From an optimization exercise on the open Yosys and OpenROAD flow, aimed at small area, a short achievable clock period and few clock cycles; shortcuts taken in it are not production practice. In this exercise RTL edits were held to simulation tests only and were not proved equivalent to the original. Some runs may be left out. An edit can pass the tests and still lose a function that they never use. Power figures rest on the tool's default switching activity, not on a simulated workload.

==> flow/design.v <==
`timescale 1ns / 1ps
module div_int(
	 input clk,
	 input rst,
	 input start,
    input [63:0] dnd,
    input [31:0] der,
    output [31:0] quo,
    output [31:0] rem,
    output err,
    output done
    );
reg [127:0] PA;
reg [127:0] res;
reg [5:0] cnt;
reg [63:0] B;
reg errf;
reg signND, signER;
reg run;
reg donef;
assign quo = res[31:0];
assign rem = res[95:64];
assign err = errf;
assign done = donef;
always @(posedge clk) begin
	if (rst) begin
		cnt = 6'b0;
		run = 1'b0;
		donef = 1'b0;
	end
	else begin
	donef = 1'b0;
	if (start) begin
		B[31:0] = der;
		B[63:32] = {der[31],der[31],der[31],der[31],der[31],der[31],der[31],der[31],der[31],der[31],der[31],der[31],der[31],der[31],der[31],der[31],
								der[31],der[31],der[31],der[31],der[31],der[31],der[31],der[31],der[31],der[31],der[31],der[31],der[31],der[31],der[31],der[31]};
		PA = {64'b0, dnd};
		if (B[63] == 1) begin
			signER = 1;
			B = {~B[63], ~B[62], ~B[61], ~B[60], ~B[59], ~B[58], ~B[57], ~B[56], ~B[55], ~B[54], ~B[53], ~B[52], ~B[51], ~B[50], ~B[49], ~B[48],
					 ~B[47], ~B[46], ~B[45], ~B[44], ~B[43], ~B[42], ~B[41], ~B[40], ~B[39], ~B[38], ~B[37], ~B[36], ~B[35], ~B[34], ~B[33], ~B[32],
					 ~B[31], ~B[30], ~B[29], ~B[28], ~B[27], ~B[26], ~B[25], ~B[24], ~B[23], ~B[22], ~B[21], ~B[20], ~B[19], ~B[18], ~B[17], ~B[16],
					 ~B[15], ~B[14], ~B[13], ~B[12], ~B[11], ~B[10], ~B[9], ~B[8], ~B[7], ~B[6], ~B[5], ~B[4], ~B[3], ~B[2], ~B[1], ~B[0]} + 1;
		end
		else begin
			signER = 0;
		end
		if (PA[63] == 1) begin
			signND = 1;
			PA = {~PA[63], ~PA[62], ~PA[61], ~PA[60], ~PA[59], ~PA[58], ~PA[57], ~PA[56], ~PA[55], ~PA[54], ~PA[53], ~PA[52], ~PA[51], ~PA[50], ~PA[49], ~PA[48],
						~PA[47], ~PA[46], ~PA[45], ~PA[44], ~PA[43], ~PA[42], ~PA[41], ~PA[40], ~PA[39], ~PA[38], ~PA[37], ~PA[36], ~PA[35], ~PA[34], ~PA[33], ~PA[32],
						~PA[31], ~PA[30], ~PA[29], ~PA[28], ~PA[27], ~PA[26], ~PA[25], ~PA[24], ~PA[23], ~PA[22], ~PA[21], ~PA[20], ~PA[19], ~PA[18], ~PA[17], ~PA[16],
						~PA[15], ~PA[14], ~PA[13], ~PA[12], ~PA[11], ~PA[10], ~PA[9], ~PA[8], ~PA[7], ~PA[6], ~PA[5], ~PA[4], ~PA[3], ~PA[2], ~PA[1], ~PA[0]} + 1;
		end
		else begin
			signND = 0;
		end
		errf = 0;
		if (B == 0) begin
			errf = 1;
		end
		cnt = 6'b0;
		run = 1'b1;
	end
	if (run) begin
	PA = PA << 1;
	if (PA[127] == 1) begin
		PA[127:64] = PA[127:64] + B;
	end
	else begin
		PA[127:64] = PA[127:64] - B;
	end
	if (PA[127] == 1) begin
		PA[0] = 0;
	end
	else begin
		PA[0] = 1;
	end
	cnt = cnt + 1;
	if (cnt == 0) begin
		if (PA[127] == 1) begin
			PA[127:64] = PA[127:64] + B;
		end
		res = PA;
		if (signER == 1) begin
			if (signND == 1) begin
				res[127:64] = -res[127:64];
			end
			else begin
				res[63:0] = -res[63:0];
			end
		end
		else begin
			if (signND == 1) begin
				res[63:0] = -res[63:0];
				res[127:64] = -res[127:64];
			end
			else begin
			end
		end
		run = 1'b0;
		donef = 1'b1;
	end
	end
	end
end
endmodule
`timescale 1ns / 1ps
module div_int_u(
	 input clk,
	 input rst,
	 input start,
    input [63:0] dnd,
    input [31:0] der,
    output [31:0] quo,
    output [31:0] rem,
    output err,
    output done
    );
reg [127:0] PA;
reg [127:0] res;
reg [5:0] cnt;
reg [63:0] B;
reg errf;
reg run;
reg donef;
assign quo = res[31:0];
assign rem = res[95:64];
assign err = errf;
assign done = donef;
always @(posedge clk) begin
	if (rst) begin
		cnt = 6'b0;
		run = 1'b0;
		donef = 1'b0;
	end
	else begin
	donef = 1'b0;
	if (start) begin
		B = {32'b0, der};
		PA = {64'b0, dnd};
		errf = 0;
		if (B == 0) begin
			errf = 1;
		end
		cnt = 6'b0;
		run = 1'b1;
	end
	if (run) begin
	PA = PA << 1;
	if (PA[127] == 1) begin
		PA[127:64] = PA[127:64] + B;
	end
	else begin
		PA[127:64] = PA[127:64] - B;
	end
	if (PA[127] == 1) begin
		PA[0] = 0;
	end
	else begin
		PA[0] = 1;
	end
	cnt = cnt + 1;
	if (cnt == 0) begin
		if (PA[127] == 1) begin
			PA[127:64] = PA[127:64] + B;
		end
		res = PA;
		run = 1'b0;
		donef = 1'b1;
	end
	end
	end
end
endmodule
`timescale 1ns / 1ps
module mul_int(
		input clk,
		input rst,
		input start,
		input wire [31:0]a,
		input wire [31:0]b,
		output wire [63:0]c,
		output wire done
		);
	reg [4:0] cnt;
	reg [63:0] tmp;
	reg [63:0] ans;
	reg [31:0] ra;
	reg [31:0] rb;
	reg [32:0] sum;
	reg run;
	reg donef;
	always @(posedge clk) begin
		if (rst) begin
			cnt = 5'b0;
			run = 1'b0;
			donef = 1'b0;
		end
		else begin
			donef = 1'b0;
			if (start) begin
				ra = a;
				rb = b;
				tmp = 64'b0;
				cnt = 5'b0;
				run = 1'b1;
			end
			if (run) begin
				if (ra[cnt] == 1'b1)
					sum = {1'b0, rb[31:0]} + {1'b0, tmp[63:32]};
				else
					sum = {1'b0, tmp[63:32]};
				tmp = {sum, tmp[31:1]};		 
				cnt = cnt + 5'b1;
				if (cnt == 5'b0) begin
					ans = tmp;
					run = 1'b0;
					donef = 1'b1;
				end
			end
		end
	end
	assign c = ans;
	assign done = donef;
endmodule
`timescale 1ns / 1ps
module div_float(
    input clk,
    input rst,
    input start,
    input [31:0] dnd,
    input [31:0] der,
    output [31:0] quo,
	 output err,
    output done
    );
reg errf;
reg [5:0] cnt;
reg [5:0] sft;
reg [7:0] e;
reg [127:0] PA;
reg [63:0] B;
reg [31:0] res;
reg [31:0] D;
reg [31:0] R;
reg run;
reg donef;
assign err = errf;
assign quo = res;
assign done = donef;
always @(posedge clk) begin
	if (rst) begin
		cnt = 6'b0;
		sft = 6'b0;
		run = 1'b0;
		donef = 1'b0;
	end
	else begin
	donef = 1'b0;
	if (start) begin
		D = dnd;
		R = der;
		PA = 0;
		PA[63:40] = {1'b1, dnd[22:0]};
		B = 0;
		B[23:0] = {1'b1, der[22:0]};
		e = dnd[30:23] - der[30:23] + 127;
		cnt = 6'b0;
		run = 1'b1;
	end
	if (run) begin
	PA = PA << 1;
	if (PA[127] == 1) begin
		PA[127:64] = PA[127:64] + B;
	end
	else begin
		PA[127:64] = PA[127:64] - B;
	end
	if (PA[127] == 1) begin
		PA[0] = 0;
	end
	else begin
		PA[0] = 1;
	end
	cnt = cnt + 1;
	if (cnt == 0) begin
		if (PA[63] == 1) begin
			sft = 0;
		end
		else if (PA[62] == 1) begin
			sft = 1;
		end
		else if (PA[61] == 1) begin
			sft = 2;
		end
		else if (PA[60] == 1) begin
			sft = 3;
		end
		else if (PA[59] == 1) begin
			sft = 4;
		end
		else if (PA[58] == 1) begin
			sft = 5;
		end
		else if (PA[57] == 1) begin
			sft = 6;
		end
		else if (PA[56] == 1) begin
			sft = 7;
		end
		else if (PA[55] == 1) begin
			sft = 8;
		end
		else if (PA[54] == 1) begin
			sft = 9;
		end
		else if (PA[53] == 1) begin
			sft = 10;
		end
		else if (PA[52] == 1) begin
			sft = 11;
		end
		else if (PA[51] == 1) begin
			sft = 12;
		end
		else if (PA[50] == 1) begin
			sft = 13;
		end
		else if (PA[49] == 1) begin
			sft = 14;
		end
		else if (PA[48] == 1) begin
			sft = 15;
		end
		else if (PA[47] == 1) begin
			sft = 16;
		end
		else if (PA[46] == 1) begin
			sft = 17;
		end
		else if (PA[45] == 1) begin
			sft = 18;
		end
		else if (PA[44] == 1) begin
			sft = 19;
		end
		else if (PA[43] == 1) begin
			sft = 20;
		end
		else if (PA[42] == 1) begin
			sft = 21;
		end
		else if (PA[41] == 1) begin
			sft = 22;
		end
		else if (PA[40] == 1) begin
			sft = 23;
		end
		else if (PA[39] == 1) begin
			sft = 24;
		end
		else if (PA[38] == 1) begin
			sft = 25;
		end
		else if (PA[37] == 1) begin
			sft = 26;
		end
		else if (PA[36] == 1) begin
			sft = 27;
		end
		else if (PA[35] == 1) begin
			sft = 28;
		end
		else if (PA[34] == 1) begin
			sft = 29;
		end
		else if (PA[33] == 1) begin
			sft = 30;
		end
		else if (PA[32] == 1) begin
			sft = 31;
		end
		else if (PA[31] == 1) begin
			sft = 32;
		end
		else if (PA[30] == 1) begin
			sft = 33;
		end
		else if (PA[29] == 1) begin
			sft = 34;
		end
		else if (PA[28] == 1) begin
			sft = 35;
		end
		else if (PA[27] == 1) begin
			sft = 36;
		end
		else if (PA[26] == 1) begin
			sft = 37;
		end
		else if (PA[25] == 1) begin
			sft = 38;
		end
		else if (PA[24] == 1) begin
			sft = 39;
		end
		else if (PA[23] == 1) begin
			sft = 40;
		end
		e = e - (sft+1) - 40 + 64;
		PA = PA << (sft+1);
		errf = 0;
		if (R == 0)
			errf = 1;
		if ((D[30] == R[30]) && (D[30] != e[7]))
			errf = 1;
		if ((D[30:23] == 8'b11111111) && (D[22:0] != 0))
			errf = 1;
		if ((R[30:23] == 8'b11111111) && (R[22:0] != 0))
			errf = 1;
		if (((D[30:23] == 8'b11111111) && (D[22:0] == 0)) && ((R[30:23] == 8'b11111111) && (R[22:0] == 0)))
			errf = 1;
		if ((D[30:23] == 8'b11111111) && (D[22:0] == 0)) begin
			res = D;
		end
		else if ((R[30:23] == 8'b11111111) && (R[22:0] == 0)) begin
			res = 32'b0;
		end
		else begin
			res[31] = D[31] ^ R[31];
			res[30:23] = e;
			res[22:0] = PA[63:41];
		end
		run = 1'b0;
		donef = 1'b1;
	end
	end
	end
end
endmodule
`timescale 1ns / 1ps
module calc_unit(
	input clk,
	input rst,
	input start,
	input [1:0] op,
	input [63:0] a,
	input [31:0] b,
	output busy,
	output done,
	output reg [63:0] result,
	output reg err
	);
wire [63:0] muluir;
wire [31:0] diviq, divir, divfr, divuq, divur;
wire err_di, err_du, err_df;
wire [3:0] dn;
reg running;
reg [1:0] op_r;
assign done = |dn;
assign busy = running & ~done;
wire go = start & ~busy;
always @(posedge clk) begin
	if (rst) begin
		running <= 1'b0;
		op_r <= 2'b0;
	end
	else if (go) begin
		running <= 1'b1;
		op_r <= op;
	end
	else if (done) begin
		running <= 1'b0;
	end
end
div_int divint0(clk, rst, go & (op == 2'd0), a, b, diviq, divir, err_di, dn[0]);
div_int_u divintu0(clk, rst, go & (op == 2'd1), a, b, divuq, divur, err_du, dn[1]);
mul_int mulint1(clk, rst, go & (op == 2'd2), a[31:0], b, muluir, dn[2]);
div_float divflt0(clk, rst, go & (op == 2'd3), a[31:0], b, divfr, err_df, dn[3]);
always @* begin
	case (op_r)
		2'd0: begin
			err = err_di;
			result = {diviq, divir};
		end
		2'd1: begin
			err = err_du;
			result = {divuq, divur};
		end
		2'd2: begin
			err = 1'b0;
			result = muluir;
		end
		default: begin
			err = err_df;
			result = {32'b0, divfr};
		end
	endcase
end
endmodule
==> flow/run.sh <==
#!/bin/bash
# synth_recipe.tcl (not shown) runs the flow's synth.tcl, then flattens the netlist and writes it again
# the make line also repeats each setting of config.mk as NAME=value (left out here)
make -C /OpenROAD-flow-scripts/flow DESIGN_CONFIG=/design/flow/config.mk WORK_HOME=/design/flow/orfs CLKGATE_MAP_FILE= SYNTH_SCRIPT=/design/flow/synth_recipe.tcl finish
==> flow/config.mk <==
export PLATFORM = sky130hd
export DESIGN_NAME = calc_unit
export DESIGN_NICKNAME = calc_unit
export VERILOG_FILES = /design/flow/design.v
export SDC_FILE = /design/flow/constraint.sdc
export NUM_CORES = 4
export LEC_CHECK = 0
export CAP_MARGIN = 20
export CORE_MARGIN = 2
export CORE_UTILIZATION = 40
export PLACE_DENSITY = 0.6
export SLEW_MARGIN = 20
==> flow/constraint.sdc <==
create_clock -name core_clock -period 15.0 [get_ports {clk}]
set_input_delay 3.0000 -clock core_clock [delete_from_list [all_inputs] [get_ports {clk}]]
set_output_delay 3.0000 -clock core_clock [all_outputs]
set_load 0.01 [all_outputs]
### Layout detail, run 1

Bar = 10 microns. Window x 337 to 362, y 104 to 129 microns. Cells in grey, sequential cells in the stronger grey; small squares are vias.
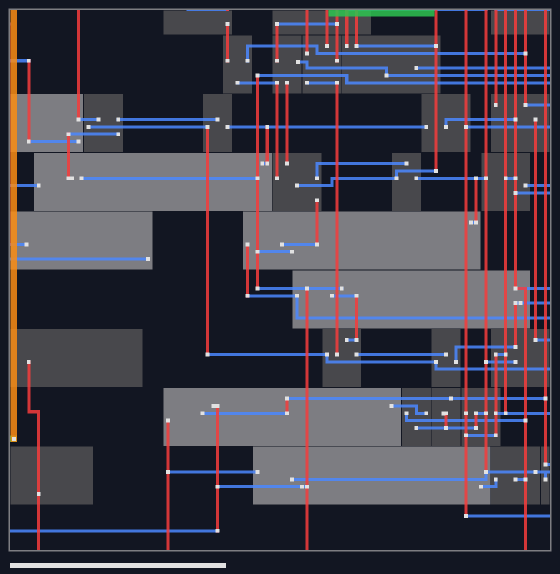
- met4: orange
- met2: red
- met1: blue
- met3: green
- netlist names of flops here include: divintu0.PA (3), divintu0.B (2)
- most frequent: nand2_1 (5), edfxtp_1 (5), and2_1 (3)
- sequential cells in the window: 6
- cells with their middle in the window: 25

### Clock wires, drivers and flops, run 1

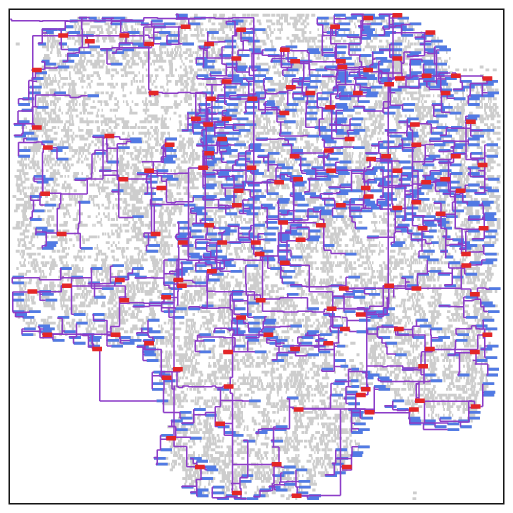
- cells driving clock nets: red (count 136)
- clock wires: purple (length 17900 microns)
- flip-flops: blue (count 1041)
- routed clock nets: 137
- flops lie: all over the die
Clk network pwr share: 21.5%
Worst Skew: 75.7 ps

==> flow_summary.yaml, run 1 <==
status:
  outcome: "finished clean"
logic_synthesis:
  synthXorXnorAreaFrac_pct: 6.55
  synth_top_family_by_area: "compound AO/OA/AOI/OAI gates"
  ys_seq_area_share_pct: 36.1
  synth_edf_count: 1001
  async_flop_share_pct: 0
  syn_nets: 10226
  synth_commonest_cells: "nand2_1 (1371), edfxtp_1 (1001), nor2_1 (773)"
  ys.flop_type: "edfxtp_1"
  ys_seq_elements: 1041
  synth_area_leader_cell: "edfxtp_1"
  yosysMostFrequentCell: "nand2_1"
  synth_fa_ha_area_share_pct: 5.79
  synthMuxAreaShare_pct: 8.62
  yosysWarnings: 5
route:
  wl_per_cell_microns: 26.8
  via_per_inst: 6.22
  drt_iter0_markers: 9213
  wl_met3_mm: 29.8
  ant_nets: 0
  routed_wirelength_mm: 340
  dr.pass1.iters: 8
  wl_met2_mm: 149
  vias: 78788
power:
  switchingPower_w: 0.00714
  vdd_drop_max_mv: 0.131
  p_leak_nw: 36.7
  powerSeq_w: 0.00373
  pg_clk_w: 0.00344
  pwr-share-comb_pct: 55.2
  netSwitchingFraction_pct: 44.6
  powerDensity_nw_per_um2: 168
  seqPwrFrac_pct: 23.3
  power_w: 0.0160
timing:
  finalHoldViolCount: 0
  setup_viol: 0
  period_minus_slack_ps: 14310
  whs_ps: 456
  grt_setup_unrepaired: "no"
  setup_tns_ps: 0
  max_slew_margin_pct: 16.9
  timing.final.ws_setup_ps: 694
flow_run:
  cap_violations: 0
setup_path:
  crit_start: "a[9]"
  max_stage_delay_ps: 690
  critPathLaunchType: "input pin"
  critical_path_arrival_ps: 14840
  criticalPathCategory: "in -> reg"
  worstReg2RegStart: "divintu0.donef$_SDFF_PP0_"
  crit_slowest_cell: "clkdlybuf4s50_1"
  cp_data_required_time_ps: 15530
  cp-end-kind: "flop"
  worstRegToRegCells: 29
  cp_top_family: "simple AND/OR/NAND/NOR gates"
  r2r_end: "divflt0.PA[44]$_DFFE_PN_"
  cp-endpoint: "divint0.PA[126]$_DFFE_PN_"
  reg2reg_slack_ps: 3770
  cp_max_fo: 5
final_layout:
  clkbuf_count: 172
  drive_gt1_share_pct: 8.02
  final_cell_area_sq_um: 95100
  fin_util_pct: 44.8
  buf_share_pct: 3.58
  fin_nets: 10183
  layout_common_cells: "nand2_1 (1367), edfxtp_1 (1001), nor2_1 (760), a21oi_1 (727), o21ai_0 (635)"
  diodes: 31
  num-multi-input-gates: 7826
  multi_input_area_share_pct: 54.1
  num-nonclk-inverters: 298
  seq_cell_count: 1041
clocking:
  post_cts_buffers: 0
  htreeDepth: 4
  insertion_delay_ps: 860
  cts_tree: "built"
  path_clk_slew_ps: 60
  holdBufCountCts: 0
  cts_buffer_depth: 3
  cts_sinks: 1041
die:
  start_util_pct: 40.3
  core-area_sq_um: 212000
  placement_rows: 169
  dieHeight_microns: 466
  tap_cells: 2821
grt:
  grt_use_met1_pct: 39.2
  top_usage_layer: "met2"
  track_usage_pct: 30.2
  grt_pass1_vias: 74538
  grt_start_max_net_pins: 149
  grt_use_met2_pct: 46.3
  grt_pass1_wl_mm: 494
  use_met3_pct: 5.27
  grt_antenna_before_repair: 39
  grt_overflow_total: 0
placement:
  gp_congestion: 1.02
  place_area_sq_um: 90300
  pre_cts_ws_ps: 291
worst_hold_path:
  whs_path_depth: 2
Testbench counts for the RTL of run 1, summed over its fixed seeds: cycles 179,744.
### Wires at chosen ports, followed through buffers, run 1

Bar = 100 microns.
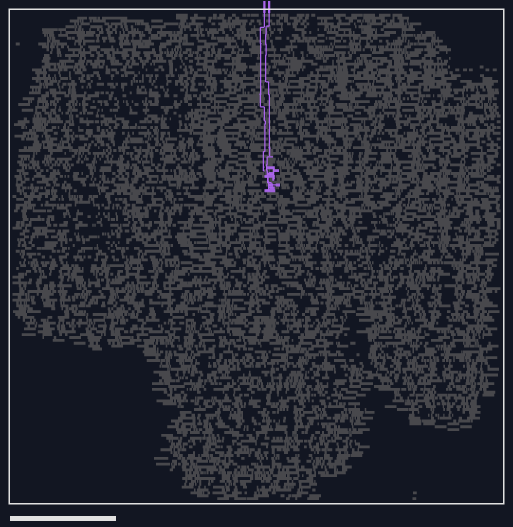
- op: purple (bits 2; direction input; edge top; end cells 10; buffers 2; wire 413 microns)
IO Pins: 168
Port Buf Inserts: 167

==> run 2: a larger rewrite; changed files in full <==
==> flow/design.v <==
`timescale 1ns / 1ps
module calc_unit(
	input clk,
	input rst,
	input start,
	input [1:0] op,
	input [63:0] a,
	input [31:0] b,
	output busy,
	output done,
	output [63:0] result,
	output err
	);
localparam S_PRE = 2'd1, S_RUN = 2'd2, S_POST = 2'd3;
reg busy_r, done_r;
reg [1:0] st;
reg [1:0] opr;
reg [31:0] R;
reg [63:0] N;
reg [31:0] D;
reg [6:0] cnt;
reg sa, sb;
reg [8:0] fb;
reg n63;
reg errr;
assign busy = busy_r;
assign done = done_r;
assign err = errr;
assign result = (opr == 2'd2) ? {R, N[31:0]} : {N[31:0], R};
wire is_mul = (opr == 2'd2);
wire dz = (D == 32'd0);
wire [33:0] bdiv = {2'b11, D ^ {32{~sb}}};
wire cdiv = ~sb;
wire [33:0] x1 = is_mul ? {2'b00, R} : {1'b0, R, N[63]};
wire [33:0] y1 = is_mul ? {2'b00, D & {32{N[0]}}} : bdiv;
wire [34:0] s1 = {x1, 1'b1} + {y1, is_mul ? 1'b0 : cdiv};
wire [33:0] t1 = s1[34:1];
wire q1 = ~t1[33];
wire [31:0] r1 = q1 ? t1[31:0] : x1[31:0];
wire [33:0] x2 = is_mul ? {2'b00, t1[32:1]} : {1'b0, r1, N[62]};
wire [33:0] y2 = is_mul ? {2'b00, D & {32{N[1]}}} : bdiv;
wire [34:0] s2 = {x2, 1'b1} + {y2, is_mul ? 1'b0 : cdiv};
wire [33:0] t2 = s2[34:1];
wire q2 = ~t2[33];
wire [31:0] r2 = q2 ? t2[31:0] : x2[31:0];
wire [33:0] xs = {2'b00, R[23:0], N[63:56]};
wire [34:0] ss = {xs, 1'b1} + {bdiv, cdiv};
wire skip8 = ~is_mul & (R[31:24] == 8'd0) & ss[34] & (cnt >= 7'd8);
wire skip32 = ~opr[1] & cnt[6] & (N[63:32] == 32'd0) & ~dz;
wire last_dz = dz & (cnt == 7'd2);    
wire [6:0] cnt_nx = skip32 ? cnt - 7'd32 : (skip8 ? cnt - 7'd8 : cnt - 7'd2);
wire run_end = (cnt_nx == 7'd0);
wire need_post = (opr == 2'd3) | ((opr == 2'd0) & (sa | sb));
wire [63:0] nN = -N;
wire [31:0] nR = -R;
wire a31 = N[57];
wire [7:0] ae = N[56:49];
wire [22:0] am = N[48:26];
wire b31 = fb[8];
wire [7:0] be = fb[7:0];
wire [22:0] bm = D[22:0];
wire ge = N[25];
wire [22:0] mant = ge ? N[24:2] : N[23:1];
wire [7:0] fe = ae - be + 8'd127 - {7'd0, ~ge};
wire a_inf = (ae == 8'hff) & (am == 23'd0);
wire a_nan = (ae == 8'hff) & (am != 23'd0);
wire b_inf = (be == 8'hff) & (bm == 23'd0);
wire b_nan = (be == 8'hff) & (bm != 23'd0);
wire b_zero = ~b31 & (be == 8'd0) & (bm == 23'd0);
wire ferr = b_zero | ((ae[7] == be[7]) & (ae[7] != fe[7])) | a_nan | b_nan | (a_inf & b_inf);
wire [31:0] f = a_inf ? {a31, 8'hff, 23'd0} : (b_inf ? 32'd0 : {a31 ^ b31, fe, mant});
always @(posedge clk) begin
	if (rst) begin
		busy_r <= 1'b0;
		done_r <= 1'b0;
		st <= S_RUN;
	end
	else begin
		done_r <= 1'b0;
		if (!busy_r) begin
			if (start) begin
				busy_r <= 1'b1;
				st <= ((op == 2'd0) & a[63]) ? S_PRE : S_RUN;
			end
		end
		else begin
			case (st)
				S_PRE: st <= S_RUN;
				S_RUN: if (run_end) begin
					if (need_post) st <= S_POST;
					else begin
						busy_r <= 1'b0;
						done_r <= 1'b1;
					end
				end
				default: begin
					busy_r <= 1'b0;
					done_r <= 1'b1;
				end
			endcase
		end
	end
end
always @(posedge clk) begin
	if (!busy_r) begin
		opr <= op;
		D <= (op == 2'd3) ? {8'd0, 1'b1, b[22:0]} : b;
		fb <= b[31:23];
		R <= (op == 2'd3) ? {9'd0, 1'b1, a[22:1]} : 32'd0;
		N <= (op == 2'd3) ? {a[0], 31'd0, a[31:0]} : a;
		cnt <= (op == 2'd3) ? 7'd26 : ((op == 2'd2) ? 7'd32 : 7'd64);
		sa <= (op == 2'd0) & a[63];
		sb <= (op == 2'd0) & b[31];
	end
	else begin
		errr <= (opr == 2'd3) ? ferr : (~opr[1] & dz);
		case (st)
			S_PRE: N <= nN;
			S_RUN: begin
				cnt <= cnt_nx;
				if (cnt[6]) n63 <= N[63];
				if (is_mul) begin
					R <= t2[32:1];
					N[31:0] <= {t2[0], t1[0], N[31:2]};
				end
				else if (skip32)
					N <= {N[31:0], 32'd0};
				else if (skip8) begin
					R <= {R[23:0], N[63:56]};
					N <= {N[55:0], 8'd0};
				end
				else begin
					R <= r2;
					N <= {N[61:0], q1, (last_dz & n63) ? 1'b0 : q2};
				end
			end
			default: begin
				if (opr == 2'd3) begin
					R <= f;
					N[31:0] <= 32'd0;
				end
				else begin
					if (sa) R <= nR;
					if (sa ^ sb) N[31:0] <= nN[31:0];
				end
			end
		endcase
	end
end
endmodule
==> run 2 against run 1 <==
  * Still clean
  * Fmax is 55% higher
  * Combinational power fell by 68%
  * Global-route usage up 6.8 points
  * Utilization up 1.3 points
  * Critical path type is now reg -> reg
  * Highest routed layer is now met4
==> flow_summary.yaml, run 2 <==
status:
  outcome: "finished clean"
logic_synthesis:
  synthMuxAreaShare_pct: 5.30
  synth_top_family_by_area: "compound AO/OA/AOI/OAI gates"
  synth_commonest_cells: "nand2_1 (501), o21ai_0 (177), nor2_1 (172)"
  ys.flop_type: "edfxtp_1"
  synthXorXnorAreaFrac_pct: 8.42
  syn_nets: 2721
  synth_edf_count: 149
  yosysWarnings: 1
  synth_fa_ha_area_share_pct: 8.62
  ys_seq_elements: 153
  ys_seq_area_share_pct: 24.0
  yosysMostFrequentCell: "nand2_1"
  async_flop_share_pct: 0
timing:
  grt_setup_unrepaired: "no"
  finalHoldViolCount: 0
  setup_tns_ps: 0
  whs_ps: 530
final_layout:
  fin_util_pct: 46.1
  buf_share_pct: 9.14
  layout_common_cells: "nand2_1 (501), o21ai_0 (177), nor2_1 (171), clkdlybuf4s50_1 (167), edfxtp_1 (149)"
  num-multi-input-gates: 2092
  diodes: 0
  num-nonclk-inverters: 62
  final_cell_area_sq_um: 21600
flow_run:
  cap_violations: 0
grt:
  grt_overflow_total: 0
  grt_antenna_before_repair: 0
  track_usage_pct: 36.9
  grt_use_met1_pct: 47.6
  grt_pass1_vias: 19454
  use_met3_pct: 8.49
  top_usage_layer: "met2"
  grt_start_max_net_pins: 82
placement:
  pre_cts_ws_ps: 6150
  port_buffers: 167
  gp_congestion: 1.02
power:
  netSwitchingFraction_pct: 55.3
  power_w: 0.00421
  powerDensity_nw_per_um2: 195
  pwr-share-comb_pct: 67.9
  powerSeq_w: 0.000891
  p_leak_nw: 8.60
setup_path:
  cp_data_required_time_ps: 15250
  cp_top_family: "simple AND/OR/NAND/NOR gates"
  cp-endpoint: "R[31]$_SDFFCE_PN0P_"
  criticalPathCategory: "reg -> reg"
  critical_path_arrival_ps: 9460
  r2r_end: "R[31]$_SDFFCE_PN0P_"
  worstRegToRegCells: 26
  crit_start: "opr[1]$_DFFE_PN_"
  worstReg2RegStart: "opr[1]$_DFFE_PN_"
  cp-end-kind: "flop"
clocking:
  cts_tree: "built"
  htreeDepth: 4
  post_cts_buffers: 0
  cts_buffer_depth: 2
  path_clk_slew_ps: 70
route:
  drt_iter0_markers: 3085
  wl_met2_mm: 40.6
  vias: 20799
  ant_nets: 0
  routed_wirelength_mm: 92.9
  wl_met3_mm: 8.98
  wl_per_cell_microns: 29.5
  dr.pass1.iters: 6
die:
  start_util_pct: 40.6
  ioPinCount: 168
  core-area_sq_um: 46800
worst_hold_path:
  whs_path_depth: 2
Testbench counts for the RTL of run 2, summed over its fixed seeds: cycles 51,910.
### Clock wires, drivers and flops, run 2

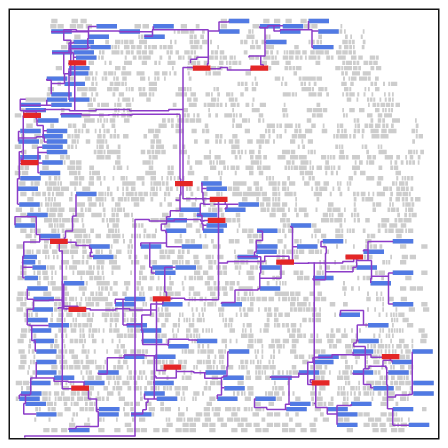
- clock wires: purple (length 2960 microns)
- cells driving clock nets: red (count 17)
- flip-flops: blue (count 153)
- flops lie: all over the die
- routed clock nets: 18
worst-skew pair later-pin latency: 510 ps
Clk power: 0.000462 W
Worst Skew: 25.5 ps
Clk network pwr share: 11.0%

### Layout detail, run 2

Bar = 10 microns. Window x 154 to 179, y 43 to 68 microns. Cells in grey, sequential cells in the stronger grey; small squares are vias.
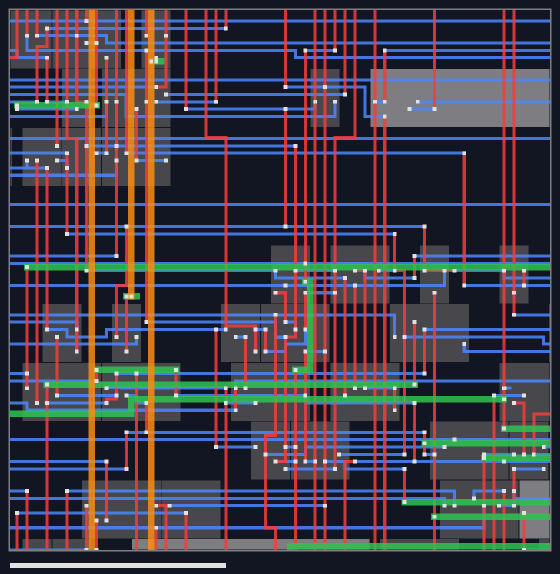
- met4: orange
- met3: green
- met1: blue
- met2: red
- cells with their middle in the window: 31
- sequential cells in the window: 1
- netlist names of flops here include: R (1)
- most frequent: mux2i_1 (7), nand2_1 (5), o21ai_0 (5)

### Local utilization, run 2

Bar = 50 microns. 22 x 22 tiles, from dark purple (low) to yellow (high), 0 to 100% covered.
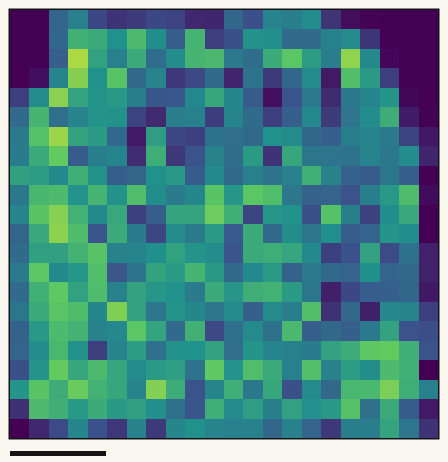

==> run 3: a larger rewrite; changed files in full <==
==> flow/design.v <==
`timescale 1ns / 1ps
module calc_unit(
	input clk,
	input rst,
	input start,
	input [1:0] op,
	input [63:0] a,
	input [31:0] b,
	output busy,
	output done,
	output [63:0] result,
	output err
	);
localparam S_PRE = 2'd1, S_RUN = 2'd2, S_POST = 2'd3;
reg busy_r, done_r;
reg [1:0] st;
reg [1:0] opr;
reg [31:0] R;
reg [63:0] N;
reg [31:0] D;      
reg bx;            
reg bc;            
reg [6:0] cnt;     
reg sa, sb;        
reg [8:0] fb;      
reg n63;
reg errr;
wire is_mul = (opr == 2'd2);
assign busy = busy_r;
assign done = done_r;
assign err = errr;
genvar gi;
wire [31:0] plo;
generate for (gi = 0; gi < 32; gi = gi + 1) begin : g_rev
	assign plo[gi] = N[31 - gi];
end endgenerate
assign result = is_mul ? {R[29:0], N[63:62], plo} : {N[31:0], R};
wire dz = bc & (D == 32'hffffffff);    
wire [35:0] x = {2'b00, R, N[63:62]};
wire [35:0] B1 = {{4{bx}}, D};
wire [35:0] B2 = {{3{bx}}, D, bc};
wire [35:0] u1 = x + B1 + {35'd0, bc};
wire [35:0] u2 = x + B2 + {35'd0, bc};
wire [35:0] cs_s = x ^ B1 ^ B2;
wire [35:0] cs_c = (x & B1) | (x & B2) | (B1 & B2);
wire [35:0] u3 = cs_s + {cs_c[34:0], bc} + {35'd0, bc};
wire g1 = ~u1[35], g2 = ~u2[35], g3 = ~u3[35];
wire qh = g2;
wire ql = g2 ? g3 : g1;
wire [31:0] rdiv = g2 ? (g3 ? u3[31:0] : u2[31:0]) : (g1 ? u1[31:0] : x[31:0]);
wire [35:0] umul = N[60] ? (N[61] ? u3 : u2) : (N[61] ? u1 : x);
wire [35:0] xs = {4'd0, R[23:0], N[63:56]};
wire [35:0] us = xs + B1 + {35'd0, bc};
wire skip8 = ~is_mul & (R[31:24] == 8'd0) & us[35] & (cnt >= 7'd8);
wire skip32 = ~opr[1] & cnt[6] & (N[63:32] == 32'd0) & ~dz;
wire last_dz = dz & (cnt == 7'd2) & n63;   
wire [6:0] cnt_nx = skip32 ? cnt - 7'd32 : (skip8 ? cnt - 7'd8 : cnt - 7'd2);
wire run_end = (cnt_nx == 7'd0);
wire need_post = (opr == 2'd3) | sa | sb;
wire post = (st == S_POST);
wire [32:0] neg_lo = {1'b0, ~N[31:0]} + 33'd1;
wire [31:0] neg_hi = ~(post ? R : N[63:32]) + {31'd0, post | neg_lo[32]};
wire a31 = N[57];
wire [7:0] ae = N[56:49];
wire [22:0] am = N[48:26];
wire b31 = fb[8];
wire [7:0] be = fb[7:0];
wire bm_zero = (D[22:0] == 23'h7fffff);
wire ge = N[25];
wire [22:0] mant = ge ? N[24:2] : N[23:1];
wire [7:0] fe = ae - be + 8'd127 - {7'd0, ~ge};
wire a_inf = (ae == 8'hff) & (am == 23'd0);
wire a_nan = (ae == 8'hff) & (am != 23'd0);
wire b_inf = (be == 8'hff) & bm_zero;
wire b_nan = (be == 8'hff) & ~bm_zero;
wire b_zero = ~b31 & (be == 8'd0) & bm_zero;
wire ferr = b_zero | ((ae[7] == be[7]) & (ae[7] != fe[7])) | a_nan | b_nan | (a_inf & b_inf);
wire [31:0] f = a_inf ? {a31, 8'hff, 23'd0} : (b_inf ? 32'd0 : {a31 ^ b31, fe, mant});
always @(posedge clk) begin
	if (rst) begin
		busy_r <= 1'b0;
		done_r <= 1'b0;
		st <= S_RUN;
	end
	else begin
		done_r <= 1'b0;
		if (!busy_r) begin
			if (start) begin
				busy_r <= 1'b1;
				st <= ((op == 2'd0) & a[63]) ? S_PRE : S_RUN;
			end
		end
		else begin
			case (st)
				S_PRE: st <= S_RUN;
				S_RUN: if (run_end) begin
					if (need_post) st <= S_POST;
					else begin
						busy_r <= 1'b0;
						done_r <= 1'b1;
					end
				end
				default: begin
					busy_r <= 1'b0;
					done_r <= 1'b1;
				end
			endcase
		end
	end
end
wire ld_add = (op == 2'd2) | ((op == 2'd0) & b[31]);
integer i;
always @(posedge clk) begin
	if (!busy_r) begin
		opr <= op;
		D <= ((op == 2'd3) ? {8'd0, 1'b1, b[22:0]} : b) ^ {32{~ld_add}};
		bx <= (op != 2'd2);
		bc <= ~ld_add;
		fb <= b[31:23];
		R <= (op == 2'd3) ? {9'd0, 1'b1, a[22:1]} : 32'd0;
		case (op)
			2'd3: N <= {a[0], 31'd0, a[31:0]};
			2'd2: begin
				N[63:62] <= 2'b00;
				for (i = 0; i < 32; i = i + 1) N[61 - i] <= a[i];
				N[29:0] <= a[29:0];
			end
			default: N <= a;
		endcase
		cnt <= (op == 2'd3) ? 7'd26 : ((op == 2'd2) ? 7'd32 : 7'd64);
		sa <= (op == 2'd0) & a[63];
		sb <= (op == 2'd0) & b[31];
	end
	else begin
		errr <= (opr == 2'd3) ? ferr : (~opr[1] & dz);
		case (st)
			S_PRE: N <= {neg_hi, neg_lo[31:0]};
			S_RUN: begin
				cnt <= cnt_nx;
				if (cnt[6]) n63 <= N[63];
				if (is_mul) begin
					R <= umul[35:4];
					N <= {umul[3:2], N[59:0], umul[0], umul[1]};
				end
				else if (skip32)
					N <= {N[31:0], 32'd0};
				else if (skip8) begin
					R <= {R[23:0], N[63:56]};
					N <= {N[55:0], 8'd0};
				end
				else begin
					R <= rdiv;
					N <= {N[61:0], qh, ql & ~last_dz};
				end
			end
			default: begin
				if (opr == 2'd3) begin
					R <= f;
					N[31:0] <= 32'd0;
				end
				else begin
					if (sa) R <= neg_hi;
					if (sa ^ sb) N[31:0] <= neg_lo[31:0];
				end
			end
		endcase
	end
end
endmodule
### Local utilization, run 3

Bar = 50 microns. 23 x 23 tiles, from dark purple (low) to yellow (high), 0 to 100% covered.
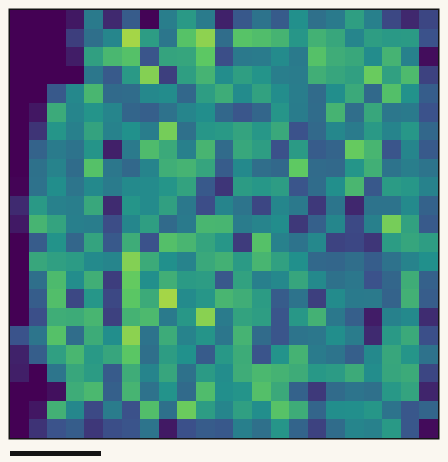
- tiles over 75% full: 2.6%
- fullest tile: 86%
- nearly empty tiles: 5.9%
- emptiest ninth of the die: upper left
- mean over tiles: 42%
Initial Util: 40.3%
Final Util: 45.9%
core area: 52400 sq um

### Wires at chosen ports, followed through buffers, run 3

Bar = 50 microns.
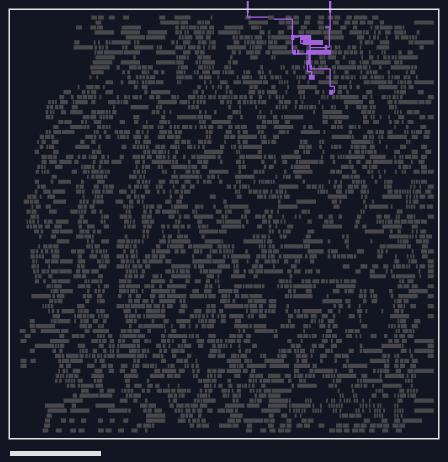
- op: purple (bits 2; direction input; edge top; end cells 13; buffers 2; wire 175 microns)

==> run 3 against run 2 <==
  * Still clean on timing, DRC and antenna
  * Routed wire length increased by 8.7%
  * Final area increased by 12%
  * Synthesized cell count increased by 5.6%
  * Critical endpoint is now result[32]
==> flow_summary.yaml, run 3 <==
final_layout:
  num-multi-input-gates: 2219
  diodes: 0
  drive_gt1_share_pct: 6.71
  final_cell_area_sq_um: 24100
  num-nonclk-inverters: 89
  buf_share_pct: 8.57
  layout_common_cells: "nand2_1 (400), a21oi_1 (227), nor2_1 (188), ha_1 (170), clkdlybuf4s50_1 (167)"
power:
  pwr-share-clk_pct: 8.0
  powerSeq_w: 0.000986
  pwr-share-comb_pct: 74.6
  p_leak_nw: 9.66
  netSwitchingFraction_pct: 55.6
  power_w: 0.00566
  pg_clk_w: 0.000453
  powerDensity_nw_per_um2: 235
clocking:
  insertion_delay_ps: 520
  path_clk_slew_ps: 90
  cts_buffer_depth: 2
  htreeDepth: 4
  cts_tree: "built"
  post_cts_buffers: 0
grt:
  top_usage_layer: "met2"
  track_usage_pct: 36.3
  grt_overflow_total: 0
  grt_use_met1_pct: 47.0
  use_met3_pct: 6.18
  grt_start_max_net_pins: 73
  grt_pass1_vias: 21439
  grt_antenna_before_repair: 1
logic_synthesis:
  synth_compound_area_share_pct: 24.2
  ys.flop_type: "edfxtp_1"
  yosysWarnings: 1
  synth_commonest_cells: "nand2_1 (400), a21oi_1 (227), nor2_1 (191)"
  synth_edf_count: 151
  ys_seq_elements: 155
  synthXorXnorAreaFrac_pct: 8.03
  syn_nets: 2939
  async_flop_share_pct: 0
  synth_fa_ha_area_share_pct: 13.6
  synth_top_family_by_area: "compound AO/OA/AOI/OAI gates"
  synthMuxAreaShare_pct: 8.70
  yosysMostFrequentCell: "nand2_1"
  ys_seq_area_share_pct: 21.8
worst_hold_path:
  whs_path_depth: 2
timing:
  finalHoldViolCount: 0
  whs_ps: 614
  period_share_pct: 39.0
  grt_setup_unrepaired: "no"
  setup_tns_ps: 0
placement:
  port_buffers: 167
  place_area_sq_um: 23500
  gp_congestion: 1.00
  pre_cts_ws_ps: 8490
status:
  outcome: "finished clean"
setup_path:
  cp-end-kind: "primary output"
  cp-endpoint: "result[32]"
  cp_top_family: "buffers and inverters"
  criticalPathCategory: "reg -> out"
  worstReg2RegStart: "R[1]$_DFFE_PP_"
  critical_path_arrival_ps: 2860
  crit_start: "opr[1]$_DFFE_PN_"
route:
  ant_nets: 0
  routed_wirelength_mm: 101
  dr.pass1.iters: 8
  drt_iter0_markers: 2669
  wl_met2_mm: 45.0
  wl_per_cell_microns: 29.7
die:
  ioPinCount: 168
  tap_cells: 688
flow_run:
  cap_violations: 0
Testbench counts for the RTL of run 3, summed over its fixed seeds: cycles 51,910.
--- run 4 (changed files replaced; the others as in run 3) ---
removed: flow/run.sh
==> flow/design.v <==
`timescale 1ns / 1ps
module calc_unit(
	input clk,
	input rst,
	input start,
	input [1:0] op,
	input [63:0] a,
	input [31:0] b,
	output busy,
	output done,
	output [63:0] result,
	output err
	);
localparam S_PRE = 2'd1, S_RUN = 2'd2, S_POST = 2'd3;
reg busy_r, done_r;
reg [1:0] st;
reg [1:0] opr;
reg [31:0] R;
reg [63:0] N;
reg [31:0] D;      
reg bc;            
reg [6:0] cnt;     
reg sa, sb;        
reg [8:0] fb;      
reg n63;
reg errr;
wire is_mul = (opr == 2'd2);
wire is_flt = (opr == 2'd3);
assign busy = busy_r;
assign done = done_r;
assign err = errr;
assign result = {N[31:0], R};
wire dz = bc & (D == 32'hffffffff);    
wire bx = ~is_mul;
wire [35:0] x = {2'b00, R, N[63:62]};
wire [35:0] B1 = {{4{bx}}, D};
wire [35:0] B2 = {{3{bx}}, D, bc};
wire [35:0] u1 = x + B1 + {35'd0, bc};
wire [35:0] u2 = x + B2 + {35'd0, bc};
wire [35:0] cs_s = x ^ B1 ^ B2;
wire [35:0] cs_c = (x & B1) | (x & B2) | (B1 & B2);
wire [35:0] u3 = cs_s + {cs_c[34:0], bc} + {35'd0, bc};
wire g1 = ~u1[35], g2 = ~u2[35], g3 = ~u3[35];
wire qh = g2;
wire ql = g2 ? g3 : g1;
wire [31:0] rdiv = g2 ? (g3 ? u3[31:0] : u2[31:0]) : (g1 ? u1[31:0] : x[31:0]);
wire [35:0] umul = N[60] ? (N[61] ? u3 : u2) : (N[61] ? u1 : x);
wire [31:0] plo;
genvar gi;
generate for (gi = 0; gi < 30; gi = gi + 1) begin : g_rev
	assign plo[gi] = N[29 - gi];
end endgenerate
assign plo[31:30] = {umul[1], umul[0]};
wire [35:0] xs = {4'd0, R[23:0], N[63:56]};
wire [35:0] us = xs + B1 + {35'd0, bc};
wire skip8 = ~opr[1] & (R[31:24] == 8'd0) & us[35] & (cnt >= 7'd8);
wire last = (cnt == 7'd2);
wire last_dz = dz & last & n63;    
wire [6:0] cnt_nx = skip8 ? cnt - 7'd8 : cnt - 7'd2;
wire run_end = (cnt_nx == 7'd0);
wire need_post = sa | sb;
wire [63:0] negN = -N;
wire [31:0] negR = -R;
wire [63:0] nabs = sa ? negN : N;
wire skip32 = (sa ? ((N[63:32] == 32'hffffffff) & (N[31:0] != 32'd0)) : (N[63:32] == 32'd0)) & (D != 32'd0);
wire a31 = N[55];
wire [7:0] ae = N[54:47];
wire [22:0] am = N[46:24];
wire b31 = fb[8];
wire [7:0] be = fb[7:0];
wire bm_zero = (D[22:0] == 23'h7fffff);
wire ge = N[23];
wire [22:0] mant = ge ? N[22:0] : {N[21:0], qh};
wire [7:0] fe = ae - be + 8'd127 - {7'd0, ~ge};
wire a_inf = (ae == 8'hff) & (am == 23'd0);
wire a_nan = (ae == 8'hff) & (am != 23'd0);
wire b_inf = (be == 8'hff) & bm_zero;
wire b_nan = (be == 8'hff) & ~bm_zero;
wire b_zero = ~b31 & (be == 8'd0) & bm_zero;
wire ferr = b_zero | ((ae[7] == be[7]) & (ae[7] != fe[7])) | a_nan | b_nan | (a_inf & b_inf);
wire [31:0] f = a_inf ? {a31, 8'hff, 23'd0} : (b_inf ? 32'd0 : {a31 ^ b31, fe, mant});
always @(posedge clk) begin
	if (rst) begin
		busy_r <= 1'b0;
		done_r <= 1'b0;
		st <= S_RUN;
	end
	else begin
		done_r <= 1'b0;
		if (!busy_r) begin
			if (start) begin
				busy_r <= 1'b1;
				st <= S_PRE;
			end
		end
		else begin
			case (st)
				S_PRE: st <= S_RUN;
				S_RUN: if (run_end) begin
					if (need_post) st <= S_POST;
					else begin
						busy_r <= 1'b0;
						done_r <= 1'b1;
					end
				end
				default: begin
					busy_r <= 1'b0;
					done_r <= 1'b1;
				end
			endcase
		end
	end
end
integer i;
always @(posedge clk) begin
	if (!busy_r) begin
		opr <= op;
		D <= b;
		bc <= (op != 2'd2) & ~((op == 2'd0) & b[31]);
		fb <= b[31:23];
		R <= 32'd0;
		N <= a;
		cnt <= op[1] ? (op[0] ? 7'd26 : 7'd32) : 7'd64;
		sa <= (op == 2'd0) & a[63];
		sb <= (op == 2'd0) & b[31];
	end
	else begin
		errr <= is_flt ? ferr : (~opr[1] & dz);
		case (st)
			S_PRE: begin
				if (is_flt) begin
					D <= {8'hff, 1'b0, ~D[22:0]};
					R <= {9'd0, 1'b1, N[22:1]};
					N <= {N[0], 31'd0, N[31:0]};
				end
				else if (is_mul) begin
					N[63:62] <= 2'b00;
					for (i = 0; i < 32; i = i + 1) N[61 - i] <= N[i];
				end
				else begin
					if (bc) D <= ~D;
					n63 <= nabs[63];
					if (skip32) begin
						N <= {nabs[31:0], 32'd0};
						cnt <= 7'd32;
					end
					else
						N <= nabs;
				end
			end
			S_RUN: begin
				cnt <= cnt_nx;
				if (is_mul) begin
					if (last) begin
						R <= plo;
						N[31:0] <= umul[33:2];
					end
					else begin
						R <= umul[35:4];
						N <= {umul[3:2], N[59:0], umul[0], umul[1]};
					end
				end
				else if (is_flt & last) begin
					R <= f;
					N[31:0] <= 32'd0;
				end
				else if (skip8) begin
					R <= {R[23:0], N[63:56]};
					N <= {N[55:0], 8'd0};
				end
				else begin
					R <= rdiv;
					N <= {N[61:0], qh, ql & ~last_dz};
				end
			end
			default: begin
				if (sa) R <= negR;
				if (sa ^ sb) N[31:0] <= negN[31:0];
			end
		endcase
	end
end
endmodule
==> flow/flow/run.sh <==
#!/bin/bash
# The standard layout (standard.sh: standard synthesis, then ORFS floorplan
# to finish), with the timing repair steps asked to leave 10.5 ns of setup slack
# at the design's own clock period and constraints, so that they size and buffer
# the critical paths instead of stopping once the 15 ns clock is met.
set -euo pipefail
bash standard.sh synth > synth.log 2>&1
bash standard.sh SETUP_SLACK_MARGIN=10.5 finish > layout.log 2>&1
==> flow/standard.sh <==
#!/bin/bash
# synth_recipe.tcl (not shown) runs the flow's synth.tcl, then flattens the netlist and writes it again
# the make line also repeats each setting of config.mk as NAME=value (left out here)
make -C /OpenROAD-flow-scripts/flow DESIGN_CONFIG=/design/flow/config.mk WORK_HOME=/design/flow/orfs CLKGATE_MAP_FILE= SYNTH_SCRIPT=/design/flow/synth_recipe.tcl "${@:-finish}"
### Layout detail, run 4

Bar = 10 microns. Window x 173 to 198, y 49 to 74 microns. Cells in grey, sequential cells in the stronger grey; small squares are vias.
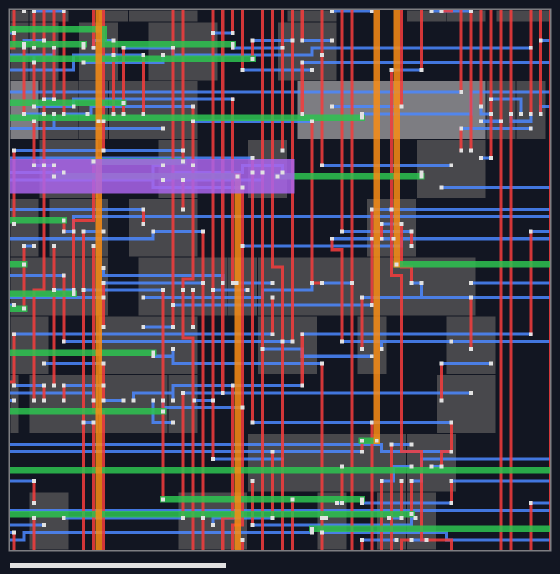
- met2: red
- met4: orange
- met3: green
- met5: purple
- met1: blue
- most frequent: inv_1 (5)
- sequential cells in the window: 1
- cells with their middle in the window: 37
- netlist names of flops here include: R (1)

==> run 4 against run 3 <==
  * Via count rose by 28%
  * Combinational power is 26% lower
  * Clock power rose by 9.9%
  * Hold slack better by 26 ps
  * Non-clock buffer count is 182 higher
  * Register-to-register slack better by 1200 ps
  * Sequential share of layout area decreased by 3.8 points
  * Synthesized cell count increased by 20%
  * Critical path type is now reg -> reg
  * Critical endpoint is now N[16]$_DFFE_PP_
  * Largest power group unchanged
  * Highest routed layer is now met5
==> flow_summary.yaml, run 4 <==
final_layout:
  fin_util_pct: 48.4
  diodes: 2
  buf_share_pct: 13.2
  layout_common_cells: "nand2_1 (350), a21oi_1 (288), o21ai_0 (227), nor2_1 (215), buf_4 (198)"
  num-multi-input-gates: 2646
  drive_gt1_share_pct: 13.8
  final_cell_area_sq_um: 28400
route:
  dr.pass1.iters: 9
  routed_wirelength_mm: 143
  wl_met2_mm: 59.5
  drt_iter0_markers: 4228
  ant_nets: 0
  wl_per_cell_microns: 34.8
placement:
  gp_congestion: 1.04
  place_area_sq_um: 25800
  port_buffers: 167
logic_synthesis:
  synth_compound_area_share_pct: 31.0
  synthXorXnorAreaFrac_pct: 6.08
  synthMuxAreaShare_pct: 4.53
  synth_fa_ha_area_share_pct: 12.0
  ys.flop_type: "edfxtp_1"
  yosysMostFrequentCell: "nand2_1"
  syn_nets: 3454
  yosysWarnings: 1
  synth_edf_count: 118
  ys_seq_area_share_pct: 18.0
  synth_commonest_cells: "nand2_1 (358), a21oi_1 (296), o21ai_0 (237)"
  ys_seq_elements: 154
  async_flop_share_pct: 0
setup_path:
  cp-endpoint: "N[16]$_DFFE_PP_"
  crit_start: "D[29]$_DFFE_PP_"
  worstReg2RegStart: "D[29]$_DFFE_PP_"
  critical_path_arrival_ps: 4800
clocking:
  htreeDepth: 4
  post_cts_buffers: 109
  cts_tree: "built"
  path_clk_slew_ps: 90
  cts_buffer_depth: 2
die:
  ioPinCount: 168
  tap_cells: 773
power:
  pwr-share-comb_pct: 72.9
  power_w: 0.00427
  p_leak_nw: 11.3
  powerSeq_w: 0.000661
  netSwitchingFraction_pct: 56.9
  powerDensity_nw_per_um2: 150
grt:
  grt_antenna_before_repair: 10
  grt_pass1_vias: 27151
  grt_overflow_total: 0
  top_usage_layer: "met2"
  use_met3_pct: 15.2
timing:
  finalHoldViolCount: 0
  whs_ps: 640
  grt_setup_unrepaired: "yes"
  period_share_pct: 30.2
flow_run:
  cap_violations: 0
worst_hold_path:
  whs_path_depth: 3
status:
  outcome: "finished clean"
Testbench counts for the RTL of run 4, summed over its fixed seeds: cycles 53,344.
### Clock wires, drivers and flops, run 4

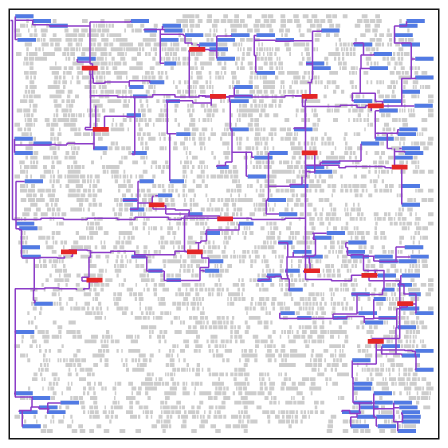
- flip-flops: blue (count 154)
- cells driving clock nets: red (count 17)
- clock wires: purple (length 3250 microns)
- flops lie: all over the die
worst-skew pair later-pin latency: 530 ps
Clk network pwr share: 11.7%
Clk power: 0.000498 W
Worst Skew: 21.0 ps

==> run 5, diff against run 4 <==
--- a/flow/design.v
+++ b/flow/design.v
@@ -14,2 +14,3 @@
 localparam S_PRE = 2'd1, S_RUN = 2'd2, S_POST = 2'd3;
+localparam SKIP = 14;
 reg busy_r, done_r;
@@ -27,2 +28,3 @@
 wire is_mul = (opr == 2'd2);
+wire ld_sub = (op != 2'd2) & ~((op == 2'd0) & b[31]);    
 wire is_flt = (opr == 2'd3);
@@ -46,15 +48,10 @@
 wire [31:0] rdiv = g2 ? (g3 ? u3[31:0] : u2[31:0]) : (g1 ? u1[31:0] : x[31:0]);
-wire [35:0] umul = N[60] ? (N[61] ? u3 : u2) : (N[61] ? u1 : x);
-wire [31:0] plo;
-genvar gi;
-generate for (gi = 0; gi < 30; gi = gi + 1) begin : g_rev
-	assign plo[gi] = N[29 - gi];
-end endgenerate
-assign plo[31:30] = {umul[1], umul[0]};
-wire [35:0] xs = {4'd0, R[23:0], N[63:56]};
+wire [35:0] umul = N[1] ? (N[0] ? u3 : u2) : (N[0] ? u1 : x);
+wire [35:0] xs = {4'd0, R[31-SKIP:0], N[63:64-SKIP]};
 wire [35:0] us = xs + B1 + {35'd0, bc};
-wire skip8 = ~opr[1] & (R[31:24] == 8'd0) & us[35] & (cnt >= 7'd8);
+wire skipj = ~opr[1] & (R[31:32-SKIP] == {SKIP{1'b0}}) & us[35] & (cnt >= SKIP);
+wire skip32 = ~opr[1] & cnt[6] & (N[63:32] == 32'd0) & ~dz;
 wire last = (cnt == 7'd2);
 wire last_dz = dz & last & n63;    
-wire [6:0] cnt_nx = skip8 ? cnt - 7'd8 : cnt - 7'd2;
+wire [6:0] cnt_nx = skip32 ? cnt - 7'd32 : (skipj ? cnt - SKIP : cnt - 7'd2);
 wire run_end = (cnt_nx == 7'd0);
@@ -63,4 +60,2 @@
 wire [31:0] negR = -R;
-wire [63:0] nabs = sa ? negN : N;
-wire skip32 = (sa ? ((N[63:32] == 32'hffffffff) & (N[31:0] != 32'd0)) : (N[63:32] == 32'd0)) & (D != 32'd0);
 wire a31 = N[55];
@@ -92,3 +87,3 @@
 				busy_r <= 1'b1;
-				st <= S_PRE;
+				st <= ((op == 2'd3) | (op == 2'd0) & a[63]) ? S_PRE : S_RUN;
 			end
@@ -113,3 +108,2 @@
 end
-integer i;
 always @(posedge clk) begin
@@ -117,7 +111,7 @@
 		opr <= op;
-		D <= b;
-		bc <= (op != 2'd2) & ~((op == 2'd0) & b[31]);
+		D <= ((op == 2'd3) ? {8'd0, 1'b1, b[22:0]} : b) ^ {32{ld_sub}};
+		bc <= ld_sub;
 		fb <= b[31:23];
 		R <= 32'd0;
-		N <= a;
+		N <= {a[63:62] & {2{op != 2'd2}}, a[61:0]};
 		cnt <= op[1] ? (op[0] ? 7'd26 : 7'd32) : 7'd64;
@@ -131,3 +125,2 @@
 				if (is_flt) begin
-					D <= {8'hff, 1'b0, ~D[22:0]};
 					R <= {9'd0, 1'b1, N[22:1]};
@@ -135,16 +128,4 @@
 				end
-				else if (is_mul) begin
-					N[63:62] <= 2'b00;
-					for (i = 0; i < 32; i = i + 1) N[61 - i] <= N[i];
-				end
-				else begin
-					if (bc) D <= ~D;
-					n63 <= nabs[63];
-					if (skip32) begin
-						N <= {nabs[31:0], 32'd0};
-						cnt <= 7'd32;
-					end
-					else
-						N <= nabs;
-				end
+				else
+					N <= negN;
 			end
@@ -152,5 +133,6 @@
 				cnt <= cnt_nx;
+				if (cnt[6]) n63 <= N[63];
 				if (is_mul) begin
 					if (last) begin
-						R <= plo;
+						R <= {umul[1:0], N[31:2]};
 						N[31:0] <= umul[33:2];
@@ -159,3 +141,4 @@
 						R <= umul[35:4];
-						N <= {umul[3:2], N[59:0], umul[0], umul[1]};
+						N[63:62] <= umul[3:2];
+						N[31:0] <= {umul[1:0], N[31:2]};
 					end
@@ -166,5 +149,7 @@
 				end
-				else if (skip8) begin
-					R <= {R[23:0], N[63:56]};
-					N <= {N[55:0], 8'd0};
+				else if (skip32)
+					N <= {N[31:0], 32'd0};
+				else if (skipj) begin
+					R <= {R[31-SKIP:0], N[63:64-SKIP]};
+					N <= {N[63-SKIP:0], {SKIP{1'b0}}};
 				end
==> flow/flow/run.sh (replaced) <==
#!/bin/bash
# The standard layout (standard.sh: standard synthesis, then ORFS floorplan
# to finish), at the design's own clock period and constraints, with two changes
# in how it is made:
#  - the timing repair steps are asked to leave 10.5 ns of setup slack, so that they
#    size and buffer the critical paths instead of stopping once 15 ns is met;
#  - every port still gets its buffer, but a buf_4 rather than the delay cell
#    buffer_ports picks by default.
set -euo pipefail
bash standard.sh synth > synth.log 2>&1
bash standard.sh SETUP_SLACK_MARGIN=10.5 "BUFFER_PORTS_ARGS=-buffer_cell sky130_fd_sc_hd__buf_4" finish > layout.log 2>&1
### Layout detail, run 5

Bar = 10 microns. Window x 165 to 190, y 47 to 72 microns. Cells in grey, sequential cells in the stronger grey; small squares are vias.
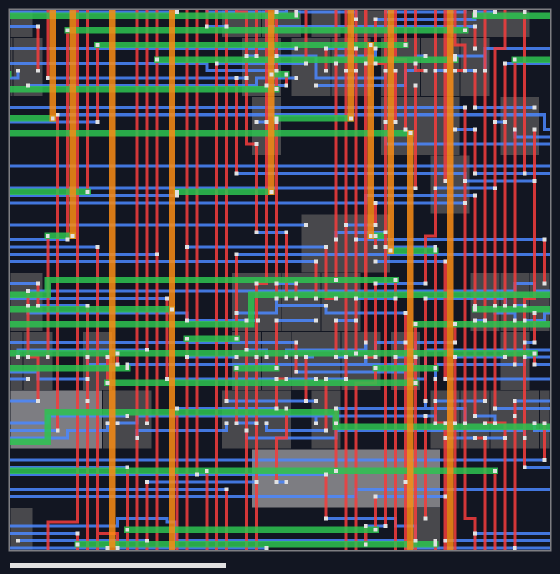
- met1: blue
- met2: red
- met3: green
- met4: orange
- cells with their middle in the window: 35
- netlist names of flops here include: R (2)
- most frequent: nand2_1 (9), nor2_1 (6), o21ai_0 (6)
- sequential cells in the window: 2

==> run 5 against run 4 <==
  * Still clean on timing, DRC and antenna
  * Combinational power is 23% higher
  * Setup slack better by 11 ps
  * Synthesized cell count is 12% lower
  * Die area is 8.7% lower
  * First-iteration DRC count is 27% lower
  * Total power is 20% higher
  * Critical path depth is 10 lower
  * Non-clock buffer count is 95 lower
  * Area after synthesis is 8.9% lower
  * Clock power is 2% higher
  * Global-route usage is 8.3 points lower
  * Final cell count is 12% lower
  * Critical endpoint is now result[27]
  * Highest routed layer unchanged
==> flow_summary.yaml, run 5 <==
logic_synthesis:
  ys.flop_type: "edfxtp_1"
  synth_fa_ha_area_share_pct: 13.1
  ys_seq_elements: 154
  synth_commonest_cells: "nand2_1 (331), a21oi_1 (284), nor2_1 (214)"
  synth_top_area_share_pct: 16.4
  yosysMostFrequentCell: "nand2_1"
  async_flop_share_pct: 0
  synth_edf_count: 118
  yosysWarnings: 1
  synthMuxAreaShare_pct: 6.50
  syn_nets: 3083
  ys_seq_area_share_pct: 19.8
  synth_compound_area_share_pct: 26.8
  synthXorXnorAreaFrac_pct: 8.17
clocking:
  path_clk_slew_ps: 80
  cts_buffer_depth: 2
  post_cts_buffers: 42
  cts_tree: "built"
  insertion_delay_ps: 520
  htreeDepth: 4
setup_path:
  critical_path_arrival_ps: 1520
  cp_max_fo: 10
  crit_slowest_cell: "dfxtp_1"
  crit_start: "R[27]$_SDFFE_PN0P_"
  cp-endpoint: "result[27]"
  critPathLaunchType: "flop"
  cp_cell_sequence: "buf_4"
  worstReg2RegStart: "D[5]$_DFFE_PN_"
  criticalPathCategory: "reg -> out"
final_layout:
  drive_gt1_share_pct: 16.5
  layout_common_cells: "nand2_1 (329), buf_4 (291), a21oi_1 (278), nor2_1 (211), o21ai_0 (171)"
  diodes: 4
  dominant_cells: "multi-input combinational cells"
  area_delta_synth_final_pct: 16.2
  multiInputGateArea_sq_um: 16400
  layout.cells.non_filler: 3598
  fin_util_pct: 46.8
  seqCellArea_sq_um: 4290
  num-nonclk-buffers: 306
  clock_area_share_pct: 2.55
  final_cell_area_sq_um: 25000
  seq_cell_count: 154
  num-multi-input-gates: 2322
  buf_share_pct: 9.93
  clkbuf_count: 17
  num-nonclk-inverters: 84
route:
  wl_met1_mm: 42.9
  vias: 24383
  dr.pass1.iters: 8
  routed_wirelength_mm: 108
  ant_nets: 0
  wl_per_cell_microns: 29.9
  drt_iter0_markers: 3067
  wl_met2_mm: 45.1
placement:
  port_buffers: 167
  gp_congestion: 1.06
  place_inst: 3483
  place_area_sq_um: 23200
  dp.final_hpwl_mm: 79.5
grt:
  use_met3_pct: 8.67
  track_usage_pct: 37.4
  grt_overflow_total: 0
  grt_pass1_vias: 22607
  top_usage_layer: "met2"
  grt_pass1_wl_mm: 154
  grt_antenna_before_repair: 5
  grt_use_met2_pct: 55.6
timing:
  finalHoldViolCount: 0
  grt_setup_unrepaired: "yes"
  period_share_pct: 30.1
  whs_ps: 583
power:
  p_leak_nw: 10.1
  seqPwrFrac_pct: 15.5
  netSwitchingFraction_pct: 56.3
  pwr-share-comb_pct: 74.5
  powerDensity_nw_per_um2: 205
  powerSeq_w: 0.000797
  power_w: 0.00513
die:
  dieArea_sq_um: 55700
  die-width_microns: 236
  tap_cells: 696
  ioPinCount: 168
  core-area_sq_um: 53500
flow_run:
  cap_violations: 0
worst_hold_path:
  whs_path_depth: 2
status:
  outcome: "finished clean"
Testbench counts for the RTL of run 5, summed over its fixed seeds: cycles 50,842.
### Clock wires, drivers and flops, run 5

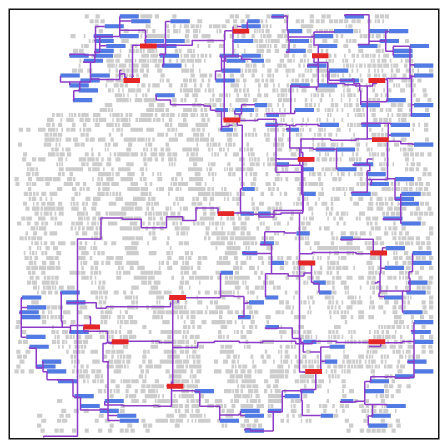
- flip-flops: blue (count 154)
- cells driving clock nets: red (count 17)
- clock wires: purple (length 3250 microns)
- routed clock nets: 18
- flops lie: all over the die
Clk network pwr share: 9.9%
Clk power: 0.000509 W
Worst Skew: 21.0 ps

==> run 6, diff against run 5 <==
==> flow/flow/run.sh (replaced) <==
#!/bin/bash
# The standard layout (standard.sh: standard synthesis, then ORFS floorplan
# to finish), at the design's own clock period and constraints, with two changes
# in how it is made:
#  - the timing repair steps are asked to leave 10.5 ns of setup slack, so that they
#    size and buffer the critical paths instead of stopping once 15 ns is met;
#  - every port still gets its buffer, but a buf_1 rather than the delay cell
#    buffer_ports picks by default (the repair steps may resize it).
set -euo pipefail
bash standard.sh synth > synth.log 2>&1
bash standard.sh SETUP_SLACK_MARGIN=10.5 "BUFFER_PORTS_ARGS=-buffer_cell sky130_fd_sc_hd__buf_1" finish > layout.log 2>&1
--- a/flow/config.mk
+++ b/flow/config.mk
@@ -9,4 +9,4 @@
 export CORE_MARGIN = 2
-export CORE_UTILIZATION = 40
-export PLACE_DENSITY = 0.6
+export CORE_UTILIZATION = 60
+export PLACE_DENSITY = 0.75
 export SLEW_MARGIN = 20
==> run 6 against run 5 <==
  * Clock skew fell by 9.4 ps
  * Total power is 0.87% lower
  * Combinational power decreased by 2%
  * Fmax fell by 3.3%
  * Still clean
  * Hold slack improved by 14 ps
  * Setup slack worse by 150 ps
  * Synthesized cell count unchanged
  * Final cell count is 7.0% lower
==> flow_summary.yaml, run 6 <==
status:
  outcome: "finished clean"
logic_synthesis:
  synthXorXnorAreaFrac_pct: 8.17
  yosysWarnings: 1
  synth_edf_count: 118
  synthMuxAreaShare_pct: 6.50
  avgSynthCellArea_sq_um: 7.75
  synth_compound_area_share_pct: 26.8
  async_flop_share_pct: 0
  synth_top_area_share_pct: 16.4
  ys_seq_area_share_pct: 19.8
  yosysMostFrequentCell: "nand2_1"
  synth_fa_ha_area_share_pct: 13.1
  syn_nets: 3083
route:
  drt_iter0_markers: 4662
  dr.pass1.iters: 7
  wl_met2_mm: 40.3
  wl_met1_mm: 35.2
  routed_wirelength_mm: 101
  ant_nets: 0
timing:
  period_share_pct: 31.1
  timing.final.ws_setup_ps: 10330
  fin_skew_ps: 11.7
  whs_ps: 597
  grt_setup_unrepaired: "yes"
die:
  dieArea_sq_um: 37400
  die-width_microns: 193
  tap_cells: 461
  ioPinCount: 168
grt:
  use_met3_pct: 21.8
  track_usage_pct: 51.5
  grt_use_met2_pct: 72.4
  grt_antenna_before_repair: 7
  grt_overflow_total: 0
  grt_pass1_wl_mm: 146
  top_usage_layer: "met2"
  grt_pass1_vias: 23027
setup_path:
  worstReg2RegStart: "D[1]$_DFFE_PN_"
  cp-endpoint: "R[6]$_SDFFE_PN0P_"
  critPathLaunchType: "flop"
  crit_start: "D[1]$_DFFE_PN_"
  cp_cell_sequence: "buf_4, ha_1, o211ai_1, a21oi_1, o2111ai_2, nand4_1, a31o_2, a21oi_4, buf_12, xnor2_2, buf_4, mux2i_1, o221ai_1, a31oi_1"
  cp_max_fo: 14
  critical_path_arrival_ps: 5050
  criticalPathCategory: "reg -> reg"
  crit_slowest_cell: "xnor2_2"
final_layout:
  fin_util_pct: 67.2
  final_cell_area_sq_um: 23800
  clock_area_share_pct: 2.50
  diodes: 3
  num-nonclk-buffers: 291
  layout_common_cells: "nand2_1 (328), a21oi_1 (279), nor2_1 (213), o21ai_0 (171), buf_1 (167)"
  seq_cell_count: 154
  drive_gt1_share_pct: 9.64
  num-multi-input-gates: 2322
  buf_share_pct: 6.99
  area_delta_synth_final_pct: 10.6
  num-nonclk-inverters: 84
  layout.cells.non_filler: 3347
clocking:
  cts_buffer_depth: 2
  post_cts_buffers: 31
  cts_tree: "built"
  path_clk_slew_ps: 70
  htreeDepth: 4
power:
  pwr-share-comb_pct: 73.9
  seqPwrFrac_pct: 16.7
  power_w: 0.00508
  powerDensity_nw_per_um2: 213
  p_leak_nw: 9.34
  netSwitchingFraction_pct: 57.4
  p_int_w: 0.00217
placement:
  place_inst: 3243
  place_area_sq_um: 22200
  port_buffers: 167
### Clock wires, drivers and flops, run 6

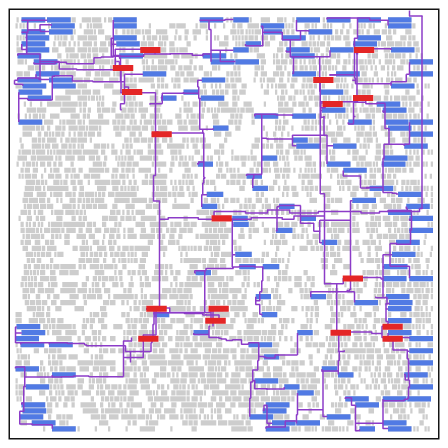
- cells driving clock nets: red (count 17)
- flip-flops: blue (count 154)
- clock wires: purple (length 2810 microns)
- flops lie: all over the die
worst-skew pair later-pin latency: 470 ps
Clk power: 0.000479 W

### Local utilization, run 6

Bar = 50 microns. 19 x 19 tiles, from dark purple (low) to yellow (high), 0 to 100% covered.
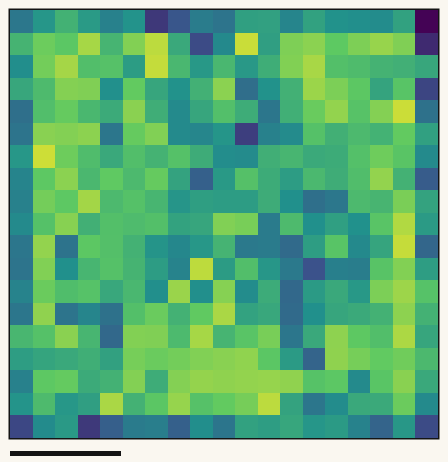
- mean over tiles: 62%
- fullest tile: 92%
- nearly empty tiles: 0.30%
- tiles over 75% full: 26%
Initial Util: 60.7%
core area: 35500 sq um

### Layout detail, run 6

Bar = 10 microns. Window x 133 to 158, y 36 to 61 microns. Cells in grey, sequential cells in the stronger grey; small squares are vias.
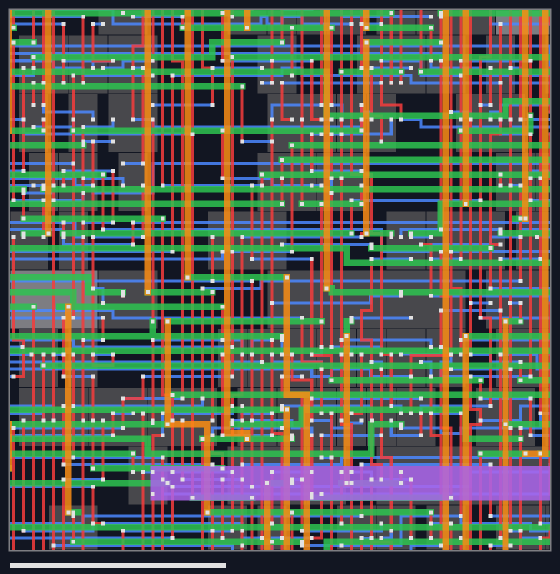

==> run 7, diff against run 6 <==
--- a/flow/design.v
+++ b/flow/design.v
@@ -27,3 +27,4 @@
 reg errr;
-wire is_mul = (opr == 2'd2);
+reg is_mul;         
+reg bx;
 wire ld_sub = (op != 2'd2) & ~((op == 2'd0) & b[31]);    
@@ -35,19 +36,23 @@
 wire dz = bc & (D == 32'hffffffff);    
-wire bx = ~is_mul;
-wire [35:0] x = {2'b00, R, N[63:62]};
-wire [35:0] B1 = {{4{bx}}, D};
-wire [35:0] B2 = {{3{bx}}, D, bc};
-wire [35:0] u1 = x + B1 + {35'd0, bc};
-wire [35:0] u2 = x + B2 + {35'd0, bc};
-wire [35:0] cs_s = x ^ B1 ^ B2;
-wire [35:0] cs_c = (x & B1) | (x & B2) | (B1 & B2);
-wire [35:0] u3 = cs_s + {cs_c[34:0], bc} + {35'd0, bc};
-wire g1 = ~u1[35], g2 = ~u2[35], g3 = ~u3[35];
+wire [34:0] x = {1'b0, R, N[63:62]};
+wire [34:0] B1 = {{3{bx}}, D};
+wire [34:0] B2 = {{2{bx}}, D, bc};
+wire [34:0] u1 = x + B1 + {34'd0, bc};
+wire [34:0] u2 = x + B2 + {34'd0, bc};
+wire [34:0] cs_s = x ^ B1 ^ B2;
+wire [34:0] cs_c = (x & B1) | (x & B2) | (B1 & B2);
+wire [34:0] u3 = cs_s + {cs_c[33:0], bc} + {34'd0, bc};
+wire g1 = ~u1[34], g2 = ~u2[34], g3 = ~u3[34];
 wire qh = g2;
 wire ql = g2 ? g3 : g1;
-wire [31:0] rdiv = g2 ? (g3 ? u3[31:0] : u2[31:0]) : (g1 ? u1[31:0] : x[31:0]);
-wire [35:0] umul = N[1] ? (N[0] ? u3 : u2) : (N[0] ? u1 : x);
-wire [35:0] xs = {4'd0, R[31-SKIP:0], N[63:64-SKIP]};
-wire [35:0] us = xs + B1 + {35'd0, bc};
-wire skipj = ~opr[1] & (R[31:32-SKIP] == {SKIP{1'b0}}) & us[35] & (cnt >= SKIP);
+wire s3 = is_mul ? (N[1] & N[0]) : g3;
+wire s2 = is_mul ? (N[1] & ~N[0]) : (g2 & ~g3);
+wire s1 = is_mul ? (~N[1] & N[0]) : (g1 & ~g2);
+wire s0 = is_mul ? ~(N[1] | N[0]) : ~g1;
+wire [34:0] usel = ({35{s3}} & u3) | ({35{s2}} & u2) | ({35{s1}} & u1) | ({35{s0}} & x);
+wire [31:0] rdiv = usel[31:0];
+wire [35:0] umul = {1'b0, usel};
+wire [32:0] xs = {1'b0, R[31-SKIP:0], N[63:64-SKIP]};
+wire [32:0] us = xs + B1[32:0] + {32'd0, bc};
+wire skipj = ~opr[1] & (R[31:32-SKIP] == {SKIP{1'b0}}) & us[32] & (cnt >= SKIP);
 wire skip32 = ~opr[1] & cnt[6] & (N[63:32] == 32'd0) & ~dz;
@@ -113,2 +118,4 @@
 		bc <= ld_sub;
+		is_mul <= (op == 2'd2);
+		bx <= (op != 2'd2);
 		fb <= b[31:23];
==> flow/flow/run.sh (replaced) <==
#!/bin/bash
# The standard layout (standard.sh: standard synthesis, then ORFS floorplan
# to finish), at the design's own clock period and constraints, with two changes
# in how it is made:
#  - the timing repair steps are asked to leave 10.5 ns of setup slack, so that they
#    size and buffer the critical paths instead of stopping once 15 ns is met;
#  - every port still gets its buffer, but a buf_4 rather than the delay cell
#    buffer_ports picks by default.
set -euo pipefail
bash standard.sh synth > synth.log 2>&1
bash standard.sh SETUP_SLACK_MARGIN=10.5 "BUFFER_PORTS_ARGS=-buffer_cell sky130_fd_sc_hd__buf_4" finish > layout.log 2>&1
--- a/flow/config.mk
+++ b/flow/config.mk
@@ -9,4 +9,4 @@
 export CORE_MARGIN = 2
-export CORE_UTILIZATION = 60
-export PLACE_DENSITY = 0.75
+export CORE_UTILIZATION = 40
+export PLACE_DENSITY = 0.6
 export SLEW_MARGIN = 20
### Layout detail, run 7

Bar = 10 microns. Window x 160 to 185, y 45 to 70 microns. Cells in grey, sequential cells in the stronger grey; small squares are vias.
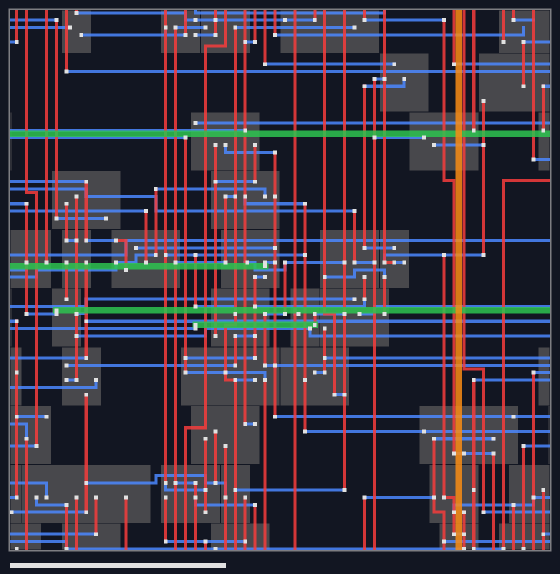
- met4: orange
- met2: red
- met1: blue
- met3: green
- cells with their middle in the window: 30
- most frequent: ha_1 (4), nand2_1 (3), xnor2_1 (3)
- sequential cells in the window: 0

### Local utilization, run 7

Bar = 50 microns. 23 x 23 tiles, from dark purple (low) to yellow (high), 0 to 100% covered.
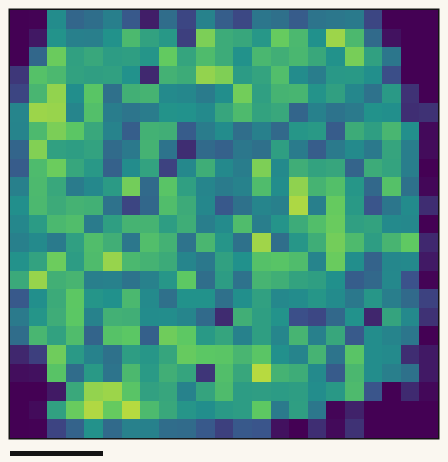
- fullest tile: 89%
- emptiest ninth of the die: lower right
- mean over tiles: 47%
- tiles over 75% full: 7.2%
Initial Util: 40.5%
Final Util: 50.7%
core area: 50200 sq um

==> run 7 against run 6 <==
  * Hold slack lost 89 ps
  * Highest routed layer unchanged
  * Clock-buffer cell count up 7
  * First-iteration DRC count fell by 33%
==> flow_summary.yaml, run 7 <==
timing:
  period_share_pct: 30.7
  max_slew_margin_pct: 24.6
  fin_skew_ps: 15.3
  whs_ps: 508
  fmax_mhz: 217
  tightestPinTransition_ps: 1130
  timing.final.ws_setup_ps: 10390
  grt_setup_unrepaired: "yes"
power:
  netSwitchingFraction_pct: 52.4
  pg_clk_w: 0.000450
  seqPwrFrac_pct: 15.5
  powerDensity_nw_per_um2: 181
  p_leak_nw: 10.6
  pwr-share-comb_pct: 74.8
  p_int_w: 0.00219
  power_w: 0.00461
logic_synthesis:
  syn_nets: 2912
  yosysWarnings: 1
  synth_top_area_share_pct: 17.7
  netlist_instances: 2607
  yosysMostFrequentCell: "nand2_1"
  synth_edf_count: 120
  synthMuxAreaShare_pct: 2.04
  async_flop_share_pct: 0
  synthXorXnorAreaFrac_pct: 8.40
  synth_fa_ha_area_share_pct: 13.9
  synth_compound_area_share_pct: 28.3
  ys_seq_area_share_pct: 21.3
  synth_commonest_cells: "nand2_1 (296), nor2_1 (233), a21oi_1 (215)"
  synthSimpleGateAreaFrac_pct: 20.4
placement:
  port_buffers: 167
  place_inst: 3317
  pre_cts_ws_ps: 9110
  gp_congestion: 1.02
  place_area_sq_um: 22100
clocking:
  insertion_delay_ps: 500
  htreeDepth: 4
  cts_buffer_depth: 2
  cts_tree: "built"
  cts-resized-gates: 126
  post_cts_buffers: 110
  path_clk_slew_ps: 70
final_layout:
  drive_gt1_share_pct: 23.4
  buf_share_pct: 13.2
  diodes: 3
  final_cell_area_sq_um: 25400
  num-nonclk-inverters: 70
  clock_area_share_pct: 2.27
  seq_cell_count: 156
  multi_input_area_share_pct: 63.1
  layout.cells.non_filler: 3540
  num-multi-input-gates: 2188
  area_delta_synth_final_pct: 25.1
  num-nonclk-buffers: 419
  layout_common_cells: "buf_4 (386), nand2_1 (291), nor2_1 (226), a21oi_1 (198), o21ai_0 (163)"
  n_fill_cell: 4918
setup_path:
  criticalPathCategory: "reg -> reg"
  worstReg2RegStart: "D[1]$_DFFE_PN_"
  critical_path_arrival_ps: 4860
  cp_cell_sequence: "fa_1, fa_2, a21o_1, a221oi_4, o31a_1, o32ai_2, o21ai_2, buf_6, mux2i_4, nor2_4, buf_12, a222oi_1, o21a_4, nand2_4, a221oi_4, nor2_1"
  crit_start: "D[1]$_DFFE_PN_"
  critPathLaunchType: "flop"
  cp_max_fo: 7
  cp-endpoint: "N[13]$_DFFE_PP_"
  crit_slowest_cell: "fa_1"
grt:
  track_usage_pct: 37.4
  use_met3_pct: 9.46
  grt_overflow_total: 0
  grt_antenna_before_repair: 5
  grt_pass1_wl_mm: 146
  grt_use_met2_pct: 57.5
  top_usage_layer: "met2"
  grt_pass1_vias: 21984
route:
  routed_wirelength_mm: 103
  wl_met2_mm: 45.0
  wl_met1_mm: 39.3
  ant_nets: 0
  dr.pass1.iters: 9
status:
  outcome: "finished clean"
die:
  ioPinCount: 168
  tap_cells: 672
  dieArea_sq_um: 52700
  die-width_microns: 229
Testbench counts for the RTL of run 7, summed over its fixed seeds: cycles 50,842.
==> run 8, diff against run 7 <==
==> flow/flow/run.sh (replaced) <==
#!/bin/bash
# The standard layout (standard.sh: standard synthesis, then ORFS floorplan
# to finish), at the design's own clock period and constraints, with these changes
# in how it is made:
#  - the timing repair steps are asked to leave setup slack beyond what the 15 ns
#    clock needs, so that they size and buffer the critical paths: 10.5 ns up to
#    and including clock tree synthesis, 10.2 ns after global routing (where the
#    repair otherwise spends much area for little gain);
#  - every port still gets its buffer, but a buf_1 rather than the delay cell
#    buffer_ports picks by default (the repair steps may resize it).
# Each step's output goes to its own log file here; ORFS's own logs are under orfs/logs.
set -euo pipefail
PORTS="BUFFER_PORTS_ARGS=-buffer_cell sky130_fd_sc_hd__buf_1"
bash standard.sh synth > synth.log 2>&1
bash standard.sh SETUP_SLACK_MARGIN=10.5 "$PORTS" cts > layout_to_cts.log 2>&1
bash standard.sh SETUP_SLACK_MARGIN=10.2 "$PORTS" finish > layout_to_finish.log 2>&1
--- a/flow/config.mk
+++ b/flow/config.mk
@@ -9,4 +9,4 @@
 export CORE_MARGIN = 2
-export CORE_UTILIZATION = 40
-export PLACE_DENSITY = 0.6
+export CORE_UTILIZATION = 60
+export PLACE_DENSITY = 0.75
 export SLEW_MARGIN = 20
==> run 8 against run 7 <==
  * Flip-flop and latch count unchanged
  * Hold slack better by 61 ps
  * Utilization up 18 points
  * Via count up 2.9%
  * Still clean on timing, DRC and antenna
==> flow_summary.yaml, run 8 <==
route:
  dr.pass1.iters: 13
  routed_wirelength_mm: 96.7
  ant_nets: 0
  wl_met1_mm: 33.0
timing:
  fin_skew_ps: 16.3
  timing.final.ws_setup_ps: 10160
  whs_ps: 569
  grt_setup_unrepaired: "yes"
  period_share_pct: 32.3
  tightestPinTransition_ps: 1330
final_layout:
  final_cell_area_sq_um: 22900
  layout_common_cells: "nand2_1 (295), nor2_1 (229), a21oi_1 (210), o21ai_0 (186), buf_1 (167)"
  num-nonclk-buffers: 319
  num-nonclk-inverters: 70
  n_fill_cell: 2735
  drive_gt1_share_pct: 11.1
  seq_cell_count: 156
  buf_share_pct: 8.40
logic_synthesis:
  ys_seq_area_share_pct: 21.3
  synth_top_area_share_pct: 17.7
  async_flop_share_pct: 0
  synthXorXnorAreaFrac_pct: 8.40
  synth_commonest_cells: "nand2_1 (296), nor2_1 (233), a21oi_1 (215)"
  synth_fa_ha_area_share_pct: 13.9
  netlist_instances: 2607
  synth_compound_area_share_pct: 28.3
  synth_edf_count: 120
  yosysWarnings: 1
  yosysMostFrequentCell: "nand2_1"
  synthSimpleGateAreaFrac_pct: 20.4
  syn_nets: 2912
status:
  outcome: "finished clean"
power:
  powerDensity_nw_per_um2: 183
  p_int_w: 0.00192
  netSwitchingFraction_pct: 54.2
  power_w: 0.00418
  pwr-share-comb_pct: 69.8
clocking:
  cts-resized-gates: 96
  insertion_delay_ps: 470
  htreeDepth: 4
  cts_tree: "built"
  path_clk_slew_ps: 70
  cts_buffer_depth: 2
die:
  core-area_sq_um: 33400
  ioPinCount: 168
  tap_cells: 448
  dieArea_sq_um: 35400
  die-width_microns: 188
setup_path:
  cp_max_fo: 22
  critical_path_arrival_ps: 5190
  cp-endpoint: "R[22]$_SDFFE_PN0P_"
  crit_start: "D[26]$_DFFE_PN_"
  critPathLaunchType: "flop"
  criticalPathCategory: "reg -> reg"
  cp_cell_sequence: "buf_4, buf_4, ha_1, a21o_1, a21oi_1, nor2b_1, o311ai_1, a21oi_1, o41ai_2, a21oi_4, buf_8, and2_1, or4b_1, o32ai_1, nor2_1, a311o_1"
  worstReg2RegStart: "D[26]$_DFFE_PN_"
placement:
  place_area_sq_um: 21100
  gp_congestion: 1.09
  pre_cts_ws_ps: 9330
grt:
  grt_pass1_vias: 22807
  grt_pass1_wl_mm: 141
  grt_antenna_before_repair: 4
### Local utilization, run 8

Bar = 50 microns. 19 x 19 tiles, from dark purple (low) to yellow (high), 0 to 100% covered.
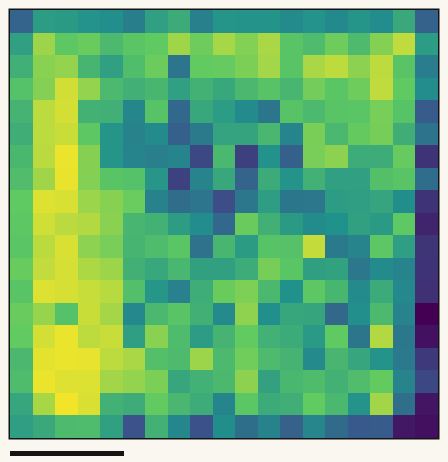
- nearly empty tiles: 0.30%
- mean over tiles: 63%
- fullest tile: 98%
- tiles over 75% full: 30%
Initial Util: 60.8%
Final Util: 68.4%

### Layout detail, run 8

Bar = 10 microns. Window x 129 to 154, y 35 to 60 microns. Cells in grey, sequential cells in the stronger grey; small squares are vias.
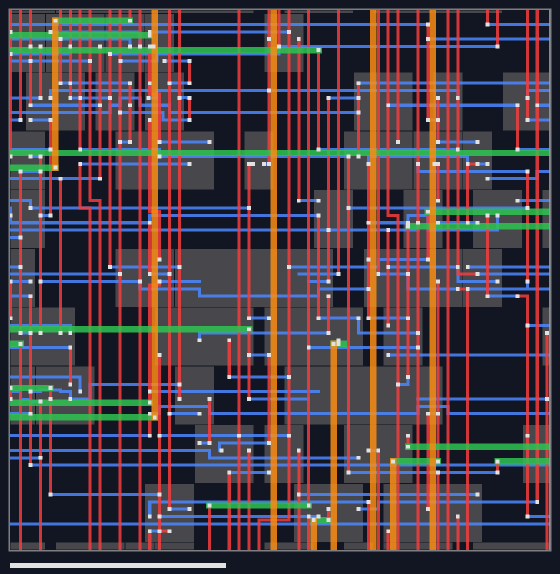
- met4: orange
- met3: green
- met2: red
- met1: blue
- sequential cells in the window: 0
- cells with their middle in the window: 39
- most frequent: a21oi_1 (7), ha_1 (5)


==> layout pictures side by side <==
Wires at chosen ports, followed through buffers.
Bar = 50 microns.
panel A
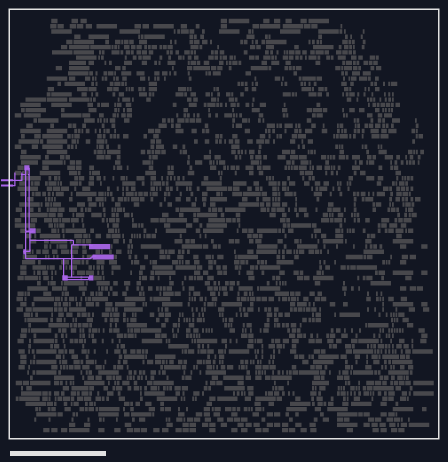
panel B
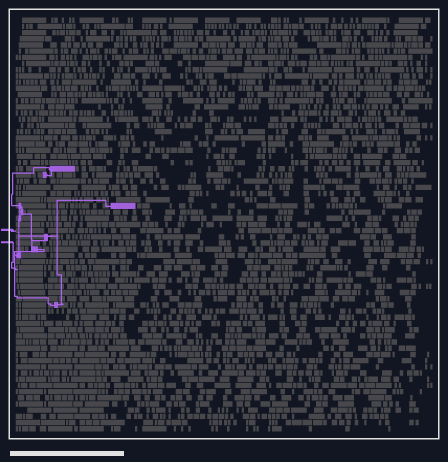
panel C
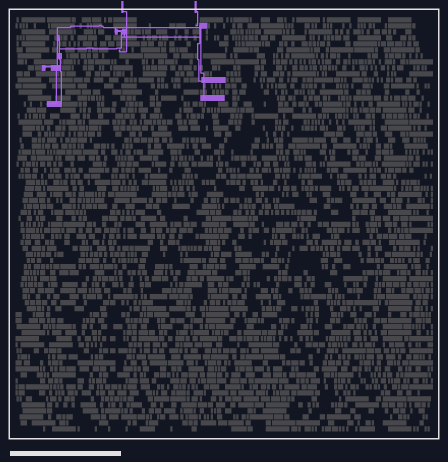
panel D
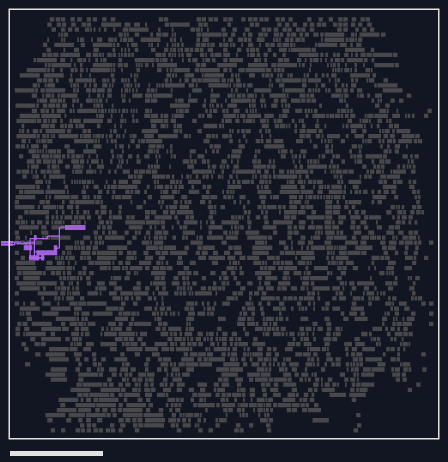
panel E
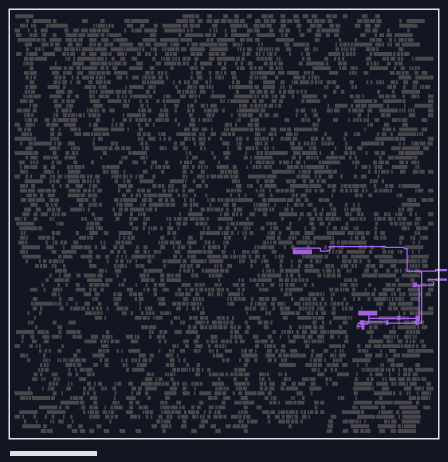
run 8: panel B
run 6: panel C
run 2: panel A
run 4: panel E
run 7: panel D
- most cells: panel E


==> gallery <==
Local utilization.
(a)
Bar = 100 microns. 23 x 23 tiles, from dark purple (low) to yellow (high), 0 to 100% covered.
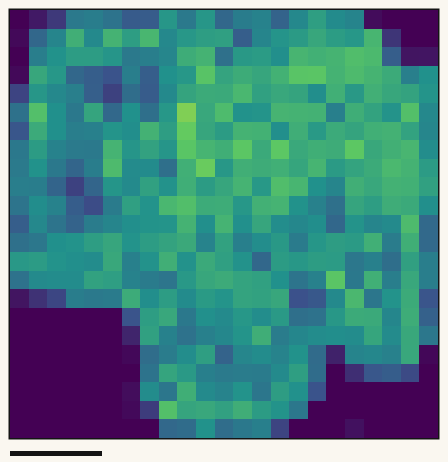
(b)
Bar = 50 microns. 25 x 25 tiles, from dark purple (low) to yellow (high), 0 to 100% covered.
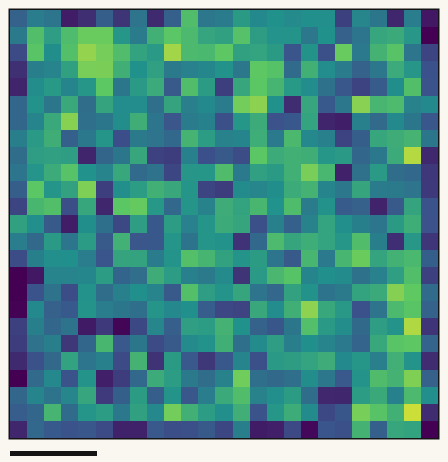
(c)
Bar = 50 microns. 24 x 24 tiles, from dark purple (low) to yellow (high), 0 to 100% covered.
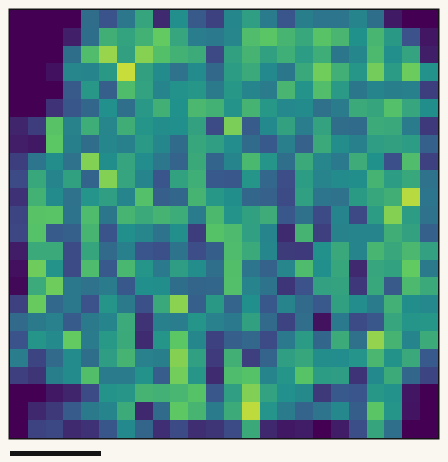
run 1 -> (a)
run 5 -> (c)
run 4 -> (b)
- largest die: (a)

[separate check: timing with driven ports]
No port has a modelled driver above. Below, the same layouts with a new extraction and two added sets of constraints.
Step 1: set_driving_cell puts a clkbuf_16 on clk and a buf_2 on each other input, an assumption about the parent block.
Step 2 moves the port delays by t, midway between the first and last clock arrival at a register: inputs arrive t later, outputs are due t later. That takes back most of the time a late clock gives input paths.
Slacks: ideal ports / drivers / drivers and shift; pairs: ideal ports / drivers.
run | shift t [ns] | setup WS [ns] | worst hold slack (ns) | clock arrival spread, ns | pins driven straight from the clock port
run 1 | 0.917 | 0.694 / 0.731 / -0.187 | 0.456 / 0.456 / 0.456 | 0.077 / 0.077 | 1
run 2 | 0.558 | 5.791 / 5.791 / 5.791 | 0.530 / 0.530 / 0.530 | 0.025 / 0.025 | 1
run 3 | 0.569 | 9.144 / 9.081 / 8.750 | 0.614 / 0.614 / 0.614 | 0.023 / 0.023 | 1
run 4 | 0.587 | 10.471 / 10.422 / 10.471 | 0.640 / 0.640 / 0.640 | 0.021 / 0.021 | 1
run 5 | 0.577 | 10.483 / 10.417 / 10.520 | 0.583 / 0.583 / 0.583 | 0.021 / 0.021 | 1
run 6 | 0.526 | 10.329 / 10.329 / 10.322 | 0.597 / 0.597 / 0.597 | 0.012 / 0.012 | 1
run 7 | 0.551 | 10.393 / 10.393 / 10.150 | 0.508 / 0.508 / 0.508 | 0.015 / 0.016 | 1
run 8 | 0.523 | 10.161 / 10.161 / 9.905 | 0.569 / 0.569 / 0.569 | 0.017 / 0.016 | 1
With both steps, setup timing fails in run 1, where it was met with ideal ports. For run 1, which loses most, drivers alone change the setup slack by +0.037 ns; drivers and shift together by -0.881 ns.
